Source: an optimization exercise on an open RTL-to-GDS flow (aim: small area). Production flows keep margins and buffers that such runs may drop. Where RTL was checked, it was by simulation tests only, not by an equivalence proof against the original. The series may have gaps, and a smaller design here may also do less where the tests do not look. The RTL of runs 2 and 3 was laid out without a check of its function. Power figures rest on the tool's default switching activity, not on a simulated workload.

--- flow/config.mk ---
export PLATFORM = sky130hd
export DESIGN_NAME = ALU_microprocessor
export DESIGN_NICKNAME = ALU_microprocessor
export VERILOG_FILES = /design/flow/design.v
export SDC_FILE = /design/flow/constraint.sdc
export NUM_CORES = 4
export LEC_CHECK = 0
export CAP_MARGIN = 20
export CORE_MARGIN = 2
export CORE_UTILIZATION = 40
export SLEW_MARGIN = 20
--- flow/constraint.sdc ---
create_clock -name core_clock -period 7.0 [get_ports {alu_clk}]
set_input_delay 1.4000 -clock core_clock [delete_from_list [all_inputs] [get_ports {alu_clk}]]
set_output_delay 1.4000 -clock core_clock [all_outputs]
set_load 0.01 [all_outputs]
--- flow/run.sh ---
#!/bin/bash
# synth_recipe.tcl (not shown) runs the flow's synth.tcl, then flattens the netlist and writes it again
# the make line also repeats each setting of config.mk as NAME=value (left out here)
make -C /OpenROAD-flow-scripts/flow DESIGN_CONFIG=/design/flow/config.mk WORK_HOME=/design/flow/orfs CLKGATE_MAP_FILE= SYNTH_SCRIPT=/design/flow/synth_recipe.tcl finish
--- flow/design.v ---
`timescale 1ns / 1ps
module ALU_microprocessor (
  input      [ 5:0]   alu_ctrl  ,
  input      [31:0]   in_1      ,
  input      [31:0]   in_2      ,
  input               alu_clk   ,
  output reg [31:0]   alu_rslt  ,
  output     [ 4:0]   alu_checks             
);
reg             N;                           
reg             Z;                           
reg             C;                           
reg             V;                           
reg             P;                           
always @(posedge alu_clk) begin
  case(alu_ctrl)
    5'd0 :  begin   
      {C,alu_rslt} = in_1 + in_2;            
      Z            = (alu_rslt==32'b0);
      N            = alu_rslt[31];
      V            = in_1[31]&&(in_2[31])&&(!alu_rslt[31]) || (!in_1[31])&&(!in_2[31])&&alu_rslt[31];
      P            = ^alu_rslt;
    end
    5'd1 :  begin   
      {C,alu_rslt} = in_1 + (-in_2);         
      C            = !C;
      Z            = (alu_rslt==32'b0);
      N            = alu_rslt[31];
      V            = in_1[31]&&(!in_2[31])&&(!alu_rslt[31]) || (!in_1[31])&&(in_2[31])&&alu_rslt[31];
      P            = ^alu_rslt;
    end
    5'd2 :  begin
      alu_rslt = in_1;                       
      Z        = (alu_rslt==32'b0);
      N        = alu_rslt[31];
      V        = 0;    
      C        = 0;
      P        = ^alu_rslt;
    end
     5'd3 :  begin
      alu_rslt = in_2;                       
      Z        = (alu_rslt==32'b0);
      N        = alu_rslt[31];
      V        = 0;    
      C        = 0;
      P        = ^alu_rslt;
    end
     5'd4 :  begin
      {C,alu_rslt} = in_1 + 1;               
      Z        = (alu_rslt==32'b0);
      N        = alu_rslt[31];
      V        = 0;
      P        = ^alu_rslt;    
    end
    5'd5 :  begin
      {C,alu_rslt} = in_2 + 1;               
      Z        = (alu_rslt==32'b0);
      N        = alu_rslt[31];
      V        = 0;   
      P        = ^alu_rslt; 
    end
    5'd6 :  begin
      alu_rslt = in_1 - 1;                   
      Z        = (alu_rslt==32'b0);
      N        = alu_rslt[31];
      V        = 0;    
      C        = alu_rslt[31];
      P        = ^alu_rslt;
    end
    5'd7 :  begin
      alu_rslt = in_2 - 1;                   
      Z        = (alu_rslt==32'b0);
      N        = alu_rslt[31];
      V        = 0;    
      C        = alu_rslt[31];
      P        = ^alu_rslt;
    end
    5'd8 :  begin   
      alu_rslt = in_1 & in_2;                
      Z        = (alu_rslt==32'b0);
      N        = alu_rslt[31];
      C        = 0;                          
      V        = 0;                          
      P        = ^alu_rslt;
    end
    5'd9 :  begin  
      alu_rslt = in_1 | in_2;                
      Z        = (alu_rslt==32'b0);
      N        = alu_rslt[31];
      V        = 0;                          
      C        = 0;                          
      P        = ^alu_rslt;
    end
    5'd10:  begin  
      alu_rslt = ~(in_1 & in_2);             
      Z        = (alu_rslt==32'b0);
      N        = alu_rslt[31];
      V        = 0;                          
      C        = 0;                          
      P        = ^alu_rslt;
    end
    5'd11:  begin  
      alu_rslt = ~(in_1 | in_2);             
      Z        = (alu_rslt==32'b0);
      N        = alu_rslt[31];
      V        = 0;                          
      C        = 0;                          
      P        = ^alu_rslt;
    end
    5'd12:  begin  
      alu_rslt = ~(in_1 ^ in_2);             
      Z        = (alu_rslt==32'b0);
      N        = alu_rslt[31];
      V        = 0;                          
      C        = 0;                          
      P        = ^alu_rslt;
    end
    5'd13:  begin  
      alu_rslt = in_1 ^ in_2;                
      Z        = (alu_rslt==32'b0);
      N        = alu_rslt[31];
      V        = 0;                          
      C        = 0;                          
      P        = ^alu_rslt;
    end
    5'd14:  begin  
      alu_rslt = ~in_1;                      
      Z        = (alu_rslt==32'b0);
      N        = alu_rslt[31];
      V        = 0;                          
      C        = 0;                          
      P        = ^alu_rslt;
    end
    5'd15:  begin  
      alu_rslt = ~in_2;                      
      Z        = (alu_rslt==32'b0);
      N        = alu_rslt[31];
      V        = 0;                          
      C        = 0;                          
      P        = ^alu_rslt;
    end
    5'd16:  begin
      alu_rslt = in_1 << 1;                  
      Z        = (alu_rslt==32'b0);
      N        = alu_rslt[31];
      V        = 0;                          
      C        = alu_rslt[31];
      P        = ^alu_rslt;
    end
    5'd17:  begin
      alu_rslt = in_2 << 1;                  
      Z        = (alu_rslt==32'b0);
      N        = alu_rslt[31];
      V        = 0;                          
      C        = alu_rslt[31];
      P        = ^alu_rslt;
    end
    5'd18:  begin
      alu_rslt = in_1 >> 1;                  
      Z        = (alu_rslt==32'b0);
      N        = alu_rslt[31];
      V        = 0;                          
      C        = alu_rslt[0];
      P        = ^alu_rslt;
    end
    5'd19:  begin
      alu_rslt = in_1 >> 1;                  
      Z        = (alu_rslt==32'b0);
      N        = alu_rslt[31];
      V        = 0;                          
      C        = alu_rslt[0];
      P        = ^alu_rslt;
    end
    5'd20:  begin
      alu_rslt = {in_1[30:0], in_1[31]};     
      Z        = (alu_rslt==32'b0);
      N        = 0;                          
      V        = 0;                          
      C        = 0;                          
      P        = ^alu_rslt;
    end
    5'd21:  begin
      alu_rslt = {in_2[30:0], in_2[31]};     
      Z        = (alu_rslt==32'b0);
      N        = 0;                          
      V        = 0;                          
      C        = 0;                          
      P        = ^alu_rslt;
    end
    5'd22:  begin
      alu_rslt = {in_1[0], in_1[31:1]};      
      Z        = (alu_rslt==32'b0);
      N        = 0;                          
      V        = 0;                          
      C        = 0;                          
      P        = ^alu_rslt;
    end
    5'd23:  begin
      alu_rslt = {in_2[0], in_2[31:1]};      
      Z        = (alu_rslt==32'b0);
      N        = 0;                          
      V        = 0;                          
      C        = 0;                          
      P        = ^alu_rslt;
    end
    default:  begin                          
      alu_rslt = 0; 
      {P,N,Z,C,V}= 5'b00100;                    
    end
  endcase  
end  
assign alu_checks = {P,V,Z,C,N};               
endmodule  
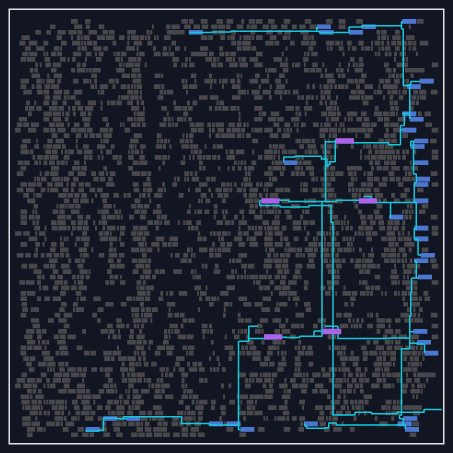
run_1/clk_routes.png
(2 px per um)
legend:
  blue:
    item: flip-flops
    count: 37
  purple:
    item: clock drivers
    count: 5
  cyan:
    item: clock wires
    length: 1160 um
routed clock nets: 6

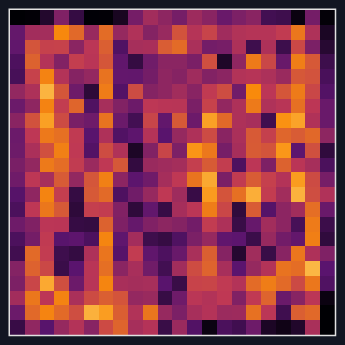
run_1/cell_density.png
(1.5 px per um) The die is cut into 22 by 22 equal tiles; black is low, pale yellow is high, 0 to 100% covered.
tiles over 75% full: 3.3%
mean over tiles: 43%
fullest tile: 84%

==> impl_results.rst, run 1 <==
.. list-table::
   :header-rows: 1

   * - Metric
     - Value
   * - Outcome
     - timing/DRC/antenna clean
   * - Hold-fix buffer count after cts
     - 0
   * - Required time reported for the critical path endpoint
     - 7.19 ns
   * - Max-slew violation count
     - 0
   * - Port-buffer cells
     - 107
   * - Most frequently used cell type in the post-synthesis netlist
     - ha_1
   * - Worst slew pin tran
     - 1.180 ns
   * - Cell family contributing the most delay on the critical path
     - compound AO/OA/AOI/OAI gates
   * - Initial DRC Count
     - 3062
   * - Average routed wire per standard cell
     - 34.40 um
   * - Total die area
     - 46860 um2
   * - Unrepaired setup endpoints after global routing
     - no
   * - Cell breakdown of the critical path
     - clkdlybuf4s50_1, buf_4, inv_1, ha_1, a211o_1, o211ai_1, o31ai_1, o211ai_1, a21oi_1, nor2b_1, o21ai_0, xnor2_1, ha_1, xnor2_1, xnor2_1, xnor2_1, xnor2_1, a32oi_1, o21ai_0, nor4_1, o211ai_2
   * - Startpoint Class
     - input port
   * - Top post-synthesis cells by count
     - ha_1 (437), xnor2_1 (379), inv_1 (175), nand2_1 (170), nor2_1 (133)
   * - TritonCTS clock tree
     - yes
   * - Placed cell count
     - 3079
   * - Primary flip-flop cell chosen by synthesis mapping
     - dfxtp_1
   * - Worst setup path category
     - in -> reg
   * - Htree depth
     - 2
   * - Number of nets at the end of the flow
     - 3004
   * - Critical Path Fanout Max
     - 8
   * - First-pass GRT wire length
     - 145700 um
   * - Ports
     - 108
   * - Post-Synthesis Cells
     - 2342
   * - Worst vdd rail ir drop
     - 0.0001414 V
   * - Vias in the first global route
     - 19270
   * - Area of the core region
     - 44410 um2
   * - Most common cell after layout, fill and taps aside
     - ha_1
   * - Aggregate global routing overflow
     - 0
   * - Number of enable-type register cells in the synthesized netlist
     - 0
   * - Initial Utilization
     - 40.66%
   * - Proportion of synthesized chip area in sequential cells
     - 4.102%
   * - Fraction of post-synthesis cell area in the top cell type by area
     - 30.28%
   * - DIE WIDTH
     - 216.5 um
   * - Number of register bits inferred by synthesis
     - 37
   * - Number of setup buffers added after CTS
     - 0
   * - Dominant cell type by count on the critical path
     - xnor2_1
   * - Number of violations of the max-capacitance limit
     - 0
   * - Leakage
     - 8.727 nW
   * - DR vias/cell
     - 6.574
   * - Total wire length
     - 106200 um
   * - Commonest non-fill, non-tap cells in the layout
     - ha_1 (437), xnor2_1 (379), inv_1 (175)
   * - Detailed-routing iteration count for the pre-antenna-repair pass
     - 10
   * - Clock buffer depth
     - 2
   * - Final routed DRC violation total
     - 0
   * - FP Rows
     - 77
   * - Final critical path time including I/O delays and setup
     - 6.705 ns
   * - CTS sink cnt
     - 37
   * - Via count
     - 20300
   * - Worst-path cell with the longest stage delay
     - clkdlybuf4s50_1
   * - Worst-case headroom to the max-slew limit
     - 21.06%
   * - Cells resized by post-CTS repair
     - 0
   * - Share of post-route cells with drive strength above 1
     - 8.737%
   * - Path category of the worst min-delay check
     - in -> reg
   * - Combined area of all synthesized cells
     - 18060 um2
   * - Total clock buffers created by CTS
     - 5
   * - Distinct cell type count after synthesis
     - 95
   * - Post-synthesis area per instance
     - 7.710 um2
   * - Setup TNS
     - 0 ns
   * - Count of nets left with antenna violations after detail routing
     - 0
   * - Cell types with the largest area share after synthesis
     - ha_1 (30%), xnor2_1 (18%), dfxtp_1 (4.1%)
   * - Layout Cells excl Fill
     - 3088
   * - Number of antenna violations at the first check in global routing
     - 6
   * - Power per Cell Area
     - 160.7 nW/um2
   * - Final setup viols
     - 0
   * - Maximum number of pins on one net before global-route repair
     - 34
   * - Estimated wirelength of the detail-placed design
     - 88740 um
   * - Bufs and invs on worst path
     - 3
   * - Gp weighted congestion
     - 1.045
   * - Slowest cell delay on critical path
     - 0.65 ns
   * - Ys async rst share
     - 0%
   * - Post-synthesis to final-layout area growth
     - 14.92%
   * - Endpoint type of the worst setup path
     - register
   * - Reg clk slew, reported paths
     - 0.08 ns
   * - Clock root cell
     - clkbuf_16
   * - Y dimension of the die
     - 216.5 um
   * - Arrival time worst endpoint
     - 6.90 ns
   * - Final number of hold-violating endpoints
     - 0
   * - Synthesis warning total
     - 1
   * - Fin crit share
     - 95.78%
   * - Maximum operating frequency
     - 149.1 MHz
   * - Total Routing Usage GR
     - 44.00%
   * - Largest area contributor in the netlist
     - ha_1
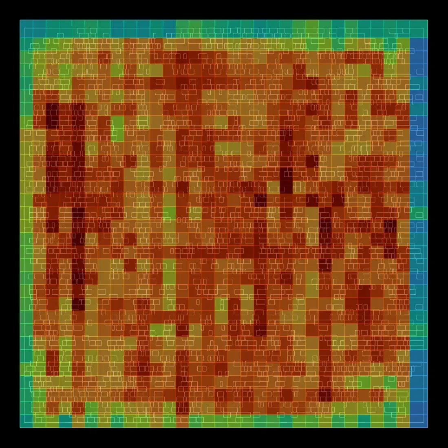
run_1/congestion.png
global route hottest layer: met2
Util after Layout: 46.72%
GR met2 Demand/Resource: 65.18%
met3 capacity usage during global routing: 14.05%

==> run 1: path summary, 6_finish.rpt <==
| check | start | end | slack, ns | cells after the start |
|---|---|---|---|---|
| worst max-delay path | in_2[1] | P | 0.30 | 21 |
| worst min-delay path | alu_ctrl[1] | alu_rslt[1] | 1.73 | 4 |
==> run 1: metrics by stage <==
step | area [um2] | total power [mW] | hold slack (ns) | util [%] | setup slack (ns)
after floorplan | 18060 | 1.948 | 1.539 | - | 1.279
after global placement | 20590 | 2.939 | 2.042 | 46.37 | 0.4012
after detailed placement | 20590 | 2.945 | 2.047 | 46.37 | 0.2072
after CTS | 20750 | 3.230 | 1.729 | 46.71 | 0.5236
after global routing | 20750 | 3.430 | 1.735 | 46.72 | 0.2082
final | 20750 | 3.335 | 1.729 | 46.72 | 0.2952
==> run 1: layer usage <==
layer | up-vias | track usage [%] | share of wire [%]
met3 | 264 | 14.05 | 13
met2 | 1509 | 65.18 | 41
met4 | 4 | 22.05 | 6.0
met5 | - | 0 | 0.021
met1 | 9788 | 57.08 | 40
li1 | 8737 | - | -
==> run 1: sequential cells by signal (all words and copies together), names as in the netlist <==
signal    cells
V             1
N             1
Z             1
alu_rslt     32
C             1
P             1
==> run 1: area by class of cell <==
cell class	instances	area, um2
multi-input cells	1996	16150
flip-flops and latches	37	740.7
well taps	592	740.7
clock inverters	2	13.76
fillers	4533	23660
inverters	186	698.2
clock buffers	6	138.9
diodes	1	2.502
repair buffers	268	2270
==> run 1: power by group <==
part	internal, mW	switching (mW)	total [mW]
Sequential	0.238	0.00856	0.246
Clock	0.143	0.131	0.275
Combinational	1.14	1.68	2.81
==> run 1: logic make-up after synthesis <==
group                      count (synthesis)  share of synthesized area [%]
and+or+nand+nor                          598                          16.30
AOI/OAI and AO/OA                        522                          20.68
adders and majority gates                439                          30.50
xor gates and xnor gates                 409                          20.00
buffers and inverters                    309                          6.874
DFF                                       37                          4.102
muxes                                     28                          1.552
==> run 2: a larger rewrite; changed files in full <==
==> flow/design.v <==
module ALU_microprocessor (
  input      [ 5:0]   alu_ctrl  ,
  input      [31:0]   in_1      ,
  input      [31:0]   in_2      ,
  input               alu_clk   ,
  output     [31:0]   alu_rslt  ,
  output     [ 4:0]   alu_checks
);
  wire [31:0] a = in_1, b = in_2;
  wire [5:0] op = alu_ctrl;
  reg [3:0] pt; reg xa, xb, ra, rb, rora, rorb, c_one, c_a31, c_b31, c_a1, c_b1;
  reg csel_c, csel_r31, csel_r0, vsel;
  always @* begin
    pt = 4'b0000; xa = 0; xb = 0; ra = 0; rb = 0; rora = 0; rorb = 0;
    c_one = 0; c_a31 = 0; c_b31 = 0; c_a1 = 0; c_b1 = 0;
    csel_c = 0; csel_r31 = 0; csel_r0 = 0; vsel = 0;
    case (op)
      6'd0: begin pt = 4'b0110; xa = 1; csel_c = 1; vsel = 1; end
      6'd1: begin pt = 4'b1001; xa = 1; c_one = 1; csel_c = 1; vsel = 1; end
      6'd2: pt = 4'b1100;
      6'd3: pt = 4'b1010;
      6'd4: begin pt = 4'b1100; xa = 1; c_one = 1; csel_c = 1; end
      6'd5: begin pt = 4'b1010; xb = 1; c_one = 1; csel_c = 1; end
      6'd6: begin pt = 4'b0011; xa = 1; csel_r31 = 1; end
      6'd7: begin pt = 4'b0101; xb = 1; csel_r31 = 1; end
      6'd8: pt = 4'b1000;
      6'd9: pt = 4'b1110;
      6'd10: pt = 4'b0111;
      6'd11: pt = 4'b0001;
      6'd12: pt = 4'b1001;
      6'd13: pt = 4'b0110;
      6'd14: pt = 4'b0011;
      6'd15: pt = 4'b0101;
      6'd16: begin xa = 1; csel_r31 = 1; end
      6'd17: begin xb = 1; csel_r31 = 1; end
      6'd18, 6'd19: begin ra = 1; c_a1 = 1; csel_r0 = 1; end
      6'd20: begin xa = 1; c_a31 = 1; end
      6'd21: begin xb = 1; c_b31 = 1; end
      6'd22: begin ra = 1; rora = 1; c_a1 = 1; end
      6'd23: begin rb = 1; rorb = 1; c_b1 = 1; end
      default: ;
    endcase
  end
  wire [31:0] s, pp, gg;    
  wire [32:0] c;             
  wire [32:0] cr;            
  assign c[0] = c_one | (c_a31 & a[31]) | (c_b31 & b[31]) | (c_a1 & a[1]) | (c_b1 & b[1]);
  wire [31:0] an = {1'b0, rora & a[0], a[31:2]};
  wire [31:0] bn = {1'b0, rorb & b[0], b[31:2]};
  wire [3:0] ptn = ~pt;
  genvar i;
  generate for (i = 0; i < 32; i = i + 1) begin : gb
    if (i % 2 == 0) begin : ev
      alu_bit_e u (.a(a[i]), .b(b[i]), .an(an[i]), .bn(bn[i]), .pt(pt), .xa(xa), .xb(xb),
                   .ra(ra), .rb(rb), .c(c[i]), .s(s[i]), .p(pp[i]), .g(gg[i]));
      alu_cc_e k (.p(pp[i]), .g(gg[i]), .c(c[i]), .cn(cr[i+1]));
    end else begin : od
      alu_bit_o u (.a(a[i]), .b(b[i]), .an(an[i]), .bn(bn[i]), .ptn(ptn), .xa(xa), .xb(xb),
                   .ra(ra), .rb(rb), .cn(c[i]), .s(s[i]), .pn(pp[i]), .gn(gg[i]));
      alu_cc_o k (.pn(pp[i]), .gn(gg[i]), .cn(c[i]), .c(cr[i+1]));
    end
  end endgenerate
  wire [22:11] gc10;
  assign gc10[11] = ~gg[10];
  alu_cc_o gk10_11 (.pn(pp[11]), .gn(gg[11]), .cn(gc10[11]), .c(gc10[12]));
  alu_cc_e gk10_12 (.p(pp[12]), .g(gg[12]), .c(gc10[12]), .cn(gc10[13]));
  alu_cc_o gk10_13 (.pn(pp[13]), .gn(gg[13]), .cn(gc10[13]), .c(gc10[14]));
  alu_cc_e gk10_14 (.p(pp[14]), .g(gg[14]), .c(gc10[14]), .cn(gc10[15]));
  alu_cc_o gk10_15 (.pn(pp[15]), .gn(gg[15]), .cn(gc10[15]), .c(gc10[16]));
  alu_cc_e gk10_16 (.p(pp[16]), .g(gg[16]), .c(gc10[16]), .cn(gc10[17]));
  alu_cc_o gk10_17 (.pn(pp[17]), .gn(gg[17]), .cn(gc10[17]), .c(gc10[18]));
  alu_cc_e gk10_18 (.p(pp[18]), .g(gg[18]), .c(gc10[18]), .cn(gc10[19]));
  alu_cc_o gk10_19 (.pn(pp[19]), .gn(gg[19]), .cn(gc10[19]), .c(gc10[20]));
  alu_cc_e gk10_20 (.p(pp[20]), .g(gg[20]), .c(gc10[20]), .cn(gc10[21]));
  alu_cc_o gk10_21 (.pn(pp[21]), .gn(gg[21]), .cn(gc10[21]), .c(gc10[22]));
  wire pb10 = pp[10] & ~pp[11] & pp[12] & ~pp[13] & pp[14] & ~pp[15] & pp[16] & ~pp[17] & pp[18] & ~pp[19] & pp[20] & ~pp[21];
  assign c[1] = cr[1];
  assign c[2] = cr[2];
  assign c[3] = cr[3];
  assign c[4] = cr[4];
  assign c[5] = cr[5];
  assign c[6] = cr[6];
  assign c[7] = cr[7];
  assign c[8] = cr[8];
  assign c[9] = cr[9];
  assign c[10] = cr[10];
  assign c[11] = cr[11];
  assign c[12] = cr[12];
  assign c[13] = cr[13];
  assign c[14] = cr[14];
  assign c[15] = cr[15];
  assign c[16] = cr[16];
  assign c[17] = cr[17];
  assign c[18] = cr[18];
  assign c[19] = cr[19];
  assign c[20] = cr[20];
  assign c[21] = cr[21];
  alu_sk_t sk10 (.p(pb10), .g(gc10[22]), .c(c[10]), .co(c[22]));
  assign c[23] = cr[23];
  assign c[24] = cr[24];
  assign c[25] = cr[25];
  assign c[26] = cr[26];
  assign c[27] = cr[27];
  assign c[28] = cr[28];
  assign c[29] = cr[29];
  assign c[30] = cr[30];
  assign c[31] = cr[31];
  assign c[32] = cr[32];
  wire [31:0] rn = s;
  wire Cn = (csel_c & c[32]) | (csel_r31 & rn[31]) | (csel_r0 & rn[0]);
  wire Vn = vsel & ~(c[32] ^ c[31]);
  wire Nn = (op < 6'd20) & rn[31];
  reg [31:0] r; reg C, V, N;
  always @(posedge alu_clk) begin r <= rn; C <= Cn; V <= Vn; N <= Nn; end
  assign alu_rslt = r;
  wire par, zer;
  alu_par32 up (.r(r), .par(par));
  alu_zero32 uz (.r(r), .z(zer));
  assign alu_checks = {par, V, zer, C, N};
endmodule
module alu_bit_e (
  input a, b, an, bn,
  input [3:0] pt,
  input xa, xb, ra, rb, c,
  output s, p, g
);
  assign p = a ? (b ? pt[3] : pt[2]) : (b ? pt[1] : pt[0]);
  wire x = (a & xa) | (b & xb) | (an & ra) | (bn & rb);
  assign g = x & ~p;
  assign s = p ^ c;
endmodule
module alu_bit_o (
  input a, b, an, bn,
  input [3:0] ptn,
  input xa, xb, ra, rb, cn,
  output s, pn, gn
);
  assign pn = a ? (b ? ptn[3] : ptn[2]) : (b ? ptn[1] : ptn[0]);
  wire x = (a & xa) | (b & xb) | (an & ra) | (bn & rb);
  assign gn = ~(x & pn);
  assign s = pn ^ cn;
endmodule
module alu_par32 (input [31:0] r, output par);
  assign par = ^r;
endmodule
module alu_zero32 (input [31:0] r, output z);
  assign z = ~|r;
endmodule
module alu_cc_e (input p, g, c, output cn);
  assign cn = ~(g | (p & c));
endmodule
module alu_cc_o (input pn, gn, cn, output c);
  assign c = ~(gn & (pn | cn));
endmodule
module alu_sk_t (input p, g, c, output co);
  assign co = g | (p & c);
endmodule
module alu_sk_n (input p, gn, cn, output con);
  assign con = gn & (~p | cn);
endmodule
==> flow/config.mk <==
export PLATFORM = sky130hd
export DESIGN_NAME = ALU_microprocessor
export DESIGN_NICKNAME = ALU_microprocessor
export VERILOG_FILES = /design/flow/design.v
export SDC_FILE = /design/flow/constraint.sdc
export NUM_CORES = 4
export LEC_CHECK = 0
export CAP_MARGIN = 20
export CORE_MARGIN = 2
export CORE_UTILIZATION = 40
export SLEW_MARGIN = 20
export SYNTH_HIERARCHICAL = 1
==> run 2 against run 1 <==
  * Critical path depth grew 11
  * Via count down 81%
  * Routed wire length down 88%
  * Still clean on timing, DRC and antenna
  * Sequential cell count fell by 2
  * Area after synthesis decreased by 80%
  * Setup slack gained 0.048 ns
  * Clock-buffer cell count stayed put
  * Final cell count decreased by 79%
==> impl_results.rst, run 2 <==
.. list-table::
   :header-rows: 1

   * - Metric
     - Value
   * - Distinct cell type count after synthesis
     - 44 (was 95)
   * - Clock root cell
     - clkbuf_8 (was clkbuf_16)
   * - Leakage
     - 2.050 nW (was 8.727 nW)
   * - Maximum operating frequency
     - 150.2 MHz (was 149.1 MHz)
   * - Number of register bits inferred by synthesis
     - 35 (was 37)
   * - Y dimension of the die
     - 99.05 um (was 216.5 um)
   * - Util after Layout
     - 63.24% (was 46.72%)
   * - Critical Path Fanout Max
     - 8 (unchanged)
   * - Required time reported for the critical path endpoint
     - 7.21 ns (was 7.19 ns)
   * - Htree depth
     - 2 (unchanged)
   * - Layout Cells excl Fill
     - 640 (was 3088)
   * - Initial DRC Count
     - 174 (was 3062)
   * - Worst slew pin tran
     - 0.6233 ns (was 1.180 ns)
   * - Power per Cell Area
     - 179.9 nW/um2 (was 160.7 nW/um2)
   * - Placed cell count
     - 620 (was 3079)
   * - Outcome
     - timing/DRC/antenna clean (unchanged)
   * - Max-slew violation count
     - 0 (unchanged)
   * - Total clock buffers created by CTS
     - 5 (unchanged)
   * - Area of the core region
     - 8721 um2 (was 44410 um2)
   * - Arrival time worst endpoint
     - 6.87 ns (was 6.90 ns)
   * - Maximum number of pins on one net before global-route repair
     - 22 (was 34)
   * - Synthesis warning total
     - 7 (was 1)
   * - Worst-path cell with the longest stage delay
     - clkdlybuf4s50_1 (unchanged)
   * - Ys async rst share
     - 0% (unchanged)
   * - CTS sink cnt
     - 35 (was 37)
   * - Setup TNS
     - 0 ns (unchanged)
   * - Endpoint type of the worst setup path
     - register (unchanged)
   * - Gp weighted congestion
     - 0.9124 (was 1.045)
   * - Worst-case headroom to the max-slew limit
     - 58.29% (was 21.06%)
   * - Final number of hold-violating endpoints
     - 0 (unchanged)
   * - Worst hold slack
     - 1.496 ns (was 1.729 ns)
   * - Startpoint Class
     - input port (unchanged)
   * - TritonCTS clock tree
     - yes (unchanged)
   * - Post-synthesis to final-layout area growth
     - 52.63% (was 14.92%)
   * - Primary flip-flop cell chosen by synthesis mapping
     - dfxtp_1 (unchanged)
   * - Fraction of post-synthesis cell area in the top cell type by area
     - 19.94% (was 30.28%)
   * - Number of antenna violations at the first check in global routing
     - 0 (was 6)
   * - Post-route cell area
     - 5515 um2 (was 20750 um2)
   * - Fin crit share
     - 95.10% (was 95.78%)
   * - Count of nets left with antenna violations after detail routing
     - 0 (unchanged)
   * - Detailed-routing iteration count for the pre-antenna-repair pass
     - 5 (was 10)
   * - DR vias/cell
     - 5.884 (was 6.574)
   * - Post-synthesis area per instance
     - 10.09 um2 (was 7.710 um2)
   * - Worst setup path category
     - in -> reg (unchanged)
   * - Antenna fix cells
     - 0 (was 1)
   * - Total wire length
     - 12380 um (was 106200 um)
   * - Bufs and invs on worst path
     - 4 (was 3)
   * - Post-Synthesis Cells
     - 358 (was 2342)
   * - Number of nets at the end of the flow
     - 609 (was 3004)
   * - Share of post-route cells with drive strength above 1
     - 33.83% (was 8.737%)
   * - Post-route worst setup slack
     - 0.3428 ns (was 0.2952 ns)
   * - Top post-synthesis cells by count
     - dfxtp_1 (35), xor2_1 (35), a22oi_1 (32), mux4_2 (32), xnor2_1 (30) (was ha_1 (437), xnor2_1 (379), inv_1 (175), nand2_1 (170), nor2_1 (133))
   * - Worst Setup Slack post-DPL
     - -0.1157 ns (was 0.2072 ns)
   * - DIE WIDTH
     - 99.05 um (was 216.5 um)
   * - Commonest non-fill, non-tap cells in the layout
     - clkdlybuf4s50_1 (105), buf_4 (65), dfxtp_1 (35), xor2_1 (35) (was ha_1 (437), xnor2_1 (379), inv_1 (175))
   * - Combined area of all synthesized cells
     - 3613 um2 (was 18060 um2)
   * - Reg clk slew, reported paths
     - 0.07 ns (was 0.08 ns)
   * - First-pass GRT wire length
     - 19190 um (was 145700 um)
   * - Vias in the first global route
     - 3731 (was 19270)
   * - FP Rows
     - 34 (was 77)
   * - Final setup viols
     - 0 (unchanged)
   * - Final critical path time including I/O delays and setup
     - 6.657 ns (was 6.705 ns)
   * - Final Total Pwr
     - 992.0 uW (was 3.335 mW)
   * - Initial Utilization
     - 41.43% (was 40.66%)
   * - Proportion of synthesized chip area in sequential cells
     - 19.39% (was 4.102%)
   * - Hold-fix buffer count after cts
     - 0 (unchanged)
   * - Ports
     - 108 (unchanged)
   * - Path category of the worst min-delay check
     - in -> reg (unchanged)
   * - Number of violations of the max-capacitance limit
     - 0 (unchanged)
   * - Worst vdd rail ir drop
     - 0.0001500 V (was 0.0001414 V)
   * - Clock buffer depth
     - 2 (unchanged)
   * - Number of enable-type register cells in the synthesized netlist
     - 0 (unchanged)
   * - Slowest cell delay on critical path
     - 0.68 ns (was 0.65 ns)
   * - Cell types with the largest area share after synthesis
     - mux4_2 (20%), dfxtp_1 (19%), xor2_1 (8.5%) (was ha_1 (30%), xnor2_1 (18%), dfxtp_1 (4.1%))
   * - Total die area
     - 9810 um2 (was 46860 um2)
   * - Aggregate global routing overflow
     - 0 (unchanged)
   * - Total Routing Usage GR
     - 24.80% (was 44.00%)
   * - Via count
     - 3766 (was 20300)
   * - Final routed DRC violation total
     - 0 (unchanged)
   * - Estimated wirelength of the detail-placed design
     - 9470 um (was 88740 um)
   * - Cell family contributing the most delay on the critical path
     - compound AO/OA/AOI/OAI gates (unchanged)
   * - Most common cell after layout, fill and taps aside
     - clkdlybuf4s50_1 (was ha_1)
   * - Largest area contributor in the netlist
     - mux4_2 (was ha_1)
   * - Flip-flop count of the largest register after layout
     - 32 (unchanged)
   * - DP Area
     - 5204 um2 (was 20590 um2)
   * - Port-buffer cells
     - 107 (unchanged)
==> run 2: changes by cell type after synthesis, moves of 72 or more <==
cell | before | now
nand2_1 | 170 | 2
inv_1 | 175 | 5
a21oi_1 | 103 | 19
o21ai_0 | 103 | 20
xnor2_1 | 379 | 30
nor2_1 | 133 | 6
nand4_1 | 75 | 3
ha_1 | 437 | 6
==> run 2: final timing paths <==
kind,from,to,slack [ns],depth (start not counted)
worst min-delay path,alu_ctrl[1],V,1.50,3
worst max-delay path,alu_ctrl[3],C,0.34,32
==> run 2: metal layers <==
metal,global-route usage [%],routed length (um),share of wire (%)
met1,34.91,5380,43
met2,39.81,6062,49
met3,2.908,772,6.2
met4,7.903,165,1.3
met5,0,0,0
==> run 2: power by group <==
group / switching (mW) / internal, mW
Sequential: 0.0302 / 0.229
Clock: 0.0749 / 0.104
Combinational: 0.247 / 0.307
==> run 2: repair_timing <==
item | in CTS | in global routing
setup buffers | 0 | 14
gates resized for setup | 0 | 35
setup endpoints to repair | 0 | 6
==> run 2: tightest hold or removal path: stages <==
cell	delay [ns]
dlymetal6s2s_1	0.11
buf_4	0.17
nor2_1	0.05
==> run 2: final cells by class <==
type	instances	area (um2)
Clock buffer	6	72.57
Clock inverter	1	30.03
Fill cell	751	3206
Inverter	6	22.52
Multi-Input combinational cell	309	2948
Sequential cell	35	700.7
Tap cell	108	135.1
Timing Repair Buffer	175	1607
==> run 2: cell families after synthesis <==
kind of cell / after synthesis / synth area share, %
flip-flops: 35 / 19.39
XOR/XNOR: 66 / 16.20
other: 1 / 0.1038
buffers and inverters: 15 / 2.839
AND/OR/NAND/NOR: 49 / 8.761
adder cells (fa/ha/maj): 6 / 2.078
multiplexers: 33 / 20.22
AO/OA/AOI/OAI: 153 / 30.40
==> run 2: modules after synthesis, one instance, submodules excluded <==
module              cells inside  flip-flops and latches  times used
alu_zero32                    11                       0           1
alu_bit_o                      5                       0          16
alu_bit_e                      5                       0          16
alu_par32                     31                       0           1
alu_cc_o                       1                       0          21
alu_cc_e                       1                       0          21
alu_sk_t                       1                       0           1
ALU_microprocessor           113                      35           1
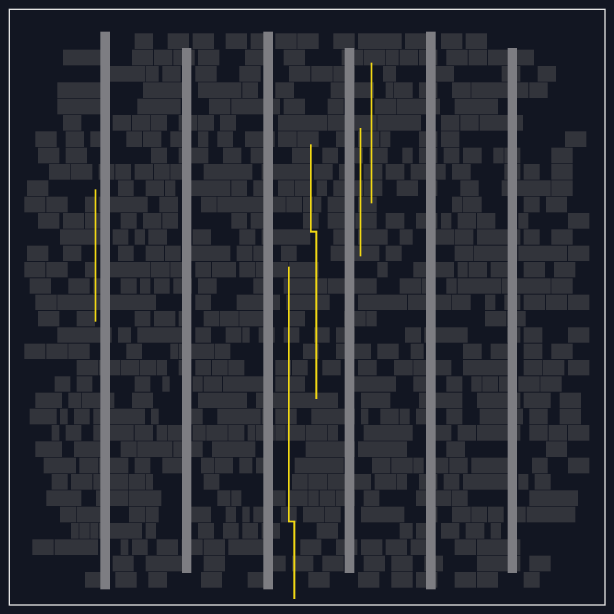
run_2/layer_met4.png
(6 px per um) Supply wires on this layer in grey. Cells faint in the background.
nets with wire on the layer: 5
longest straight run: 42.3 um

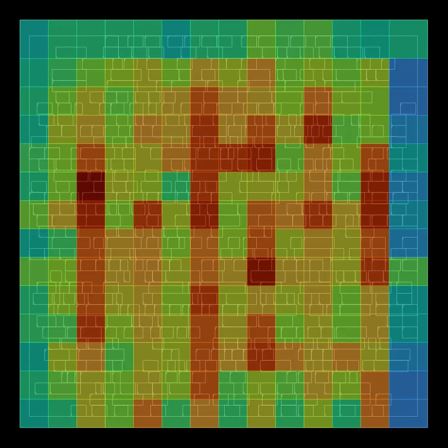
run_2/congestion.png
average routed wire per standard cell: 19.34 um
GRT met1 Usage: 34.91%
GR met2 Demand/Resource: 39.81%

==> run 3: changes to the inputs <==
==> flow/flow/run.sh (new file) <==
#!/bin/bash
set -euo pipefail
export BUFFER_PORTS_ARGS="-buffer_cell sky130_fd_sc_hd__buf_1"
bash standard.sh > standard_flow.log 2>&1
==> flow/standard.sh (new file) <==
#!/bin/bash
# synth_recipe.tcl (not shown) runs the flow's synth.tcl, then flattens the netlist and writes it again
# the make line also repeats each setting of config.mk as NAME=value (left out here)
make -C /OpenROAD-flow-scripts/flow DESIGN_CONFIG=/design/flow/config.mk WORK_HOME=/design/flow/orfs CLKGATE_MAP_FILE= SYNTH_SCRIPT=/design/flow/synth_recipe.tcl "${@:-finish}"
removed: flow/run.sh
==> run 3 against run 2 <==
  * Via count down 2.0%
  * Final cell count shrank 5.3%
  * Critical path depth increased by 2
  * Global-route usage is 2.1 points lower
  * Synthesized cell count unchanged
  * Clock-buffer cell count shrank 1
  * Setup slack better by 0.10 ns
  * Non-clock buffer count decreased by 35
  * Sequential share of layout area is 2.9 points higher
  * Routed wire length fell by 8.5%
  * Cell area is 19% lower
  * Combinational power shrank 22%
  * Highest routed layer unchanged
==> impl_results.rst, run 3 <==
.. list-table::
   :header-rows: 1

   * - Metric
     - Value
   * - Outcome
     - timing/DRC/antenna clean (unchanged)
   * - Ports
     - 108 (unchanged)
   * - Area fraction in and, or, nand and nor cells after synthesis
     - 8.760% (unchanged)
   * - Synthesis warning total
     - 7 (unchanged)
   * - Port-buffer cells
     - 107 (unchanged)
   * - Startpoint Class
     - input port (unchanged)
   * - Number of enable-type register cells in the synthesized netlist
     - 0 (unchanged)
   * - Post-Synthesis Cells
     - 358 (unchanged)
   * - Switching part of the total power
     - 41.31% (was 35.45%)
   * - Most common cell after layout, fill and taps aside
     - buf_1 (was clkdlybuf4s50_1)
   * - Share of total power in the clock network
     - 18.2% (was 18.1%)
   * - Met3 capacity usage during global routing
     - 2.979% (was 2.908%)
   * - Slowest cell delay on critical path
     - 0.48 ns (was 0.68 ns)
   * - Maximum operating frequency
     - 152.6 MHz (was 150.2 MHz)
   * - Worst slew pin tran
     - 0.5322 ns (was 0.6233 ns)
   * - Htree depth
     - 2 (unchanged)
   * - GR met2 Demand/Resource
     - 37.16% (was 39.81%)
   * - Worst-path cell with the longest stage delay
     - mux4_2 (was clkdlybuf4s50_1)
   * - Via count
     - 3692 (was 3766)
   * - Area of the core region
     - 8721 um2 (unchanged)
   * - First-pass GRT wire length
     - 17840 um (was 19190 um)
   * - Flip-flop count of the largest register after layout
     - 32 (unchanged)
   * - Total clock buffers created by CTS
     - 5 (unchanged)
   * - Post-Synth Adder-Cell Area
     - 2.078% (unchanged)
   * - Post-synthesis to final-layout area growth
     - 24.10% (was 52.63%)
   * - Gp weighted congestion
     - 0.9410 (was 0.9124)
   * - Synth Area in Compound Gates
     - 30.40% (unchanged)
   * - DP Area
     - 4322 um2 (was 5204 um2)
   * - Sw power
     - 346.7 uW (was 351.6 uW)
   * - Leakage
     - 1.549 nW (was 2.050 nW)
   * - Instance count along the most critical hold path
     - 3 (unchanged)
   * - Distinct cell type count after synthesis
     - 44 (unchanged)
   * - Estimated wirelength of the detail-placed design
     - 8775 um (was 9470 um)
   * - Fin crit share
     - 93.62% (was 95.10%)
   * - Cell types with the largest area share after synthesis
     - mux4_2 (20%), dfxtp_1 (19%), xor2_1 (8.5%) (unchanged)
   * - Clock root cell
     - clkbuf_8 (unchanged)
   * - Final setup viols
     - 0 (unchanged)
   * - Largest area contributor in the netlist
     - mux4_2 (unchanged)
   * - Cell family contributing the most delay on the critical path
     - compound AO/OA/AOI/OAI gates (unchanged)
   * - Critical Path Fanout Max
     - 5 (was 8)
   * - Number of violations of the max-capacitance limit
     - 0 (unchanged)
   * - GRT met1 Usage
     - 31.56% (was 34.91%)
   * - Reg clk slew, reported paths
     - 0.08 ns (was 0.07 ns)
   * - Power per Cell Area
     - 187.2 nW/um2 (was 179.9 nW/um2)
   * - Internal power consumption
     - 492.7 uW (was 640.3 uW)
   * - Power share of the combinational group
     - 51.2% (was 55.8%)
   * - Bufs and invs on worst path
     - 3 (was 4)
   * - Filler Cell Count
     - 847 (was 751)
   * - Proportion of synthesized chip area in sequential cells
     - 19.39% (unchanged)
   * - Endpoint type of the worst setup path
     - register (unchanged)
   * - Ys async rst share
     - 0% (unchanged)
   * - Number of register bits inferred by synthesis
     - 35 (unchanged)
   * - Fraction of post-synthesis cell area in the top cell type by area
     - 19.94% (unchanged)
   * - FP Rows
     - 34 (unchanged)
   * - Total wire length
     - 11330 um (was 12380 um)
   * - Xor-xnor portion of the synthesized cell area
     - 16.20% (unchanged)
   * - Combinational family with the most area after synthesis
     - compound AO/OA/AOI/OAI gates (unchanged)
   * - Y dimension of the die
     - 99.05 um (unchanged)
   * - Worst vdd rail ir drop
     - 0.00006600 V (was 0.0001500 V)
   * - Max-slew violation count
     - 0 (unchanged)
   * - Mux cell area share after synthesis
     - 20.22% (unchanged)
   * - Maximum number of pins on one net before global-route repair
     - 19 (was 22)
   * - DIE WIDTH
     - 99.05 um (unchanged)
   * - Number of nets at the end of the flow
     - 574 (was 609)
   * - DR vias/cell
     - 6.092 (was 5.884)
   * - Final number of hold-violating endpoints
     - 0 (unchanged)
   * - Post-route cell area
     - 4484 um2 (was 5515 um2)
   * - Initial DRC Count
     - 244 (was 174)
   * - Total Routing Usage GR
     - 22.66% (was 24.80%)
   * - Total die area
     - 9810 um2 (unchanged)
   * - Primary flip-flop cell chosen by synthesis mapping
     - dfxtp_1 (unchanged)
   * - Share of post-route cells with drive strength above 1
     - 25.90% (was 33.83%)
   * - Arrival time worst endpoint
     - 6.78 ns (was 6.87 ns)
   * - Commonest non-fill, non-tap cells in the layout
     - buf_1 (106), dfxtp_1 (35), xor2_1 (34) (was clkdlybuf4s50_1 (105), buf_4 (65), dfxtp_1 (35), xor2_1 (35))
   * - Top post-synthesis cells by count
     - dfxtp_1 (35), xor2_1 (35), a22oi_1 (32), mux4_2 (32), xnor2_1 (30) (unchanged)
   * - Count of nets left with antenna violations after detail routing
     - 0 (unchanged)
   * - Post-synthesis area per instance
     - 10.09 um2 (unchanged)
   * - Final Total Pwr
     - 839.4 uW (was 992.0 uW)
   * - Aggregate global routing overflow
     - 0 (unchanged)
   * - Worst-case headroom to the max-slew limit
     - 64.19% (was 58.29%)
   * - Initial Utilization
     - 41.43% (unchanged)
   * - Worst setup path category
     - in -> reg (unchanged)
   * - Final critical path time including I/O delays and setup
     - 6.553 ns (was 6.657 ns)
   * - Dominant cell type by count on the critical path
     - a21oi_2
run 3: cell counts after synthesis:
Identical to the previous run, type by type.
run 3: power by group through the flow:
| stage | registers (mW) | clock network (mW) | logic, mW |
|---|---|---|---|
| final | 0.257 | 0.152 | 0.430 |
| after global routing | 0.261 | 0.163 | 0.473 |
| after CTS | 0.258 | 0.156 | 0.430 |
| after detailed placement | 0.262 | 0 | 0.427 |
| after global placement | 0.261 | 0 | 0.417 |
| after floorplan | 0.270 | 0 | 0.307 |
run 3: routing by layer:
layer	vias to the layer above	routed length (um)
li1	1708	-
met1	1795	4771
met2	176	5495
met3	13	869
met4	0	195
met5	-	0
run 3: per-stage QoR:
stage	TNS, ns	utilization, %	setup WS, ns	hold WS (ns)	cells
detailed placement	-0.06223	49.56	-0.06223	1.753	595
floorplan	0	-	0.03098	1.472	359
global route	-0.04636	51.42	-0.04636	1.507	606
finish	0	51.42	0.4469	1.447	606
global placement	0	49.56	0.07952	1.749	595
CTS	0	50.57	0.2271	1.440	603
run 3: cell families (layout without fill, tap and decap cells):
family / count (synthesis) / count (layout)
DFF: 35 / 35
and+or+nand+nor: 49 / 49
buffers and inverters: 15 / 154
AOI/OAI and AO/OA: 153 / 153
adders and majority gates: 6 / 6
muxes: 33 / 33
other: 1 / 2
xor gates and xnor gates: 66 / 66
run 3: layout make-up:
cell class / count / area (um2) / area share, %
Tap cell: 108 / 135.1 / 3.013
Timing Repair Buffer: 140 / 650.6 / 14.51
Clock inverter: 3 / 20.02 / 0.4464
Multi-Input combinational cell: 309 / 2887 / 64.37
Inverter: 6 / 22.52 / 0.5022
Clock buffer: 5 / 68.82 / 1.535
Sequential cell: 35 / 700.7 / 15.63
run 3: path summary, 6_finish.rpt:
kind	from	end	slack [ns]
setup / recovery	alu_ctrl[1]	C	0.45
hold / removal	alu_ctrl[1]	V	1.45
run 3: repair_timing:
action / 4_1_cts / 5_1_grt
resized for setup: 0 / 10
buffers inserted: 0 / 3
setup endpoints to repair: 0 / 4
hold buffers: 0 / 0
run 3: modules after synthesis (local to each module, per instance):
module	flip-flops and latches	copies in the design	cell area, um2	cells
alu_sk_t	0	1	7.507	1
alu_cc_e	0	21	8.758	1
alu_zero32	0	1	72.57	11
ALU_microprocessor	35	1	1271	113
alu_bit_o	0	16	55.05	5
alu_cc_o	0	21	5.005	1
alu_par32	0	1	271.5	31
alu_bit_e	0	16	51.30	5
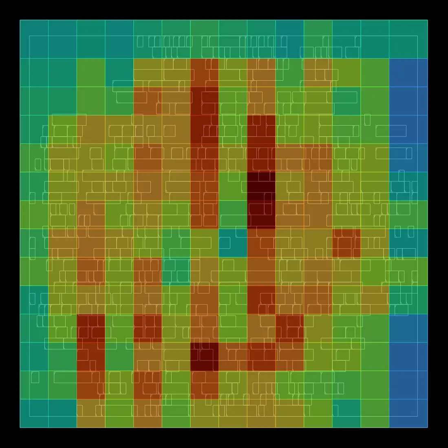
run_3/congestion.png
Util after Layout: 51.42%
average routed wire per standard cell: 18.70 um

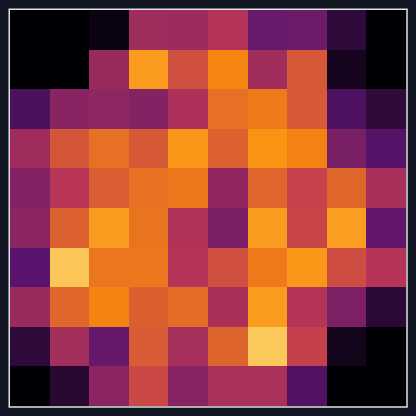
run_3/cell_density.png
(4 px per um) The die is cut into 10 by 10 equal tiles; black is low, pale yellow is high, 0 to 100% covered.
mean over tiles: 44%
nearly empty tiles: 10%
tiles over 75% full: 10%
emptiest ninth of the die: north-west
fullest tile: 88%

--- run 4 (changed files replaced; the others as in run 3) ---
==> flow/design.v <==
module ALU_microprocessor (
  input      [ 5:0]   alu_ctrl  ,
  input      [31:0]   in_1      ,
  input      [31:0]   in_2      ,
  input               alu_clk   ,
  output     [31:0]   alu_rslt  ,
  output     [ 4:0]   alu_checks
);
  wire [31:0] a = in_1, b = in_2;
  wire [3:0] pt, ptn;
  wire xa, xb, l, ln, r, rn, rrot, rol, c_one, csel_c, csel_r31, csel_r0, vsel, lt20;
  alu_dec ud (.op(alu_ctrl), .pt(pt), .ptn(ptn), .xa(xa), .xb(xb), .l(l), .ln(ln), .r(r), .rn(rn),
              .rrot(rrot), .rol(rol), .c_one(c_one), .csel_c(csel_c), .csel_r31(csel_r31),
              .csel_r0(csel_r0), .vsel(vsel), .lt20(lt20));
  wire [31:0] s;
  wire [31:0] pp, gg;    
  wire [31:0] xs;        
  wire [32:0] c;         
  wire [32:0] cr;        
  assign c[0] = c_one | (rol & ~xs[31]) | (r & ~xs[1]);
  genvar i;
  generate for (i = 0; i < 32; i = i + 1) begin : gb
    if (i % 2 == 0) begin : ev
      wire nb = (i < 30) ? xs[i+2] : xs[0];
      wire rr = (i < 30) ? r : rrot;
      alu_bit_e u (.a(a[i]), .b(b[i]), .pt(pt), .xa(xa), .xb(xb), .l(l), .r(rr), .xnb(nb),
                   .c(c[i]), .x1(xs[i]), .s(s[i]), .p(pp[i]), .g(gg[i]));
      alu_cc_e k (.p(pp[i]), .g(gg[i]), .c(c[i]), .cn(cr[i+1]));
    end else begin : od
      wire nb = (i < 30) ? xs[i+2] : 1'b1;
      alu_bit_o u (.a(a[i]), .b(b[i]), .ptn(ptn), .xa(xa), .xb(xb), .ln(ln), .rn(rn), .x1nnb(nb),
                   .cn(c[i]), .x1n(xs[i]), .s(s[i]), .pn(pp[i]), .gn(gg[i]));
      alu_cc_o k (.pn(pp[i]), .gn(gg[i]), .cn(c[i]), .c(cr[i+1]));
    end
  end endgenerate
  wire [22:11] gc10;
  assign gc10[11] = ~gg[10];
  alu_cc_o gk10_11 (.pn(pp[11]), .gn(gg[11]), .cn(gc10[11]), .c(gc10[12]));
  alu_cc_e gk10_12 (.p(pp[12]), .g(gg[12]), .c(gc10[12]), .cn(gc10[13]));
  alu_cc_o gk10_13 (.pn(pp[13]), .gn(gg[13]), .cn(gc10[13]), .c(gc10[14]));
  alu_cc_e gk10_14 (.p(pp[14]), .g(gg[14]), .c(gc10[14]), .cn(gc10[15]));
  alu_cc_o gk10_15 (.pn(pp[15]), .gn(gg[15]), .cn(gc10[15]), .c(gc10[16]));
  alu_cc_e gk10_16 (.p(pp[16]), .g(gg[16]), .c(gc10[16]), .cn(gc10[17]));
  alu_cc_o gk10_17 (.pn(pp[17]), .gn(gg[17]), .cn(gc10[17]), .c(gc10[18]));
  alu_cc_e gk10_18 (.p(pp[18]), .g(gg[18]), .c(gc10[18]), .cn(gc10[19]));
  alu_cc_o gk10_19 (.pn(pp[19]), .gn(gg[19]), .cn(gc10[19]), .c(gc10[20]));
  alu_cc_e gk10_20 (.p(pp[20]), .g(gg[20]), .c(gc10[20]), .cn(gc10[21]));
  alu_cc_o gk10_21 (.pn(pp[21]), .gn(gg[21]), .cn(gc10[21]), .c(gc10[22]));
  wire pb10;
  alu_and12 pa10 (.x({~pp[21], pp[20], ~pp[19], pp[18], ~pp[17], pp[16], ~pp[15], pp[14], ~pp[13], pp[12], ~pp[11], pp[10]}), .y(pb10));
  assign c[1] = cr[1];
  assign c[2] = cr[2];
  assign c[3] = cr[3];
  assign c[4] = cr[4];
  assign c[5] = cr[5];
  assign c[6] = cr[6];
  assign c[7] = cr[7];
  assign c[8] = cr[8];
  assign c[9] = cr[9];
  assign c[10] = cr[10];
  assign c[11] = cr[11];
  assign c[12] = cr[12];
  assign c[13] = cr[13];
  assign c[14] = cr[14];
  assign c[15] = cr[15];
  assign c[16] = cr[16];
  assign c[17] = cr[17];
  assign c[18] = cr[18];
  assign c[19] = cr[19];
  assign c[20] = cr[20];
  assign c[21] = cr[21];
  alu_sk_t sk10 (.p(pb10), .g(gc10[22]), .c(c[10]), .co(c[22]));
  assign c[23] = cr[23];
  assign c[24] = cr[24];
  assign c[25] = cr[25];
  assign c[26] = cr[26];
  assign c[27] = cr[27];
  assign c[28] = cr[28];
  assign c[29] = cr[29];
  assign c[30] = cr[30];
  assign c[31] = cr[31];
  assign c[32] = cr[32];
  wire Cn = (csel_c & c[32]) | (csel_r31 & s[31]) | (csel_r0 & s[0]);
  wire Vn = vsel & ~(c[32] ^ c[31]);
  wire Nn = lt20 & s[31];
  reg [31:0] rq; reg C, V, N;
  always @(posedge alu_clk) begin rq <= s; C <= Cn; V <= Vn; N <= Nn; end
  wire par, zer;
  alu_par32 up (.r(rq), .par(par));
  alu_zero32 uz (.r(rq), .z(zer));
  assign alu_rslt = rq;
  assign alu_checks = {par, V, zer, C, N};
endmodule
module alu_dec (
  input [5:0] op,
  output [3:0] pt, ptn,
  output xa, xb, l, r, rrot, rol, c_one, csel_c, csel_r31, csel_r0, vsel,
  output ln, rn, lt20
);
  alu_dec_pt u0 (.op(op), .pt(pt));
  assign ptn = ~pt;
  alu_dec_lr u1 (.op(op), .l(l), .r(r));
  assign ln = ~l;
  assign rn = ~r;
  alu_dec_x u2 (.op(op), .xa(xa), .xb(xb));
  alu_dec_c u3 (.op(op), .rrot(rrot), .rol(rol), .c_one(c_one), .csel_c(csel_c), .csel_r31(csel_r31),
                .csel_r0(csel_r0), .vsel(vsel), .lt20(lt20));
endmodule
module alu_dec_pt (input [5:0] op, output reg [3:0] pt);
  always @* begin
    case (op)
      6'd0:  pt = 4'b0110;
      6'd1:  pt = 4'b1001;
      6'd2:  pt = 4'b1100;
      6'd3:  pt = 4'b1010;
      6'd4:  pt = 4'b1100;
      6'd5:  pt = 4'b1010;
      6'd6:  pt = 4'b0011;
      6'd7:  pt = 4'b0101;
      6'd8:  pt = 4'b1000;
      6'd9:  pt = 4'b1110;
      6'd10: pt = 4'b0111;
      6'd11: pt = 4'b0001;
      6'd12: pt = 4'b1001;
      6'd13: pt = 4'b0110;
      6'd14: pt = 4'b0011;
      6'd15: pt = 4'b0101;
      default: pt = 4'b0000;
    endcase
  end
endmodule
module alu_dec_lr (input [5:0] op, output l, output r);
  assign l = (op == 6'd0) | (op == 6'd1) | (op == 6'd6) | (op == 6'd7) | (op == 6'd16) |
             (op == 6'd17) | (op == 6'd20) | (op == 6'd21);
  assign r = (op == 6'd18) | (op == 6'd19) | (op == 6'd22) | (op == 6'd23);
endmodule
module alu_dec_x (input [5:0] op, output xa, output xb);
  assign xb = op[0] & (op[4] ? (~op[1] | op[2]) : (op[1] & op[2]));
  assign xa = ~xb;
endmodule
module alu_dec_c (
  input [5:0] op,
  output rrot, rol, c_one, csel_c, csel_r31, csel_r0, vsel, lt20
);
  assign rrot = (op == 6'd22) | (op == 6'd23);
  assign rol = (op == 6'd20) | (op == 6'd21);
  assign c_one = (op == 6'd1) | (op == 6'd4) | (op == 6'd5);
  assign csel_c = (op == 6'd0) | (op == 6'd1) | (op == 6'd4) | (op == 6'd5);
  assign csel_r31 = (op == 6'd6) | (op == 6'd7) | (op == 6'd16) | (op == 6'd17);
  assign csel_r0 = (op == 6'd18) | (op == 6'd19);
  assign vsel = (op == 6'd0) | (op == 6'd1);
  assign lt20 = ~(op[4] & op[2]);
endmodule
module alu_bit_e (
  input a, b,
  input [3:0] pt,
  input xa, xb, l, r, xnb, c,
  output x1, s, p, g
);
  assign p = a ? (b ? pt[3] : pt[2]) : (b ? pt[1] : pt[0]);
  assign x1 = (a & xa) | (b & xb);
  wire x = (x1 & l) | (xnb & r);
  assign g = x & ~p;
  assign s = p ^ c;
endmodule
module alu_bit_o (
  input a, b,
  input [3:0] ptn,
  input xa, xb, ln, rn, x1nnb, cn,
  output x1n, s, pn, gn
);
  assign pn = a ? (b ? ptn[3] : ptn[2]) : (b ? ptn[1] : ptn[0]);
  assign x1n = ~((a & xa) | (b & xb));
  wire x = ~((x1n | ln) & (x1nnb | rn));
  assign gn = ~(x & pn);
  assign s = pn ^ cn;
endmodule
module alu_cc_e (input p, g, c, output cn);
  assign cn = ~(g | (p & c));
endmodule
module alu_cc_o (input pn, gn, cn, output c);
  assign c = ~(gn & (pn | cn));
endmodule
module alu_sk_t (input p, g, c, output co);
  assign co = g | (p & c);
endmodule
module alu_sk_n (input p, gn, cn, output con);
  assign con = gn & (~p | cn);
endmodule
module alu_par32 (input [31:0] r, output par);
  assign par = ^r;
endmodule
module alu_zero32 (input [31:0] r, output z);
  assign z = ~|r;
endmodule
module alu_and12 (input [11:0] x, output y);
  assign y = &x;
endmodule
==> flow/flow/run.sh <==
#!/bin/bash
# The standard layout (standard.sh) with two changes: every port gets a plain
# buf_1 as its buffer, and clock tree synthesis adds no dummy load cells.
set -euo pipefail
export BUFFER_PORTS_ARGS="-buffer_cell sky130_fd_sc_hd__buf_1"
export CTS_ARGS="-sink_clustering_enable -repair_clock_nets -dont_use_dummy_load -buf_list {sky130_fd_sc_hd__clkbuf_2 sky130_fd_sc_hd__clkbuf_4}"
bash standard.sh > standard_flow.log 2>&1
==> flow/config.mk <==
export PLATFORM = sky130hd
export DESIGN_NAME = ALU_microprocessor
export DESIGN_NICKNAME = ALU_microprocessor
export VERILOG_FILES = /design/flow/design.v
export SDC_FILE = /design/flow/constraint.sdc
export NUM_CORES = 4
export LEC_CHECK = 0
export CAP_MARGIN = 20
export CORE_MARGIN = 2
export CORE_UTILIZATION = 40
export CTS_BUF_LIST = sky130_fd_sc_hd__clkbuf_2 sky130_fd_sc_hd__clkbuf_4
export GPL_TIMING_DRIVEN = 0
export SLEW_MARGIN = 20
export SYNTH_HIERARCHICAL = 1
==> run 4 against run 3 <==
  * Synthesized cell count shrank 0.28%
  * Sequential cell count is the same
  * Non-clock buffer count shrank 9
  * Maximum frequency shrank 0.14%
  * Routed wire length shrank 11%
  * Core utilization grew 0.41 points
  * Clock-buffer cell count is the same
  * Clock power shrank 41%
  * Sequential power shrank 2%
  * Cell area shrank 4.1%
  * Critical path type unchanged
  * Critical endpoint unchanged
  * Highest routed layer unchanged
==> impl_results.rst, run 4 <==
.. list-table::
   :header-rows: 1

   * - Metric
     - Value
   * - Outcome
     - timing/DRC/antenna clean (unchanged)
   * - Worst-case headroom to the max-slew limit
     - 65.40% (was 64.19%)
   * - Clock root cell
     - clkbuf_4 (was clkbuf_8)
   * - Post-Synthesis Cells
     - 357 (was 358)
   * - Final routed DRC violation total
     - 0 (unchanged)
   * - Worst-path cell with the longest stage delay
     - mux4_2 (unchanged)
   * - Share of post-route cells with drive strength above 1
     - 26.69% (was 25.90%)
   * - Final Total Pwr
     - 777.7 uW (was 839.4 uW)
   * - Synthesis warning total
     - 8 (was 7)
   * - TritonCTS clock tree
     - yes (unchanged)
   * - First-pass GRT wire length
     - 16080 um (was 17840 um)
   * - DIE WIDTH
     - 97.05 um (was 99.05 um)
   * - Largest area contributor in the netlist
     - mux4_2 (unchanged)
   * - CTS sink cnt
     - 35 (unchanged)
   * - Leakage
     - 1.536 nW (was 1.549 nW)
   * - Multi-input logic area
     - 2754 um2 (was 2887 um2)
   * - Final critical path time including I/O delays and setup
     - 6.562 ns (was 6.553 ns)
   * - Vias in the first global route
     - 3223 (was 3551)
   * - Most frequently used cell type in the post-synthesis netlist
     - xor2_1
   * - Worst hold slack
     - 1.526 ns (was 1.447 ns)
   * - Post-synthesis area per instance
     - 9.701 um2 (was 10.09 um2)
   * - Detailed-routing iteration count for the pre-antenna-repair pass
     - 5 (unchanged)
   * - Power per Cell Area
     - 180.8 nW/um2 (was 187.2 nW/um2)
   * - Filler Cell Count
     - 826 (was 847)
   * - Y dimension of the die
     - 97.05 um (was 99.05 um)
   * - Via count
     - 3467 (was 3692)
   * - Number of nets at the end of the flow
     - 564 (was 574)
   * - DR vias/cell
     - 5.856 (was 6.092)
   * - Fraction of post-synthesis cell area in the top cell type by area
     - 20.81% (was 19.94%)
   * - Arrival time worst endpoint
     - 6.77 ns (was 6.78 ns)
   * - Setup TNS
     - 0 ns (unchanged)
   * - Commonest non-fill, non-tap cells in the layout
     - buf_1 (104), xor2_1 (36), dfxtp_1 (35) (was buf_1 (106), dfxtp_1 (35), xor2_1 (34))
   * - Required time reported for the critical path endpoint
     - 7.21 ns (was 7.22 ns)
   * - Total wire length
     - 10140 um (was 11330 um)
   * - Path category of the worst min-delay check
     - in -> reg (unchanged)
   * - Synth Area in Compound Gates
     - 24.89% (was 30.40%)
   * - Number of register bits inferred by synthesis
     - 35 (unchanged)
   * - Count of nets left with antenna violations after detail routing
     - 0 (unchanged)
   * - Critical Path Fanout Max
     - 12 (was 5)
   * - Average routed wire per standard cell
     - 17.13 um (was 18.70 um)
   * - Ports
     - 108 (unchanged)
   * - Flip-flop count of the largest register after layout
     - 32 (unchanged)
   * - Area fraction in and, or, nand and nor cells after synthesis
     - 11.67% (was 8.760%)
   * - Number of stages on the worst setup path
     - 34 (unchanged)
   * - Fin crit share
     - 93.75% (was 93.62%)
   * - Total clock buffers created by CTS
     - 5 (unchanged)
   * - Unrepaired setup endpoints after global routing
     - no
   * - DP Area
     - 4021 um2 (was 4322 um2)
   * - Final number of hold-violating endpoints
     - 0 (unchanged)
   * - Maximum number of pins on one net before global-route repair
     - 33 (was 19)
   * - Worst setup endpoint
     - C (unchanged)
   * - Combinational family with the most area after synthesis
     - compound AO/OA/AOI/OAI gates (unchanged)
   * - Combined area of all synthesized cells
     - 3463 um2 (was 3613 um2)
   * - Worst Setup SP
     - alu_ctrl[1] (unchanged)
   * - Endpoint type of the worst setup path
     - register (unchanged)
   * - Proportion of synthesized chip area in sequential cells
     - 20.23% (was 19.39%)
   * - Slowest cell delay on critical path
     - 0.55 ns (was 0.48 ns)
   * - Top post-synthesis cells by count
     - xor2_1 (36), dfxtp_1 (35), a22oi_1 (32), mux4_2 (32), xnor2_1 (31) (was dfxtp_1 (35), xor2_1 (35), a22oi_1 (32), mux4_2 (32), xnor2_1 (30))
   * - Worst setup path category
     - in -> reg (unchanged)
   * - Most common cell after layout, fill and taps aside
     - buf_1 (unchanged)
   * - Post-route cell area
     - 4302 um2 (was 4484 um2)
   * - Htree depth
     - 2 (unchanged)
   * - Total die area
     - 9419 um2 (was 9810 um2)
   * - Initial Utilization
     - 41.73% (was 41.43%)
   * - Antenna fix cells
     - 0 (unchanged)
   * - Number of violations of the max-capacitance limit
     - 0 (unchanged)
   * - Max-slew violation count
     - 0 (unchanged)
   * - Post-Synth Adder-Cell Area
     - 1.445% (was 2.078%)
   * - Hold-fix buffer count after cts
     - 0 (unchanged)
   * - Worst vdd rail ir drop
     - 0.0001161 V (was 0.00006600 V)
   * - Reg clk slew, reported paths
     - 0.08 ns (about the same)
   * - Worst slew pin tran
     - 0.5185 ns (was 0.5322 ns)
   * - FP Rows
     - 33 (was 34)
   * - Clock buffer depth
     - 2 (unchanged)
   * - Total Routing Usage GR
     - 20.76% (was 22.66%)
   * - Number of enable-type register cells in the synthesized netlist
     - 0 (unchanged)
   * - Gp weighted congestion
     - 0.9030 (was 0.9410)
   * - Port-buffer cells
     - 107 (unchanged)
   * - Final setup viols
     - 0 (unchanged)
   * - Bufs and invs on worst path
     - 5 (was 3)
   * - Primary flip-flop cell chosen by synthesis mapping
     - dfxtp_1 (unchanged)
   * - Ys async rst share
     - 0% (unchanged)
   * - Estimated wirelength of the detail-placed design
     - 7626 um (was 8775 um)
   * - Maximum operating frequency
     - 152.4 MHz (was 152.6 MHz)
   * - Area of the core region
     - 8299 um2 (was 8721 um2)
   * - Cell types with the largest area share after synthesis
     - mux4_2 (21%), dfxtp_1 (20%), xor2_1 (9.1%) (was mux4_2 (20%), dfxtp_1 (19%), xor2_1 (8.5%))
   * - Mux cell area share after synthesis
     - 21.24% (was 20.22%)
   * - Distinct cell type count after synthesis
     - 43 (was 44)
   * - Cell family contributing the most delay on the critical path
     - compound AO/OA/AOI/OAI gates (unchanged)
   * - Xor-xnor portion of the synthesized cell area
     - 16.94% (was 16.20%)
   * - Aggregate global routing overflow
     - 0 (unchanged)
   * - Area taken by flip-flops and latches
     - 700.7 um2 (unchanged)
   * - Number of antenna violations at the first check in global routing
     - 0 (unchanged)
   * - Dominant cell type by count on the critical path
     - a21oi_2 (unchanged)
   * - HP Start
     - alu_ctrl[1] (unchanged)
   * - Post-synthesis to final-layout area growth
     - 24.21% (was 24.10%)
   * - Initial DRC Count
     - 245 (was 244)
   * - Startpoint Class
     - input port (unchanged)
run 4: cell type report:
cell class	count	area share, %
sequential	35	16.29
inverter	19	2.007
tap	105	3.054
buffer	6	1.134
multi-input combinational	297	64.02
timing repair buffer	125	12.62
clock buffer	5	0.8726
run 4: cell families after synthesis:
family	after synthesis
DFF	35
buffers and inverters	25
xor gates and xnor gates	67
other	1
and+or+nand+nor	76
adders and majority gates	4
AOI/OAI and AO/OA	116
muxes	33
run 4: power breakdown:
group	internal, mW	switching, mW	total (mW)	leakage, nW
combinational	0.216	0.220	0.437	1.22
clock	0.0335	0.0561	0.0896	0.0230
sequential	0.226	0.0250	0.251	0.289
run 4: worst min path at each step:
stage	to	depth (start not counted)
2_1_floorplan	N	2
3_3_place_gp	alu_rslt[13]	1
3_5_place_dp	alu_rslt[13]	1
4_1_cts	rq[29]	3
5_1_grt	rq[29]	3
6_report	V	3
run 4: per-layer routing:
layer  share of wire (%)  global-route usage [%]  vias up
met2                  48                   34.67      138
li1                    -                       -     1653
met4                 1.4                   5.417        0
met5                   0                       0        -
met3                 6.0                   2.806       10
met1                  45                   28.43     1666
run 4: per-module statistics from Yosys, one instance, submodules excluded:
module / flops+latches / area (um2) / times used / cells
ALU_microprocessor: 35 / 820.8 / 1 / 56
alu_sk_t: 0 / 7.507 / 1 / 1
alu_and12: 0 / 28.78 / 1 / 4
alu_dec_lr: 0 / 33.78 / 1 / 5
alu_zero32: 0 / 72.57 / 1 / 11
alu_cc_e: 0 / 8.758 / 21 / 1
alu_dec_x: 0 / 25.02 / 1 / 3
alu_par32: 0 / 271.5 / 1 / 31
alu_dec: 0 / 22.52 / 1 / 6
alu_bit_e: 0 / 52.55 / 16 / 5
alu_bit_o: 0 / 48.80 / 16 / 5
alu_cc_o: 0 / 5.005 / 21 / 1
alu_dec_pt: 0 / 182.7 / 1 / 27
alu_dec_c: 0 / 87.58 / 1 / 11
run 4: metrics by stage:
stage                     utilization (%)  worst slack [ns]  cells
after floorplan                         -           0.03341    357
after global placement              48.15            -1.691    569
after detailed placement            48.45            -1.708    570
after CTS                           50.61          0.006245    585
after global routing                51.83           0.01969    592
final                               51.83            0.4376    592
run 4: timing repair:
action                     CTS  global route
buffers inserted            10             7
setup endpoints to repair   16             8
pin swaps                    3             2
gates resized for setup     15            15
run 4: tightest hold or removal path: cells and delay by family:
family	cells	cell delay, ns
buffers and inverters	1	0.19
and+or+nand+nor	2	0.21
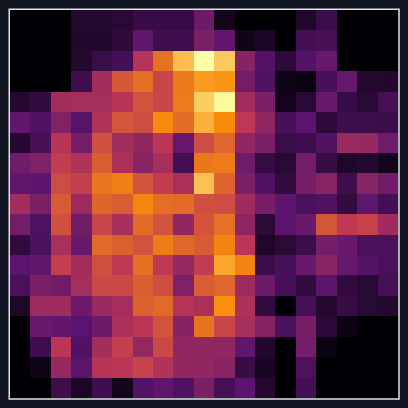
run_4/metal_density.png
(4 px per um) The die is cut into 19 by 19 equal tiles; black is low, pale yellow is high, scaled to the fullest tile. Values are wire area over tile area, all layers added.
fullest tile: 0.55
tiles over half the peak: 23%
emptiest ninth of the die: south-east
mean over tiles: 0.17

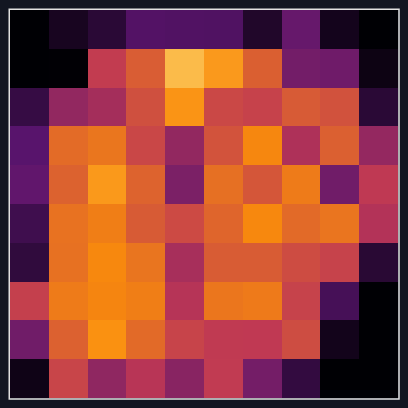
run_4/cell_density.png
(4 px per um) The die is cut into 10 by 10 equal tiles; black is low, pale yellow is high, 0 to 100% covered.
mean over tiles: 44%
tiles over 75% full: 5.0%
fullest tile: 85%

==> run 5: changes to the inputs <==
--- a/flow/design.v
+++ b/flow/design.v
@@ -80,16 +80,25 @@
   assign c[30] = cr[30];
   assign c[31] = cr[31];
   assign c[32] = cr[32];
-  wire Cn = (csel_c & c[32]) | (csel_r31 & s[31]) | (csel_r0 & s[0]);
-  wire Vn = vsel & ~(c[32] ^ c[31]);
-  wire Nn = lt20 & s[31];
-  reg [31:0] rq; reg C, V, N;
-  always @(posedge alu_clk) begin rq <= s; C <= Cn; V <= Vn; N <= Nn; end
-  wire par, zer;
-  alu_par32 up (.r(rq), .par(par));
-  alu_zero32 uz (.r(rq), .z(zer));
+  wire p31 = ~pp[31], g31 = ~gg[31];
+  wire c_ci0 = (csel_c & g31) | (csel_r31 & p31) | (csel_r0 & s[0]);           
+  wire c_ci1 = (csel_c & (g31 | p31)) | (csel_r31 & ~p31) | (csel_r0 & s[0]);  
+  wire v_ci0 = vsel & g31;
+  wire v_ci1 = vsel & ~(g31 | p31);
+  wire n_ci0 = lt20 & p31;
+  wire n_ci1 = lt20 & ~p31;
+  wire Cn, Vn, Nn;
+  alu_fsel fc (.cn(c[31]), .d0n(~c_ci0), .d1n(~c_ci1), .y(Cn));
+  alu_fsel fv (.cn(c[31]), .d0n(~v_ci0), .d1n(~v_ci1), .y(Vn));
+  alu_fsel fn (.cn(c[31]), .d0n(~n_ci0), .d1n(~n_ci1), .y(Nn));
+  reg [31:0] rq; reg [4:0] chk;
+  always @(posedge alu_clk) begin rq <= s; chk[3] <= Vn; chk[1] <= Cn; chk[0] <= Nn; end
+  alu_par32 up (.r(rq), .par(alu_checks[4]));
+  alu_zero32 uz (.r(rq), .z(alu_checks[2]));
   assign alu_rslt = rq;
-  assign alu_checks = {par, V, zer, C, N};
+  assign alu_checks[3] = chk[3];
+  assign alu_checks[1] = chk[1];
+  assign alu_checks[0] = chk[0];
 endmodule
 module alu_dec (
   input [5:0] op,
@@ -106,49 +115,37 @@
   alu_dec_c u3 (.op(op), .rrot(rrot), .rol(rol), .c_one(c_one), .csel_c(csel_c), .csel_r31(csel_r31),
                 .csel_r0(csel_r0), .vsel(vsel), .lt20(lt20));
 endmodule
-module alu_dec_pt (input [5:0] op, output reg [3:0] pt);
-  always @* begin
-    case (op)
-      6'd0:  pt = 4'b0110;
-      6'd1:  pt = 4'b1001;
-      6'd2:  pt = 4'b1100;
-      6'd3:  pt = 4'b1010;
-      6'd4:  pt = 4'b1100;
-      6'd5:  pt = 4'b1010;
-      6'd6:  pt = 4'b0011;
-      6'd7:  pt = 4'b0101;
-      6'd8:  pt = 4'b1000;
-      6'd9:  pt = 4'b1110;
-      6'd10: pt = 4'b0111;
-      6'd11: pt = 4'b0001;
-      6'd12: pt = 4'b1001;
-      6'd13: pt = 4'b0110;
-      6'd14: pt = 4'b0011;
-      6'd15: pt = 4'b0101;
-      default: pt = 4'b0000;
-    endcase
-  end
+module alu_dec_pt (input [5:0] op, output [3:0] pt);
+  assign pt[3] = (op == 6'd1) | (op == 6'd2) | (op == 6'd3) | (op == 6'd4) | (op == 6'd5) |
+                 (op == 6'd8) | (op == 6'd9) | (op == 6'd12);
+  assign pt[2] = (op == 6'd0) | (op == 6'd2) | (op == 6'd4) | (op == 6'd7) | (op == 6'd9) |
+                 (op == 6'd10) | (op == 6'd13) | (op == 6'd15);
+  assign pt[1] = (op == 6'd0) | (op == 6'd3) | (op == 6'd5) | (op == 6'd6) | (op == 6'd9) |
+                 (op == 6'd10) | (op == 6'd13) | (op == 6'd14);
+  assign pt[0] = (op == 6'd1) | (op == 6'd6) | (op == 6'd7) | (op == 6'd10) | (op == 6'd11) |
+                 (op == 6'd12) | (op == 6'd14) | (op == 6'd15);
 endmodule
 module alu_dec_lr (input [5:0] op, output l, output r);
-  assign l = (op == 6'd0) | (op == 6'd1) | (op == 6'd6) | (op == 6'd7) | (op == 6'd16) |
-             (op == 6'd17) | (op == 6'd20) | (op == 6'd21);
-  assign r = (op == 6'd18) | (op == 6'd19) | (op == 6'd22) | (op == 6'd23);
+  assign l = ~op[5] & ~op[3] & ~(op[4] & op[1]);
+  assign r = ~op[5] & op[4] & ~op[3] & op[1];
 endmodule
 module alu_dec_x (input [5:0] op, output xa, output xb);
-  assign xb = op[0] & (op[4] ? (~op[1] | op[2]) : (op[1] & op[2]));
+  assign xb = (op[0] & op[2]) | (op[0] & op[1] & ~op[4]) | (op[0] & ~op[1] & op[4]);
   assign xa = ~xb;
 endmodule
 module alu_dec_c (
   input [5:0] op,
   output rrot, rol, c_one, csel_c, csel_r31, csel_r0, vsel, lt20
 );
-  assign rrot = (op == 6'd22) | (op == 6'd23);
-  assign rol = (op == 6'd20) | (op == 6'd21);
-  assign c_one = (op == 6'd1) | (op == 6'd4) | (op == 6'd5);
-  assign csel_c = (op == 6'd0) | (op == 6'd1) | (op == 6'd4) | (op == 6'd5);
-  assign csel_r31 = (op == 6'd6) | (op == 6'd7) | (op == 6'd16) | (op == 6'd17);
-  assign csel_r0 = (op == 6'd18) | (op == 6'd19);
-  assign vsel = (op == 6'd0) | (op == 6'd1);
+  wire lo3 = ~op[5] & ~op[4] & ~op[3];    
+  wire hi = ~op[5] & op[4] & ~op[3];      
+  assign rrot = hi & op[2] & op[1];
+  assign rol = hi & op[2] & ~op[1];
+  assign c_one = lo3 & ~op[1] & (op[2] | op[0]);
+  assign csel_c = lo3 & ~op[1];
+  assign csel_r31 = (lo3 & op[2] & op[1]) | (hi & ~op[2] & ~op[1]);
+  assign csel_r0 = hi & ~op[2] & op[1];
+  assign vsel = lo3 & ~op[2] & ~op[1];
   assign lt20 = ~(op[4] & op[2]);
 endmodule
 module alu_bit_e (
@@ -187,6 +184,9 @@
 module alu_sk_n (input p, gn, cn, output con);
   assign con = gn & (~p | cn);
 endmodule
+module alu_fsel (input cn, d0n, d1n, output y);
+  assign y = ~(cn ? d0n : d1n);
+endmodule
 module alu_par32 (input [31:0] r, output par);
   assign par = ^r;
 endmodule
--- a/flow/config.mk
+++ b/flow/config.mk
@@ -7,8 +7,7 @@
 export LEC_CHECK = 0
 export CAP_MARGIN = 20
 export CORE_MARGIN = 2
-export CORE_UTILIZATION = 40
+export CORE_UTILIZATION = 65
 export CTS_BUF_LIST = sky130_fd_sc_hd__clkbuf_2 sky130_fd_sc_hd__clkbuf_4
-export GPL_TIMING_DRIVEN = 0
 export SLEW_MARGIN = 20
 export SYNTH_HIERARCHICAL = 1
==> run 5 against run 4 <==
  * Non-clock buffer count is 10 lower
  * Sequential cell count stayed put
  * Critical path depth is 7 lower
  * Cell area is 7.0% lower
  * Core utilization is 28 points higher
  * Highest routed layer unchanged
  * Clock power is 2% lower
  * Maximum frequency is 0.78% lower
  * Via count is 0.98% higher
  * Die area is 39% lower
  * Power is 2.0% lower
  * Setup slack worse by 0.052 ns
  * Final cell count is 9.0% lower
==> impl_results.rst, run 5 <==
.. list-table::
   :header-rows: 1

   * - Metric
     - Value
   * - Total Routing Usage GR
     - 31.54% (was 20.76%)
   * - First-pass GRT wire length
     - 13650 um (was 16080 um)
   * - Final routed DRC violation total
     - 0 (unchanged)
   * - Synthesis warning total
     - 7 (was 8)
   * - Worst slew pin tran
     - 0.6023 ns (was 0.5185 ns)
   * - Number of violations of the max-capacitance limit
     - 0 (unchanged)
   * - Cell types with the largest area share after synthesis
     - mux4_2 (21%), dfxtp_1 (21%), xor2_1 (9.6%) (was mux4_2 (21%), dfxtp_1 (20%), xor2_1 (9.1%))
   * - Final setup viols
     - 0 (unchanged)
   * - Flip-flop count of the largest register after layout
     - 32 (unchanged)
   * - Worst vdd rail ir drop
     - 0.0001740 V (was 0.0001161 V)
   * - Filler Cell Count
     - 386 (was 826)
   * - Total clock buffers created by CTS
     - 5 (unchanged)
   * - Hold-fix buffer count after cts
     - 0 (unchanged)
   * - Top post-synthesis cells by count
     - xor2_1 (37), dfxtp_1 (35), a22oi_1 (32), mux4_2 (32), xnor2_1 (30) (was xor2_1 (36), dfxtp_1 (35), a22oi_1 (32), mux4_2 (32), xnor2_1 (31))
   * - Ports
     - 108 (unchanged)
   * - Instance count along the most critical hold path
     - 3 (unchanged)
   * - Total wire length
     - 9356 um (was 10140 um)
   * - Clock buffer depth
     - 2 (unchanged)
   * - Via count
     - 3501 (was 3467)
   * - Reg clk slew, reported paths
     - 0.09 ns (was 0.08 ns)
   * - Fraction of post-synthesis cell area in the top cell type by area
     - 21.46% (was 20.81%)
   * - Initial DRC Count
     - 309 (was 245)
   * - Worst setup path category
     - in -> reg (unchanged)
   * - Number of enable-type register cells in the synthesized netlist
     - 0 (unchanged)
   * - Maximum number of pins on one net before global-route repair
     - 24 (was 33)
   * - Estimated wirelength of the detail-placed design
     - 7525 um (was 7626 um)
   * - Detailed-routing iteration count for the pre-antenna-repair pass
     - 5 (unchanged)
   * - DIE WIDTH
     - 75.88 um (was 97.05 um)
   * - Initial Utilization
     - 66.60% (was 41.73%)
   * - TritonCTS clock tree
     - yes (unchanged)
   * - Post-route cell area
     - 4003 um2 (was 4302 um2)
   * - Combined area of all synthesized cells
     - 3358 um2 (was 3463 um2)
   * - Path category of the worst min-delay check
     - in -> reg (unchanged)
   * - FP Rows
     - 26 (was 33)
   * - DP Area
     - 3961 um2 (was 4021 um2)
   * - Number of nets at the end of the flow
     - 542 (was 564)
   * - Outcome
     - timing/DRC/antenna clean (unchanged)
   * - Antenna fix cells
     - 0 (unchanged)
   * - Final critical path time including I/O delays and setup
     - 6.614 ns (was 6.562 ns)
   * - Clock root cell
     - clkbuf_4 (unchanged)
   * - Maximum operating frequency
     - 151.2 MHz (was 152.4 MHz)
   * - CTS sink cnt
     - 35 (unchanged)
   * - Most frequently used cell type in the post-synthesis netlist
     - xor2_1 (unchanged)
   * - Share of post-route cells with drive strength above 1
     - 21.11% (was 26.69%)
   * - Final number of hold-violating endpoints
     - 0 (unchanged)
   * - Commonest non-fill, non-tap cells in the layout
     - buf_1 (104), xor2_1 (37), dfxtp_1 (35) (was buf_1 (104), xor2_1 (36), dfxtp_1 (35))
   * - DR vias/cell
     - 6.495 (was 5.856)
   * - Endpoint type of the worst setup path
     - register (unchanged)
   * - Required time reported for the critical path endpoint
     - 7.20 ns (was 7.21 ns)
   * - Primary flip-flop cell chosen by synthesis mapping
     - dfxtp_1 (unchanged)
   * - Critical Path Fanout Max
     - 23 (was 12)
   * - Number of antenna violations at the first check in global routing
     - 0 (unchanged)
   * - Total die area
     - 5758 um2 (was 9419 um2)
   * - Max-slew violation count
     - 0 (unchanged)
   * - Number of register bits inferred by synthesis
     - 35 (unchanged)
   * - Leakage
     - 1.436 nW (was 1.536 nW)
   * - Worst-case headroom to the max-slew limit
     - 59.48% (was 65.40%)
   * - Y dimension of the die
     - 75.88 um (was 97.05 um)
   * - Post-synthesis to final-layout area growth
     - 19.19% (was 24.21%)
   * - Worst-path cell with the longest stage delay
     - o21ai_2 (was mux4_2)
   * - Aggregate global routing overflow
     - 0 (unchanged)
   * - Count of nets left with antenna violations after detail routing
     - 0 (unchanged)
   * - Arrival time worst endpoint
     - 6.82 ns (was 6.77 ns)
   * - Proportion of synthesized chip area in sequential cells
     - 20.86% (was 20.23%)
   * - Setup TNS
     - 0 ns (unchanged)
   * - Startpoint Class
     - input port (unchanged)
   * - Ys async rst share
     - 0% (unchanged)
   * - Distinct cell type count after synthesis
     - 34 (was 43)
   * - Port-buffer cells
     - 107 (unchanged)
   * - Gp weighted congestion
     - 0.9512 (was 0.9030)
   * - Unrepaired setup endpoints after global routing
     - no (unchanged)
   * - Htree depth
     - 2 (unchanged)
   * - Fin crit share
     - 94.49% (was 93.75%)
   * - Vias in the first global route
     - 2925 (was 3223)
   * - Area of the core region
     - 5042 um2 (was 8299 um2)
   * - Most common cell after layout, fill and taps aside
     - buf_1 (unchanged)
   * - Post-synthesis area per instance
     - 9.791 um2 (was 9.701 um2)
   * - Slowest cell delay on critical path
     - 0.44 ns (was 0.55 ns)
   * - Post-Synthesis Cells
     - 343 (was 357)
   * - Largest area contributor in the netlist
     - mux4_2 (unchanged)
-- run 5: repair_timing --
item | in CTS | in global routing
setup buffers | 0 | 0
resized for setup | 0 | 3
setup endpoints to repair | 0 | 5
-- run 5: critical path, delay by kind of cell --
| kind | cells | cell delay [ns] |
|---|---|---|
| compound gates | 22 | 4.19 |
| simple gates | 1 | 0.07 |
| buf+inv | 2 | 0.77 |
| xor+xnor | 2 | 0.38 |
-- run 5: cells by family after synthesis --
kind of cell | after synthesis | share of synthesized area (%)
compound gates | 117 | 26.19
simple gates | 70 | 10.80
xor+xnor | 67 | 17.47
mux | 36 | 22.65
flops | 35 | 20.86
buf+inv | 17 | 1.900
other cells | 1 | 0.1117
-- run 5: per-stage QoR --
| stage | worst slack [ns] | hold WS [ns] | std cells | util (%) |
|---|---|---|---|---|
| CTS | 0.4255 | 1.526 | 539 | 79.31 |
| detailed placement | 0.09805 | 1.790 | 534 | 78.56 |
| global route | 0.008124 | 1.540 | 539 | 79.38 |
| finish | 0.3858 | 1.546 | 539 | 79.38 |
| floorplan | 0.1915 | 1.590 | 343 | - |
| global placement | 0.4072 | 1.787 | 534 | 78.56 |
-- run 5: final timing paths --
check | start | to | slack (ns)
max | alu_ctrl[4] | rq[31] | 0.39
min | in_1[1] | rq[1] | 1.55
-- run 5: area by class of cell --
cell class / instances / area [um2] / area share, %
multi-input cells: 291 / 2603 / 65.02
flip-flops and latches: 35 / 700.7 / 17.51
repair buffers: 121 / 510.5 / 12.75
well taps: 70 / 87.58 / 2.188
inverters: 17 / 63.81 / 1.594
clock buffers: 5 / 37.54 / 0.9378
-- run 5: layer usage --
| metal | vias to the layer above | global-route usage (%) | wire length [um] |
|---|---|---|---|
| met5 | - | 0 | 0 |
| met4 | 0 | 9.552 | 175 |
| met3 | 20 | 3.042 | 822 |
| met2 | 226 | 51.15 | 4382 |
| met1 | 1622 | 44.79 | 3975 |
| li1 | 1633 | - | - |
-- run 5: report_power, final --
| group | leakage (nW) | internal [mW] | total [mW] | switching (mW) |
|---|---|---|---|---|
| Sequential | 0.290 | 0.229 | 0.255 | 0.0265 |
| Combinational | 1.12 | 0.194 | 0.419 | 0.225 |
| Clock | 0.0230 | 0.0335 | 0.0876 | 0.0541 |
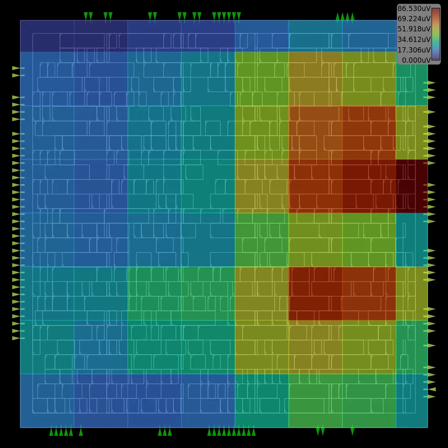
run_5/ir_drop.png
sw power: 306.1 uW
internal power consumption: 456.1 uW
Power per Cell Area: 190.4 nW/um2
Final Total Pwr: 762.2 uW

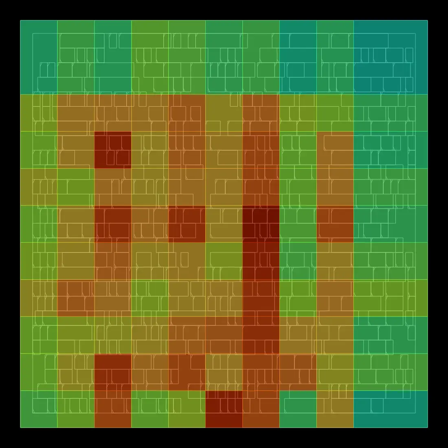
run_5/congestion.png
average routed wire per standard cell: 17.36 um
met3 capacity usage during global routing: 3.042%
Util after Layout: 79.38%

==> run 6: changes to the inputs <==
==> flow/flow/run.sh (replaced) <==
#!/bin/bash
# The standard layout (standard.sh) with three changes: every port gets a plain
# buf_1 as its buffer, clock tree synthesis adds no dummy load cells, and after global
# routing the resizer downsizes gates off the critical paths (RECOVER_POWER).
set -euo pipefail
export BUFFER_PORTS_ARGS="-buffer_cell sky130_fd_sc_hd__buf_1"
export CTS_ARGS="-sink_clustering_enable -repair_clock_nets -dont_use_dummy_load -buf_list {sky130_fd_sc_hd__clkbuf_2 sky130_fd_sc_hd__clkbuf_4}"
export RECOVER_POWER=100
bash standard.sh > standard_flow.log 2>&1
==> run 6 against run 5 <==
  * Non-clock buffer count is the same
  * Die area is the same
  * Synthesized cell count is the same
  * Setup slack lost 0.0069 ns
  * Via count grew 0.14%
  * Critical path type unchanged
  * Largest cell class unchanged
  * Largest power group unchanged
==> impl_results.rst, run 6 <==
.. list-table::
   :header-rows: 1

   * - Metric
     - Value
   * - Outcome
     - timing/DRC/antenna clean (unchanged)
   * - Primary flip-flop cell chosen by synthesis mapping
     - dfxtp_1 (unchanged)
   * - Multi-input logic area
     - 2587 um2 (was 2603 um2)
   * - Detailed-routing iteration count for the pre-antenna-repair pass
     - 5 (unchanged)
   * - Area of the core region
     - 5042 um2 (unchanged)
   * - Proportion of synthesized chip area in sequential cells
     - 20.86% (unchanged)
   * - Most frequently used cell type in the post-synthesis netlist
     - xor2_1 (unchanged)
   * - Fin crit share
     - 94.59% (was 94.49%)
   * - DIE WIDTH
     - 75.88 um (unchanged)
   * - Y dimension of the die
     - 75.88 um (unchanged)
   * - Maximum number of pins on one net before global-route repair
     - 24 (unchanged)
   * - Maximum operating frequency
     - 151.0 MHz (was 151.2 MHz)
   * - Final critical path time including I/O delays and setup
     - 6.621 ns (was 6.614 ns)
   * - Top post-synthesis cells by count
     - xor2_1 (37), dfxtp_1 (35), a22oi_1 (32), mux4_2 (32), xnor2_1 (30) (unchanged)
   * - Path category of the worst min-delay check
     - in -> reg (unchanged)
   * - Largest area contributor in the netlist
     - mux4_2 (unchanged)
   * - Fraction of post-synthesis cell area in the top cell type by area
     - 21.46% (unchanged)
   * - Worst-case headroom to the max-slew limit
     - 57.35% (was 59.48%)
   * - Critical Path Fanout Max
     - 12 (was 23)
   * - Post-synthesis area per instance
     - 9.791 um2 (unchanged)
   * - Post-synthesis to final-layout area growth
     - 18.74% (was 19.19%)
   * - Number of antenna violations at the first check in global routing
     - 0 (unchanged)
   * - Worst-path cell with the longest stage delay
     - clkbuf_1 (was o21ai_2)
   * - Global route hottest layer
     - met2 (unchanged)
   * - Leakage
     - 1.434 nW (was 1.436 nW)
   * - Clock root cell
     - clkbuf_4 (unchanged)
   * - Share of post-route cells with drive strength above 1
     - 20.26% (was 21.11%)
   * - Placed cell count
     - 534 (unchanged)
   * - Post-Synthesis Cells
     - 343 (unchanged)
   * - Count of nets left with antenna violations after detail routing
     - 0 (unchanged)
   * - Worst Setup SP
     - alu_ctrl[4] (unchanged)
   * - Via count
     - 3506 (was 3501)
   * - Vias in the first global route
     - 2925 (unchanged)
   * - Number of setup buffers added after CTS
     - 0 (unchanged)
   * - Gp weighted congestion
     - 0.9512 (unchanged)
   * - Util after Layout
     - 79.08% (was 79.38%)
   * - Setup TNS
     - 0 ns (unchanged)
   * - Cell types with the largest area share after synthesis
     - mux4_2 (21%), dfxtp_1 (21%), xor2_1 (9.6%) (unchanged)
   * - Cells resized by post-CTS repair
     - 0 (unchanged)
   * - FP Rows
     - 26 (unchanged)
   * - Final setup viols
     - 0 (unchanged)
   * - Required time reported for the critical path endpoint
     - 7.24 ns (was 7.20 ns)
   * - Endpoint type of the worst setup path
     - register (unchanged)
   * - Filler Cell Count
     - 392 (was 386)
   * - Number of stages on the worst setup path
     - 27 (unchanged)
   * - Total wire length
     - 9355 um (was 9356 um)
   * - First-pass GRT wire length
     - 13650 um (unchanged)
   * - Worst hold slack
     - 1.543 ns (was 1.546 ns)
   * - Reg clk slew, reported paths
     - 0.09 ns (about the same)
   * - Met3 capacity usage during global routing
     - 3.042% (unchanged)
   * - Aggregate global routing overflow
     - 0 (unchanged)
   * - Combined area of all synthesized cells
     - 3358 um2 (unchanged)
   * - Flip-flop count of the largest register after layout
     - 32 (unchanged)
   * - Commonest non-fill, non-tap cells in the layout
     - buf_1 (103), xor2_1 (37), dfxtp_1 (35) (was buf_1 (104), xor2_1 (37), dfxtp_1 (35))
   * - Total die area
     - 5758 um2 (unchanged)
   * - Cell family contributing the most delay on the critical path
     - compound AO/OA/AOI/OAI gates (unchanged)
   * - Worst vdd rail ir drop
     - 0.0001740 V (unchanged)
   * - Ys async rst share
     - 0% (unchanged)
   * - Antenna fix cells
     - 0 (unchanged)
   * - Startpoint Class
     - input port (unchanged)
   * - DR vias/cell
     - 6.505 (was 6.495)
   * - GRT met1 Usage
     - 44.79% (unchanged)
   * - Average routed wire per standard cell
     - 17.36 um (about the same)
   * - Estimated wirelength of the detail-placed design
     - 7525 um (unchanged)
   * - Distinct cell type count after synthesis
     - 34 (unchanged)
   * - Unrepaired setup endpoints after global routing
     - no (unchanged)
   * - Port-buffer cells
     - 107 (unchanged)
   * - Final number of hold-violating endpoints
     - 0 (unchanged)
   * - Most common cell after layout, fill and taps aside
     - buf_1 (unchanged)
   * - Number of enable-type register cells in the synthesized netlist
     - 0 (unchanged)
   * - Initial DRC Count
     - 277 (was 309)
   * - Arrival time worst endpoint
     - 6.87 ns (was 6.82 ns)
   * - Number of nets at the end of the flow
     - 542 (unchanged)
   * - Initial Utilization
     - 66.60% (unchanged)
   * - Htree depth
     - 2 (unchanged)
   * - Area taken by flip-flops and latches
     - 700.7 um2 (unchanged)
   * - Final routed DRC violation total
     - 0 (unchanged)
   * - Max-slew violation count
     - 0 (unchanged)
   * - Bufs and invs on worst path
     - 2 (unchanged)
   * - Clock buffer depth
     - 2 (unchanged)
   * - CTS sink cnt
     - 35 (unchanged)
   * - Total Routing Usage GR
     - 31.54% (unchanged)
   * - Worst setup path category
     - in -> reg (unchanged)
   * - Worst setup endpoint
     - rq[31] (unchanged)
   * - Hold-fix buffer count after cts
     - 0 (unchanged)
   * - Slowest cell delay on critical path
     - 0.41 ns (was 0.44 ns)
   * - TritonCTS clock tree
     - yes (unchanged)
   * - Worst slew pin tran
     - 0.6339 ns (was 0.6023 ns)
   * - Number of register bits inferred by synthesis
     - 35 (unchanged)
   * - GR met2 Demand/Resource
     - 51.15% (unchanged)
   * - Number of violations of the max-capacitance limit
     - 0 (unchanged)
   * - Ports
     - 108 (unchanged)
   * - Layout Cells excl Fill
     - 539 (unchanged)
   * - Total clock buffers created by CTS
     - 5 (unchanged)
   * - Synthesis warning total
     - 7 (unchanged)
## run 6: cell types whose count changed in the layout (fill, tap and decap cells not counted)
cell	change
clkbuf_1	+1
buf_1	-1
a21oi_1	+4
a21oi_2	-4
## run 6: tightest hold or removal path: stages
cell and delay [ns]:
buf_1 0.10, mux4_2 0.22, xor2_1 0.10
## run 6: how the worst min path moves through the flow
stage                  start  slack (ns)             to  cells past startpoint
2_1_floorplan    alu_ctrl[2]        1.59  alu_checks[3]                      3
3_3_place_gp   alu_checks[3]        1.79  alu_checks[3]                      1
3_5_place_dp   alu_checks[3]        1.79  alu_checks[3]                      1
4_1_cts              in_1[1]        1.53          rq[1]                      3
5_1_grt             in_1[23]        1.54         rq[23]                      3
6_report             in_1[1]        1.54          rq[1]                      3
## run 6: logic make-up (layout without fill, tap and decap cells)
| group | count (synthesis) | in the layout | share of synthesized area [%] |
|---|---|---|---|
| flip-flops | 35 | 35 | 20.86 |
| buffers and inverters | 17 | 143 | 1.900 |
| XOR/XNOR | 67 | 67 | 17.47 |
| multiplexers | 36 | 36 | 22.65 |
| AO/OA/AOI/OAI | 117 | 117 | 26.19 |
| AND/OR/NAND/NOR | 70 | 70 | 10.80 |
| other | 1 | 1 | 0.1117 |
## run 6: area by class of cell
type / count / share of cell area (%)
Multi-Input combinational cell: 291 / 64.89
Sequential cell: 35 / 17.57
Timing Repair Buffer: 121 / 12.80
Inverter: 17 / 1.600
Clock buffer: 5 / 0.9413
Tap cell: 70 / 2.196
## run 6: power breakdown
group / total [mW] / switching (mW) / leakage [nW] / internal, mW
combinational: 0.418 / 0.224 / 1.12 / 0.193
sequential: 0.255 / 0.0266 / 0.290 / 0.229
clock: 0.0874 / 0.0539 / 0.0230 / 0.0335
total: 0.761 / 0.305 / 1.43 / 0.456
## run 6: through the flow
| stage | setup WS (ns) | instance area [um2] |
|---|---|---|
| 2_1_floorplan | 0.1915 | 3358 |
| 3_3_place_gp | 0.4072 | 3961 |
| 3_5_place_dp | 0.09805 | 3961 |
| 4_1_cts | 0.4255 | 3999 |
| 5_1_grt | 0.007433 | 3988 |
| 6_report | 0.3789 | 3988 |
## run 6: per-layer routing
metal	wire length, um	part of all wire [%]
met5	0	0
met4	155	1.7
met3	928	9.9
met2	4407	47
met1	3863	41
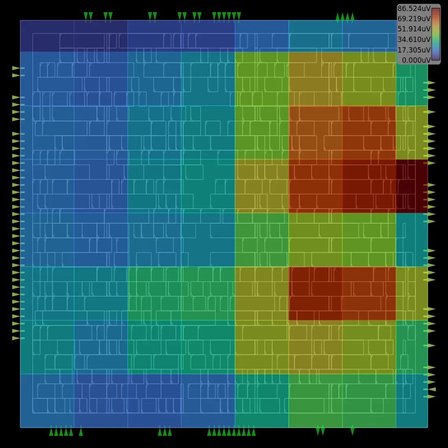
run_6/ir_drop.png
Power per Cell Area: 190.8 nW/um2
Final Total Pwr: 760.7 uW
internal power consumption: 455.7 uW
sw power: 305.0 uW

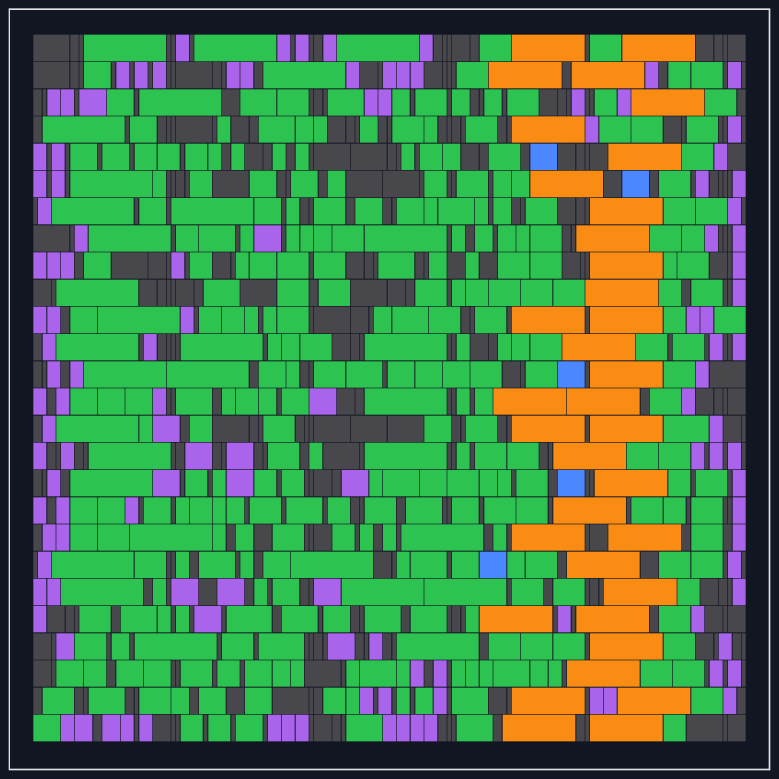
run_6/placement_by_type.png
(10 px per um) Fill, decap, tap and diode cells in grey.
legend:
  purple:
    class: other buffers and delay cells
    cells: 121
    share_of_their_area: 13%
  green:
    class: combinational and other logic
    cells: 308
    share_of_their_area: 68%
  orange:
    class: flops
    cells: 35
    share_of_their_area: 18%
  blue:
    class: clock drivers
    cells: 5
    share_of_their_area: 0.96%

==> run 7: changes to the inputs <==
--- a/flow/design.v
+++ b/flow/design.v
@@ -33,21 +33,28 @@
       alu_cc_o k (.pn(pp[i]), .gn(gg[i]), .cn(c[i]), .c(cr[i+1]));
     end
   end endgenerate
-  wire [22:11] gc10;
-  assign gc10[11] = ~gg[10];
-  alu_cc_o gk10_11 (.pn(pp[11]), .gn(gg[11]), .cn(gc10[11]), .c(gc10[12]));
-  alu_cc_e gk10_12 (.p(pp[12]), .g(gg[12]), .c(gc10[12]), .cn(gc10[13]));
-  alu_cc_o gk10_13 (.pn(pp[13]), .gn(gg[13]), .cn(gc10[13]), .c(gc10[14]));
-  alu_cc_e gk10_14 (.p(pp[14]), .g(gg[14]), .c(gc10[14]), .cn(gc10[15]));
-  alu_cc_o gk10_15 (.pn(pp[15]), .gn(gg[15]), .cn(gc10[15]), .c(gc10[16]));
-  alu_cc_e gk10_16 (.p(pp[16]), .g(gg[16]), .c(gc10[16]), .cn(gc10[17]));
-  alu_cc_o gk10_17 (.pn(pp[17]), .gn(gg[17]), .cn(gc10[17]), .c(gc10[18]));
-  alu_cc_e gk10_18 (.p(pp[18]), .g(gg[18]), .c(gc10[18]), .cn(gc10[19]));
-  alu_cc_o gk10_19 (.pn(pp[19]), .gn(gg[19]), .cn(gc10[19]), .c(gc10[20]));
-  alu_cc_e gk10_20 (.p(pp[20]), .g(gg[20]), .c(gc10[20]), .cn(gc10[21]));
-  alu_cc_o gk10_21 (.pn(pp[21]), .gn(gg[21]), .cn(gc10[21]), .c(gc10[22]));
-  wire pb10;
-  alu_and12 pa10 (.x({~pp[21], pp[20], ~pp[19], pp[18], ~pp[17], pp[16], ~pp[15], pp[14], ~pp[13], pp[12], ~pp[11], pp[10]}), .y(pb10));
+  wire [16:9] gc8;
+  assign gc8[9] = ~gg[8];
+  alu_cc_o gk8_9 (.pn(pp[9]), .gn(gg[9]), .cn(gc8[9]), .c(gc8[10]));
+  alu_cc_e gk8_10 (.p(pp[10]), .g(gg[10]), .c(gc8[10]), .cn(gc8[11]));
+  alu_cc_o gk8_11 (.pn(pp[11]), .gn(gg[11]), .cn(gc8[11]), .c(gc8[12]));
+  alu_cc_e gk8_12 (.p(pp[12]), .g(gg[12]), .c(gc8[12]), .cn(gc8[13]));
+  alu_cc_o gk8_13 (.pn(pp[13]), .gn(gg[13]), .cn(gc8[13]), .c(gc8[14]));
+  alu_cc_e gk8_14 (.p(pp[14]), .g(gg[14]), .c(gc8[14]), .cn(gc8[15]));
+  alu_cc_o gk8_15 (.pn(pp[15]), .gn(gg[15]), .cn(gc8[15]), .c(gc8[16]));
+  wire pb8;
+  alu_and8 pa8 (.x({~pp[15], pp[14], ~pp[13], pp[12], ~pp[11], pp[10], ~pp[9], pp[8]}), .y(pb8));
+  wire [24:17] gc16;
+  assign gc16[17] = ~gg[16];
+  alu_cc_o gk16_17 (.pn(pp[17]), .gn(gg[17]), .cn(gc16[17]), .c(gc16[18]));
+  alu_cc_e gk16_18 (.p(pp[18]), .g(gg[18]), .c(gc16[18]), .cn(gc16[19]));
+  alu_cc_o gk16_19 (.pn(pp[19]), .gn(gg[19]), .cn(gc16[19]), .c(gc16[20]));
+  alu_cc_e gk16_20 (.p(pp[20]), .g(gg[20]), .c(gc16[20]), .cn(gc16[21]));
+  alu_cc_o gk16_21 (.pn(pp[21]), .gn(gg[21]), .cn(gc16[21]), .c(gc16[22]));
+  alu_cc_e gk16_22 (.p(pp[22]), .g(gg[22]), .c(gc16[22]), .cn(gc16[23]));
+  alu_cc_o gk16_23 (.pn(pp[23]), .gn(gg[23]), .cn(gc16[23]), .c(gc16[24]));
+  wire pb16;
+  alu_and8 pa16 (.x({~pp[23], pp[22], ~pp[21], pp[20], ~pp[19], pp[18], ~pp[17], pp[16]}), .y(pb16));
   assign c[1] = cr[1];
   assign c[2] = cr[2];
   assign c[3] = cr[3];
@@ -63,15 +70,15 @@
   assign c[13] = cr[13];
   assign c[14] = cr[14];
   assign c[15] = cr[15];
-  assign c[16] = cr[16];
+  alu_sk_t sk8 (.p(pb8), .g(gc8[16]), .c(c[8]), .co(c[16]));
   assign c[17] = cr[17];
   assign c[18] = cr[18];
   assign c[19] = cr[19];
   assign c[20] = cr[20];
   assign c[21] = cr[21];
-  alu_sk_t sk10 (.p(pb10), .g(gc10[22]), .c(c[10]), .co(c[22]));
+  assign c[22] = cr[22];
   assign c[23] = cr[23];
-  assign c[24] = cr[24];
+  alu_sk_t sk16 (.p(pb16), .g(gc16[24]), .c(c[16]), .co(c[24]));
   assign c[25] = cr[25];
   assign c[26] = cr[26];
   assign c[27] = cr[27];
@@ -193,6 +200,6 @@
 module alu_zero32 (input [31:0] r, output z);
   assign z = ~|r;
 endmodule
-module alu_and12 (input [11:0] x, output y);
+module alu_and8 (input [7:0] x, output y);
   assign y = &x;
 endmodule
==> run 7 against run 6 <==
  * Still clean
  * Sequential share of layout area down 0.10 points
  * First-iteration DRC count rose by 4.3%
  * Final cell count up 1.1%
  * Sequential power barely moved
  * Routed wire length rose by 4.5%
  * Die area up 1.0%
  * Synthesized cell count rose by 2.3%
  * Hold slack lost 0.028 ns
  * Setup slack improved by 0.28 ns
  * Clock-buffer cell count unchanged
  * Non-clock buffer count is 2 lower
  * Via count increased by 1.2%
  * Critical endpoint is now alu_checks[3]
  * Largest cell class unchanged
==> impl_results.rst, run 7 <==
.. list-table::
   :header-rows: 1

   * - Metric
     - Value
   * - Final Total Pwr
     - 776.9 uW (was 760.7 uW)
   * - Htree depth
     - 2 (unchanged)
   * - Most common cell after layout, fill and taps aside
     - buf_1 (unchanged)
   * - Ys async rst share
     - 0% (unchanged)
   * - Port-buffer cells
     - 107 (unchanged)
   * - Power per Cell Area
     - 193.7 nW/um2 (was 190.8 nW/um2)
   * - Multi-input logic area
     - 2619 um2 (was 2587 um2)
   * - Commonest non-fill, non-tap cells in the layout
     - buf_1 (106), xor2_1 (37), dfxtp_1 (35) (was buf_1 (103), xor2_1 (37), dfxtp_1 (35))
   * - Cell types with the largest area share after synthesis
     - mux4_2 (21%), dfxtp_1 (21%), xor2_1 (9.5%) (was mux4_2 (21%), dfxtp_1 (21%), xor2_1 (9.6%))
   * - Final routed DRC violation total
     - 0 (unchanged)
   * - DIE WIDTH
     - 76.27 um (was 75.88 um)
   * - HP Start
     - in_1[29] (was in_1[1])
   * - Clock root cell
     - clkbuf_4 (unchanged)
   * - Total wire length
     - 9779 um (was 9355 um)
   * - Worst-case headroom to the max-slew limit
     - 54.50% (was 57.35%)
   * - Max-slew violation count
     - 0 (unchanged)
   * - TritonCTS clock tree
     - yes (unchanged)
   * - Number of enable-type register cells in the synthesized netlist
     - 0 (unchanged)
   * - Number of register bits inferred by synthesis
     - 35 (unchanged)
   * - Number of violations of the max-capacitance limit
     - 0 (unchanged)
   * - Hold path endpoint
     - rq[29] (was rq[1])
   * - Endpoint type of the worst setup path
     - register (unchanged)
   * - Arrival time worst endpoint
     - 6.62 ns (was 6.87 ns)
   * - Path category of the worst min-delay check
     - in -> reg (unchanged)
   * - Leakage
     - 1.450 nW (was 1.434 nW)
   * - Fraction of post-synthesis cell area in the top cell type by area
     - 21.23% (was 21.46%)
   * - Reg clk slew, reported paths
     - 0.12 ns (was 0.09 ns)
   * - Gp weighted congestion
     - 1.021 (was 0.9512)
   * - Required time reported for the critical path endpoint
     - 7.28 ns (was 7.24 ns)
   * - Cell family contributing the most delay on the critical path
     - compound AO/OA/AOI/OAI gates (unchanged)
   * - Synthesis warning total
     - 7 (unchanged)
   * - Number of setup buffers added after CTS
     - 0 (unchanged)
   * - Y dimension of the die
     - 76.27 um (was 75.88 um)
   * - Hold-fix buffer count after cts
     - 0 (unchanged)
   * - Detailed-routing iteration count for the pre-antenna-repair pass
     - 5 (unchanged)
   * - Area taken by flip-flops and latches
     - 700.7 um2 (unchanged)
   * - DR vias/cell
     - 6.508 (was 6.505)
   * - Total clock buffers created by CTS
     - 5 (unchanged)
   * - Largest area contributor in the netlist
     - mux4_2 (unchanged)
   * - Most frequently used cell type in the post-synthesis netlist
     - xor2_1 (unchanged)
   * - First-pass GRT wire length
     - 15770 um (was 13650 um)
   * - Worst setup path category
     - in -> reg (unchanged)
   * - Maximum operating frequency
     - 157.6 MHz (was 151.0 MHz)
   * - Share of post-route cells with drive strength above 1
     - 19.16% (was 20.26%)
   * - Startpoint Class
     - input port (unchanged)
   * - Distinct cell type count after synthesis
     - 34 (unchanged)
   * - Final number of hold-violating endpoints
     - 0 (unchanged)
   * - Antenna fix cells
     - 0 (unchanged)
   * - Post-synthesis area per instance
     - 9.671 um2 (was 9.791 um2)
   * - Number of antenna violations at the first check in global routing
     - 0 (unchanged)
   * - Critical Path Fanout Max
     - 16 (was 12)
   * - Setup TNS
     - 0 ns (unchanged)
   * - Final setup viols
     - 0 (unchanged)
   * - Aggregate global routing overflow
     - 0 (unchanged)
   * - Maximum number of pins on one net before global-route repair
     - 18 (was 24)
   * - FP Rows
     - 26 (unchanged)
   * - Initial DRC Count
     - 289 (was 277)
   * - Final critical path time including I/O delays and setup
     - 6.343 ns (was 6.621 ns)
   * - Fin crit share
     - 90.62% (was 94.59%)
   * - Vias in the first global route
     - 3402 (was 2925)
   * - Ports
     - 108 (unchanged)
   * - Primary flip-flop cell chosen by synthesis mapping
     - dfxtp_1 (unchanged)
   * - Estimated wirelength of the detail-placed design
     - 7555 um (was 7525 um)
   * - Instance count along the most critical hold path
     - 3 (unchanged)
   * - Clock buffer depth
     - 2 (unchanged)
   * - Post-Synthesis Cells
     - 351 (was 343)
   * - Cell breakdown of the critical path
     - clkbuf_1, xor2_1, o21a_1, a22oi_1, inv_1, a221o_1, a21oi_1, o21ai_0, a21oi_2, o21ai_1, a21oi_2, o21ai_1, a21oi_2, o21ai_1, a21o_1, a21o_1, a21oi_2, o21ai_1, a21oi_2, o21ai_1, a21oi_2, o21ai_1, a21oi_2, mux2i_1
   * - Post-synthesis to final-layout area growth
     - 18.17% (was 18.74%)
   * - Outcome
     - timing/DRC/antenna clean (unchanged)
   * - CTS sink cnt
     - 35 (unchanged)
   * - Flip-flop count of the largest register after layout
     - 32 (unchanged)
   * - Combined area of all synthesized cells
     - 3395 um2 (was 3358 um2)
   * - Worst vdd rail ir drop
     - 0.0001976 V (was 0.0001740 V)
   * - Count of nets left with antenna violations after detail routing
     - 0 (unchanged)
   * - Worst slew pin tran
     - 0.6763 ns (was 0.6339 ns)
   * - Worst-path cell with the longest stage delay
     - clkbuf_1 (unchanged)
   * - Top post-synthesis cells by count
     - xor2_1 (37), dfxtp_1 (35), a22oi_1 (32), mux4_2 (32), xnor2_1 (30) (unchanged)
   * - Via count
     - 3547 (was 3506)
   * - Bufs and invs on worst path
     - 2 (unchanged)
   * - Cells resized by post-CTS repair
     - 0 (unchanged)
   * - Total die area
     - 5816 um2 (was 5758 um2)
   * - Number of nets at the end of the flow
     - 548 (was 542)
   * - Dominant cell type by count on the critical path
     - a21oi_2
   * - Slowest cell delay on critical path
     - 0.44 ns (was 0.41 ns)
   * - Proportion of synthesized chip area in sequential cells
     - 20.64% (was 20.86%)
   * - Filler Cell Count
     - 369 (was 392)
   * - Unrepaired setup endpoints after global routing
     - no (unchanged)
run 7: cell count changes after synthesis, sizes merged:
cell / before / now
inv: 17 / 20
nor3: 4 / 3
a21o: 1 / 2
nor2: 19 / 21
o21ai: 22 / 23
nand4: 5 / 6
a21oi: 21 / 22
run 7: tightest hold or removal path: stages:
cell	delay, ns
buf_1	0.10
mux4_2	0.23
xor2_1	0.07
run 7: where the power goes:
group          switching, mW  internal (mW)
registers             0.0253          0.229
clock network         0.0649         0.0336
logic                  0.231          0.193
total                  0.321          0.455
run 7: layer usage:
layer / vias up / GRT usage [%] / part of all wire, %
li1: 1645 / - / -
met1: 1622 / 44.32 / 38
met2: 248 / 57.79 / 48
met5: - / 0 / 0
met3: 32 / 4.502 / 11
met4: 0 / 11.64 / 2.3
run 7: logic make-up (layout without fill, tap and decap cells):
group / after synthesis / in the layout / share of synthesized area [%]
buf+inv: 20 / 144 / 2.212
compound gates: 120 / 120 / 26.54
flops: 35 / 35 / 20.64
simple gates: 72 / 72 / 10.80
mux: 36 / 36 / 22.41
other cells: 1 / 1 / 0.1105
xor+xnor: 67 / 67 / 17.29
run 7: cell type report:
cell class / instances / area share (%)
tap: 70 / 2.183
timing repair buffer: 119 / 12.26
sequential: 35 / 17.47
multi-input combinational: 296 / 65.28
inverter: 20 / 1.871
clock buffer: 5 / 0.9357
run 7: per-stage QoR:
stage	hold WS [ns]	cells	util (%)	area [um2]	worst slack (ns)
after floorplan	1.590	351	-	3395	0.1895
after global placement	1.788	540	78.60	3989	0.7942
after detailed placement	1.785	540	78.60	3989	0.4770
after CTS	1.497	545	79.34	4026	0.8129
after global routing	1.521	545	79.04	4011	0.2170
final	1.515	545	79.04	4011	0.6566
run 7: how the worst max path moves through the flow:
stage	startpoint	to	slack [ns]	cells past startpoint
finish	alu_ctrl[1]	alu_checks[3]	0.66	24
global route	alu_ctrl[1]	alu_checks[3]	0.22	24
detailed placement	alu_ctrl[1]	rq[31]	0.48	25
CTS	alu_ctrl[1]	rq[31]	0.81	25
floorplan	alu_ctrl[4]	rq[31]	0.19	23
global placement	alu_ctrl[1]	rq[31]	0.79	25
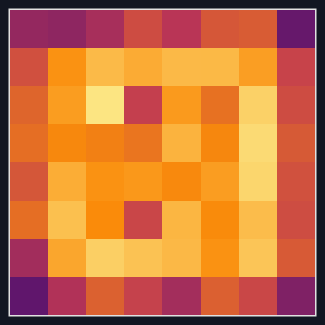
run_7/cell_density.png
(4 px per um) The die is cut into 8 by 8 equal tiles; black is low, pale yellow is high, 0 to 100% covered.
mean over tiles: 68%
fullest tile: 94%
tiles over 75% full: 41%
Initial Utilization: 66.89%
area of the core region: 5075 um2
Util after Layout: 79.04%

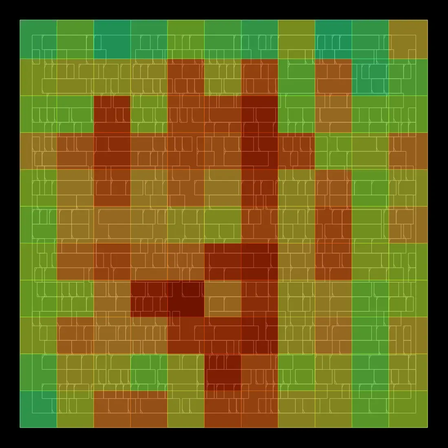
run_7/congestion.png
GR met2 Demand/Resource: 57.79%
average routed wire per standard cell: 17.94 um
Total Routing Usage GR: 33.80%
met3 capacity usage during global routing: 4.502%

==> run 8: changes to the inputs <==
--- a/flow/design.v
+++ b/flow/design.v
@@ -27,7 +27,7 @@
                    .c(c[i]), .x1(xs[i]), .s(s[i]), .p(pp[i]), .g(gg[i]));
       alu_cc_e k (.p(pp[i]), .g(gg[i]), .c(c[i]), .cn(cr[i+1]));
     end else begin : od
-      wire nb = (i < 30) ? xs[i+2] : 1'b1;
+      wire nb = (i < 30) ? xs[i+2] : ln;   
       alu_bit_o u (.a(a[i]), .b(b[i]), .ptn(ptn), .xa(xa), .xb(xb), .ln(ln), .rn(rn), .x1nnb(nb),
                    .cn(c[i]), .x1n(xs[i]), .s(s[i]), .pn(pp[i]), .gn(gg[i]));
       alu_cc_o k (.pn(pp[i]), .gn(gg[i]), .cn(c[i]), .c(cr[i+1]));
@@ -43,7 +43,7 @@
   alu_cc_e gk8_14 (.p(pp[14]), .g(gg[14]), .c(gc8[14]), .cn(gc8[15]));
   alu_cc_o gk8_15 (.pn(pp[15]), .gn(gg[15]), .cn(gc8[15]), .c(gc8[16]));
   wire pb8;
-  alu_and8 pa8 (.x({~pp[15], pp[14], ~pp[13], pp[12], ~pp[11], pp[10], ~pp[9], pp[8]}), .y(pb8));
+  alu_pblk8 pa8 (.pe({pp[14], pp[12], pp[10], pp[8]}), .pon({pp[15], pp[13], pp[11], pp[9]}), .y(pb8));
   wire [24:17] gc16;
   assign gc16[17] = ~gg[16];
   alu_cc_o gk16_17 (.pn(pp[17]), .gn(gg[17]), .cn(gc16[17]), .c(gc16[18]));
@@ -54,7 +54,7 @@
   alu_cc_e gk16_22 (.p(pp[22]), .g(gg[22]), .c(gc16[22]), .cn(gc16[23]));
   alu_cc_o gk16_23 (.pn(pp[23]), .gn(gg[23]), .cn(gc16[23]), .c(gc16[24]));
   wire pb16;
-  alu_and8 pa16 (.x({~pp[23], pp[22], ~pp[21], pp[20], ~pp[19], pp[18], ~pp[17], pp[16]}), .y(pb16));
+  alu_pblk8 pa16 (.pe({pp[22], pp[20], pp[18], pp[16]}), .pon({pp[23], pp[21], pp[19], pp[17]}), .y(pb16));
   assign c[1] = cr[1];
   assign c[2] = cr[2];
   assign c[3] = cr[3];
@@ -87,17 +87,9 @@
   assign c[30] = cr[30];
   assign c[31] = cr[31];
   assign c[32] = cr[32];
-  wire p31 = ~pp[31], g31 = ~gg[31];
-  wire c_ci0 = (csel_c & g31) | (csel_r31 & p31) | (csel_r0 & s[0]);           
-  wire c_ci1 = (csel_c & (g31 | p31)) | (csel_r31 & ~p31) | (csel_r0 & s[0]);  
-  wire v_ci0 = vsel & g31;
-  wire v_ci1 = vsel & ~(g31 | p31);
-  wire n_ci0 = lt20 & p31;
-  wire n_ci1 = lt20 & ~p31;
   wire Cn, Vn, Nn;
-  alu_fsel fc (.cn(c[31]), .d0n(~c_ci0), .d1n(~c_ci1), .y(Cn));
-  alu_fsel fv (.cn(c[31]), .d0n(~v_ci0), .d1n(~v_ci1), .y(Vn));
-  alu_fsel fn (.cn(c[31]), .d0n(~n_ci0), .d1n(~n_ci1), .y(Nn));
+  alu_flags uf (.pn(pp[31]), .gn(gg[31]), .cn(c[31]), .s0(s[0]), .csel_c(csel_c), .csel_r31(csel_r31),
+                .csel_r0(csel_r0), .vsel(vsel), .lt20(lt20), .cf(Cn), .vf(Vn), .nf(Nn));
   reg [31:0] rq; reg [4:0] chk;
   always @(posedge alu_clk) begin rq <= s; chk[3] <= Vn; chk[1] <= Cn; chk[0] <= Nn; end
   alu_par32 up (.r(rq), .par(alu_checks[4]));
@@ -191,6 +183,17 @@
 module alu_sk_n (input p, gn, cn, output con);
   assign con = gn & (~p | cn);
 endmodule
+module alu_flags (
+  input pn, gn, cn, s0, csel_c, csel_r31, csel_r0, vsel, lt20,
+  output cf, vf, nf
+);
+  wire p = ~pn, g = ~gn;
+  wire c_ci0 = (csel_c & g) | (csel_r31 & p) | (csel_r0 & s0);         
+  wire c_ci1 = (csel_c & (g | p)) | (csel_r31 & ~p) | (csel_r0 & s0);  
+  alu_fsel fc (.cn(cn), .d0n(~c_ci0), .d1n(~c_ci1), .y(cf));
+  alu_fsel fv (.cn(cn), .d0n(~(vsel & g)), .d1n(~(vsel & ~(g | p))), .y(vf));
+  alu_fsel fn (.cn(cn), .d0n(~(lt20 & p)), .d1n(~(lt20 & ~p)), .y(nf));
+endmodule
 module alu_fsel (input cn, d0n, d1n, output y);
   assign y = ~(cn ? d0n : d1n);
 endmodule
@@ -200,6 +203,6 @@
 module alu_zero32 (input [31:0] r, output z);
   assign z = ~|r;
 endmodule
-module alu_and8 (input [7:0] x, output y);
-  assign y = &x;
-endmodule
+module alu_pblk8 (input [3:0] pe, input [3:0] pon, output y);
+  assign y = (&pe) & ~(|pon);
+endmodule
==> run 8 against run 7 <==
  * Clock power hardly changed
  * Clock-buffer cell count did not move
  * Largest power group unchanged
  * Sequential power is essentially flat
  * First-iteration DRC count grew 26%
  * Largest cell class unchanged
  * Critical endpoint is now alu_checks[0]
  * Sequential share of layout area grew 0.25 points
  * Non-clock buffer count down 3
  * Synthesized cell count fell by 2.6%
  * Area after synthesis down 0.33%
  * Final cell count decreased by 2.2%
  * Core utilization decreased by 1.1 points
  * Die area shrank 0.31%
  * Global-route usage increased by 0.46 points
==> impl_results.rst, run 8 <==
.. list-table::
   :header-rows: 1

   * - Metric
     - Value
   * - Proportion of synthesized chip area in sequential cells
     - 20.71% (was 20.64%)
   * - Bufs and invs on worst path
     - 2 (unchanged)
   * - Synthesis warning total
     - 7 (unchanged)
   * - Hold-fix buffer count after cts
     - 0 (unchanged)
   * - Vias in the first global route
     - 3378 (was 3402)
   * - Cell family contributing the most delay on the critical path
     - compound AO/OA/AOI/OAI gates (unchanged)
   * - Worst hold slack
     - 1.531 ns (was 1.515 ns)
   * - Post-Synthesis Cells
     - 342 (was 351)
   * - Worst slew pin tran
     - 0.7325 ns (was 0.6763 ns)
   * - Worst Setup Slack post-DPL
     - 0.2927 ns (was 0.4770 ns)
   * - Endpoint type of the worst setup path
     - register (unchanged)
   * - Worst setup path category
     - in -> reg (unchanged)
   * - Path category of the worst min-delay check
     - in -> reg (unchanged)
   * - Reg clk slew, reported paths
     - 0.11 ns (was 0.12 ns)
   * - Slowest cell delay on critical path
     - 0.60 ns (was 0.44 ns)
   * - Maximum operating frequency
     - 150.8 MHz (was 157.6 MHz)
   * - Leakage
     - 1.362 nW (was 1.450 nW)
   * - Final routed DRC violation total
     - 0 (unchanged)
   * - Cell breakdown of the critical path
     - clkbuf_1, o21ai_0, nand2_1, nor2_1, inv_1, mux4_2, nand2_1, o21ai_1, a21oi_1, o21ai_1, a21oi_1, o21ai_1, a21oi_1, o21ai_1, a21o_1, a21o_1, a21oi_1, o21ai_1, a21oi_2, o21ai_1, a21oi_2, o21ai_1, a21oi_2, mux2i_1 (was clkbuf_1, xor2_1, o21a_1, a22oi_1, inv_1, a221o_1, a21oi_1, o21ai_0, a21oi_2, o21ai_1, a21oi_2, o21ai_1, a21oi_2, o21ai_1, a21o_1, a21o_1, a21oi_2, o21ai_1, a21oi_2, o21ai_1, a21oi_2, o21ai_1, a21oi_2, mux2i_1)
   * - Max-slew violation count
     - 0 (unchanged)
   * - Y dimension of the die
     - 76.15 um (was 76.27 um)
   * - Count of nets left with antenna violations after detail routing
     - 0 (unchanged)
   * - Most common cell after layout, fill and taps aside
     - buf_1 (unchanged)
   * - Cell types with the largest area share after synthesis
     - mux4_2 (21%), dfxtp_1 (21%), xor2_1 (9.6%) (was mux4_2 (21%), dfxtp_1 (21%), xor2_1 (9.5%))
   * - Placed cell count
     - 528 (was 540)
   * - First-pass GRT wire length
     - 15840 um (was 15770 um)
   * - Gp weighted congestion
     - 0.8961 (was 1.021)
   * - Fraction of post-synthesis cell area in the top cell type by area
     - 21.30% (was 21.23%)
   * - Maximum number of pins on one net before global-route repair
     - 18 (unchanged)
   * - Port-buffer cells
     - 107 (unchanged)
   * - Switching part of the total power
     - 41.64% (was 41.38%)
   * - Final number of hold-violating endpoints
     - 0 (unchanged)
   * - Via count
     - 3538 (was 3547)
   * - Number of nets at the end of the flow
     - 536 (was 548)
   * - Outcome
     - timing/DRC/antenna clean (unchanged)
   * - Worst vdd rail ir drop
     - 0.0002247 V (was 0.0001976 V)
   * - Htree depth
     - 2 (unchanged)
   * - Post-route cell area
     - 3955 um2 (was 4011 um2)
   * - Sw power
     - 323.9 uW (was 321.5 uW)
   * - Ports
     - 108 (unchanged)
   * - Estimated wirelength of the detail-placed design
     - 7689 um (was 7555 um)
   * - Aggregate global routing overflow
     - 0 (unchanged)
   * - Total Routing Usage GR
     - 34.26% (was 33.80%)
   * - Fin crit share
     - 94.76% (was 90.62%)
   * - DP Area
     - 3955 um2 (was 3989 um2)
   * - Number of setup buffers added after CTS
     - 0 (unchanged)
   * - Final setup viols
     - 0 (unchanged)
   * - TritonCTS clock tree
     - yes (unchanged)
   * - Ys async rst share
     - 0% (unchanged)
   * - Final critical path time including I/O delays and setup
     - 6.634 ns (was 6.343 ns)
   * - Dominant cell type by count on the critical path
     - o21ai_1 (was a21oi_2)
   * - Initial DRC Count
     - 363 (was 289)
   * - Distinct cell type count after synthesis
     - 33 (was 34)
   * - Arrival time worst endpoint
     - 6.90 ns (was 6.62 ns)
   * - FP Rows
     - 26 (unchanged)
   * - Number of antenna violations at the first check in global routing
     - 0 (unchanged)
   * - Share of total power in sequential cells
     - 32.9% (was 32.7%)
   * - Worst-path cell with the longest stage delay
     - mux4_2 (was clkbuf_1)
   * - Average routed wire per standard cell
     - 18.80 um (was 17.94 um)
==> run 8: kinds of logic after synthesis <==
family                    synth area share [%]
DFF                                      20.71
xor gates and xnor gates                 17.34
AOI/OAI and AO/OA                        26.63
muxes                                    22.49
and+or+nand+nor                          11.50
buffers and inverters                    1.331
==> run 8: layer usage <==
| layer | routed length, um | GRT usage, % | vias to the layer above |
|---|---|---|---|
| li1 | - | - | 1616 |
| met1 | 3831 | 43.90 | 1644 |
| met2 | 4920 | 59.46 | 252 |
| met3 | 1076 | 6.635 | 26 |
| met4 | 193 | 9.818 | 0 |
| met5 | 0 | 0 | - |
==> run 8: power groups by stage <==
| stage | clock network (mW) | logic, mW | registers (mW) |
|---|---|---|---|
| 2_1_floorplan | 0 | 0.284 | 0.271 |
| 3_3_place_gp | 0 | 0.412 | 0.258 |
| 3_5_place_dp | 0 | 0.421 | 0.260 |
| 4_1_cts | 0.0988 | 0.423 | 0.256 |
| 5_1_grt | 0.106 | 0.457 | 0.260 |
| 6_report | 0.0984 | 0.424 | 0.256 |
==> run 8: Yosys stat by module (local to each module, per instance), excerpt <==
module | times used | flops+latches | cells inside | cell area (um2)
alu_bit_e | 16 | 0 | 5 | 52.55
alu_fsel | 3 | 0 | 1 | 10.01
alu_cc_o | 21 | 0 | 1 | 5.005
alu_sk_t | 2 | 0 | 1 | 7.507
alu_dec_x | 1 | 0 | 3 | 21.27
alu_zero32 | 1 | 0 | 11 | 72.57
alu_par32 | 1 | 0 | 31 | 271.5
alu_pblk8 | 2 | 0 | 3 | 27.53
alu_cc_e | 22 | 0 | 1 | 8.758
ALU_microprocessor | 1 | 35 | 40 | 725.7
alu_dec_pt | 1 | 0 | 15 | 108.9
==> run 8: worst paths after layout <==
path                            end        start  depth (start not counted)  slack (ns)
worst max-delay path  alu_checks[0]  alu_ctrl[2]                         24        0.37
worst min-delay path         rq[28]     in_1[28]                          3        1.53
==> run 8: cell type report <==
class | instances | area (um2) | area share (%)
Multi-Input combinational cell | 295 | 2615 | 66.12
Sequential cell | 35 | 700.7 | 17.72
Timing Repair Buffer | 116 | 469.2 | 11.86
Tap cell | 70 | 87.58 | 2.214
Inverter | 12 | 45.04 | 1.139
Clock buffer | 5 | 37.54 | 0.9491
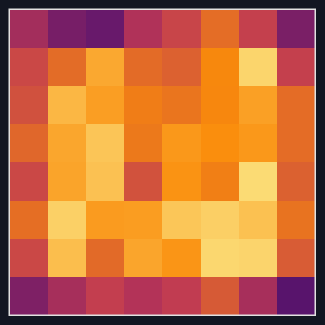
run_8/cell_density.png
(4 px per um) The die is cut into 8 by 8 equal tiles; black is low, pale yellow is high, 0 to 100% covered.
fullest tile: 92%
mean over tiles: 67%
tiles over 75% full: 39%
Util after Layout: 77.93%
Initial Utilization: 66.67%

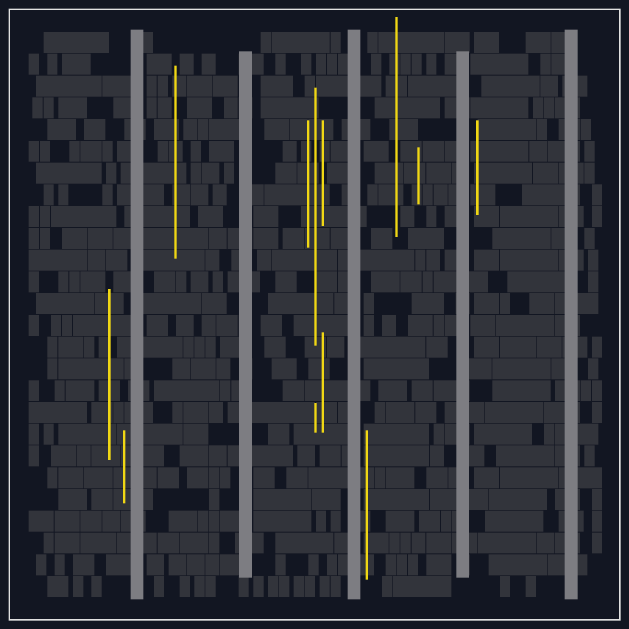
run_8/layer_met4.png
(8 px per um) Supply wires on this layer in grey. Cells faint in the background.
share of all routed wire: 1.9%
longest straight run: 32.0 um
wire length on this layer: 194 um
nets with wire on the layer: 11
main direction: vertical

## what the ideal ports hide
No port has a modelled driver above. Below, the same layouts with a new extraction and two added sets of constraints.
Step 1 assumes that a clkbuf_16 drives the clock port and a buf_2 every other input.
Step 2, shift: input delay + t, output delay - t, t = (earliest + latest rising clock arrival at the registers) / 2. This alone moves slack from input paths to output paths.
a / b / c = no drivers / after step 1 / after step 2; a / b = the first two.
| run | t, ns | setup slack, ns | worst hold slack (ns) | clock arrival spread, ns | worst slew at a driven data input, ns |
|---|---|---|---|---|---|
| run 1 | 0.378 | 0.295 / 0.332 / -0.045 | 1.729 / 1.688 / 2.065 | 0.023 / 0.023 | 0.07 |
| run 2 | 0.317 | 0.343 / 0.352 / 0.035 | 1.496 / 1.485 / 1.802 | 0.007 / 0.007 | 0.04 |
| run 3 | 0.323 | 0.447 / 0.457 / 0.134 | 1.447 / 1.440 / 1.762 | 0.007 / 0.007 | 0.04 |
| run 4 | 0.343 | 0.438 / 0.439 / 0.096 | 1.526 / 1.525 / 1.867 | 0.010 / 0.010 | 0.04 |
| run 5 | 0.338 | 0.386 / 0.385 / 0.047 | 1.546 / 1.554 / 1.816 | 0.016 / 0.016 | 0.04 |
| run 6 | 0.338 | 0.379 / 0.376 / 0.038 | 1.543 / 1.553 / 1.816 | 0.017 / 0.016 | 0.04 |
| run 7 | 0.353 | 0.657 / 0.656 / 0.304 | 1.515 / 1.520 / 1.839 | 0.022 / 0.023 | 0.04 |
| run 8 | 0.352 | 0.366 / 0.369 / 0.017 | 1.531 / 1.528 / 1.835 | 0.013 / 0.014 | 0.04 |
With both steps, setup timing fails in run 1, where it was met with ideal ports. The setup slack of run 7, which loses most, moves by -0.001 ns with the drivers and by -0.353 ns with both steps.
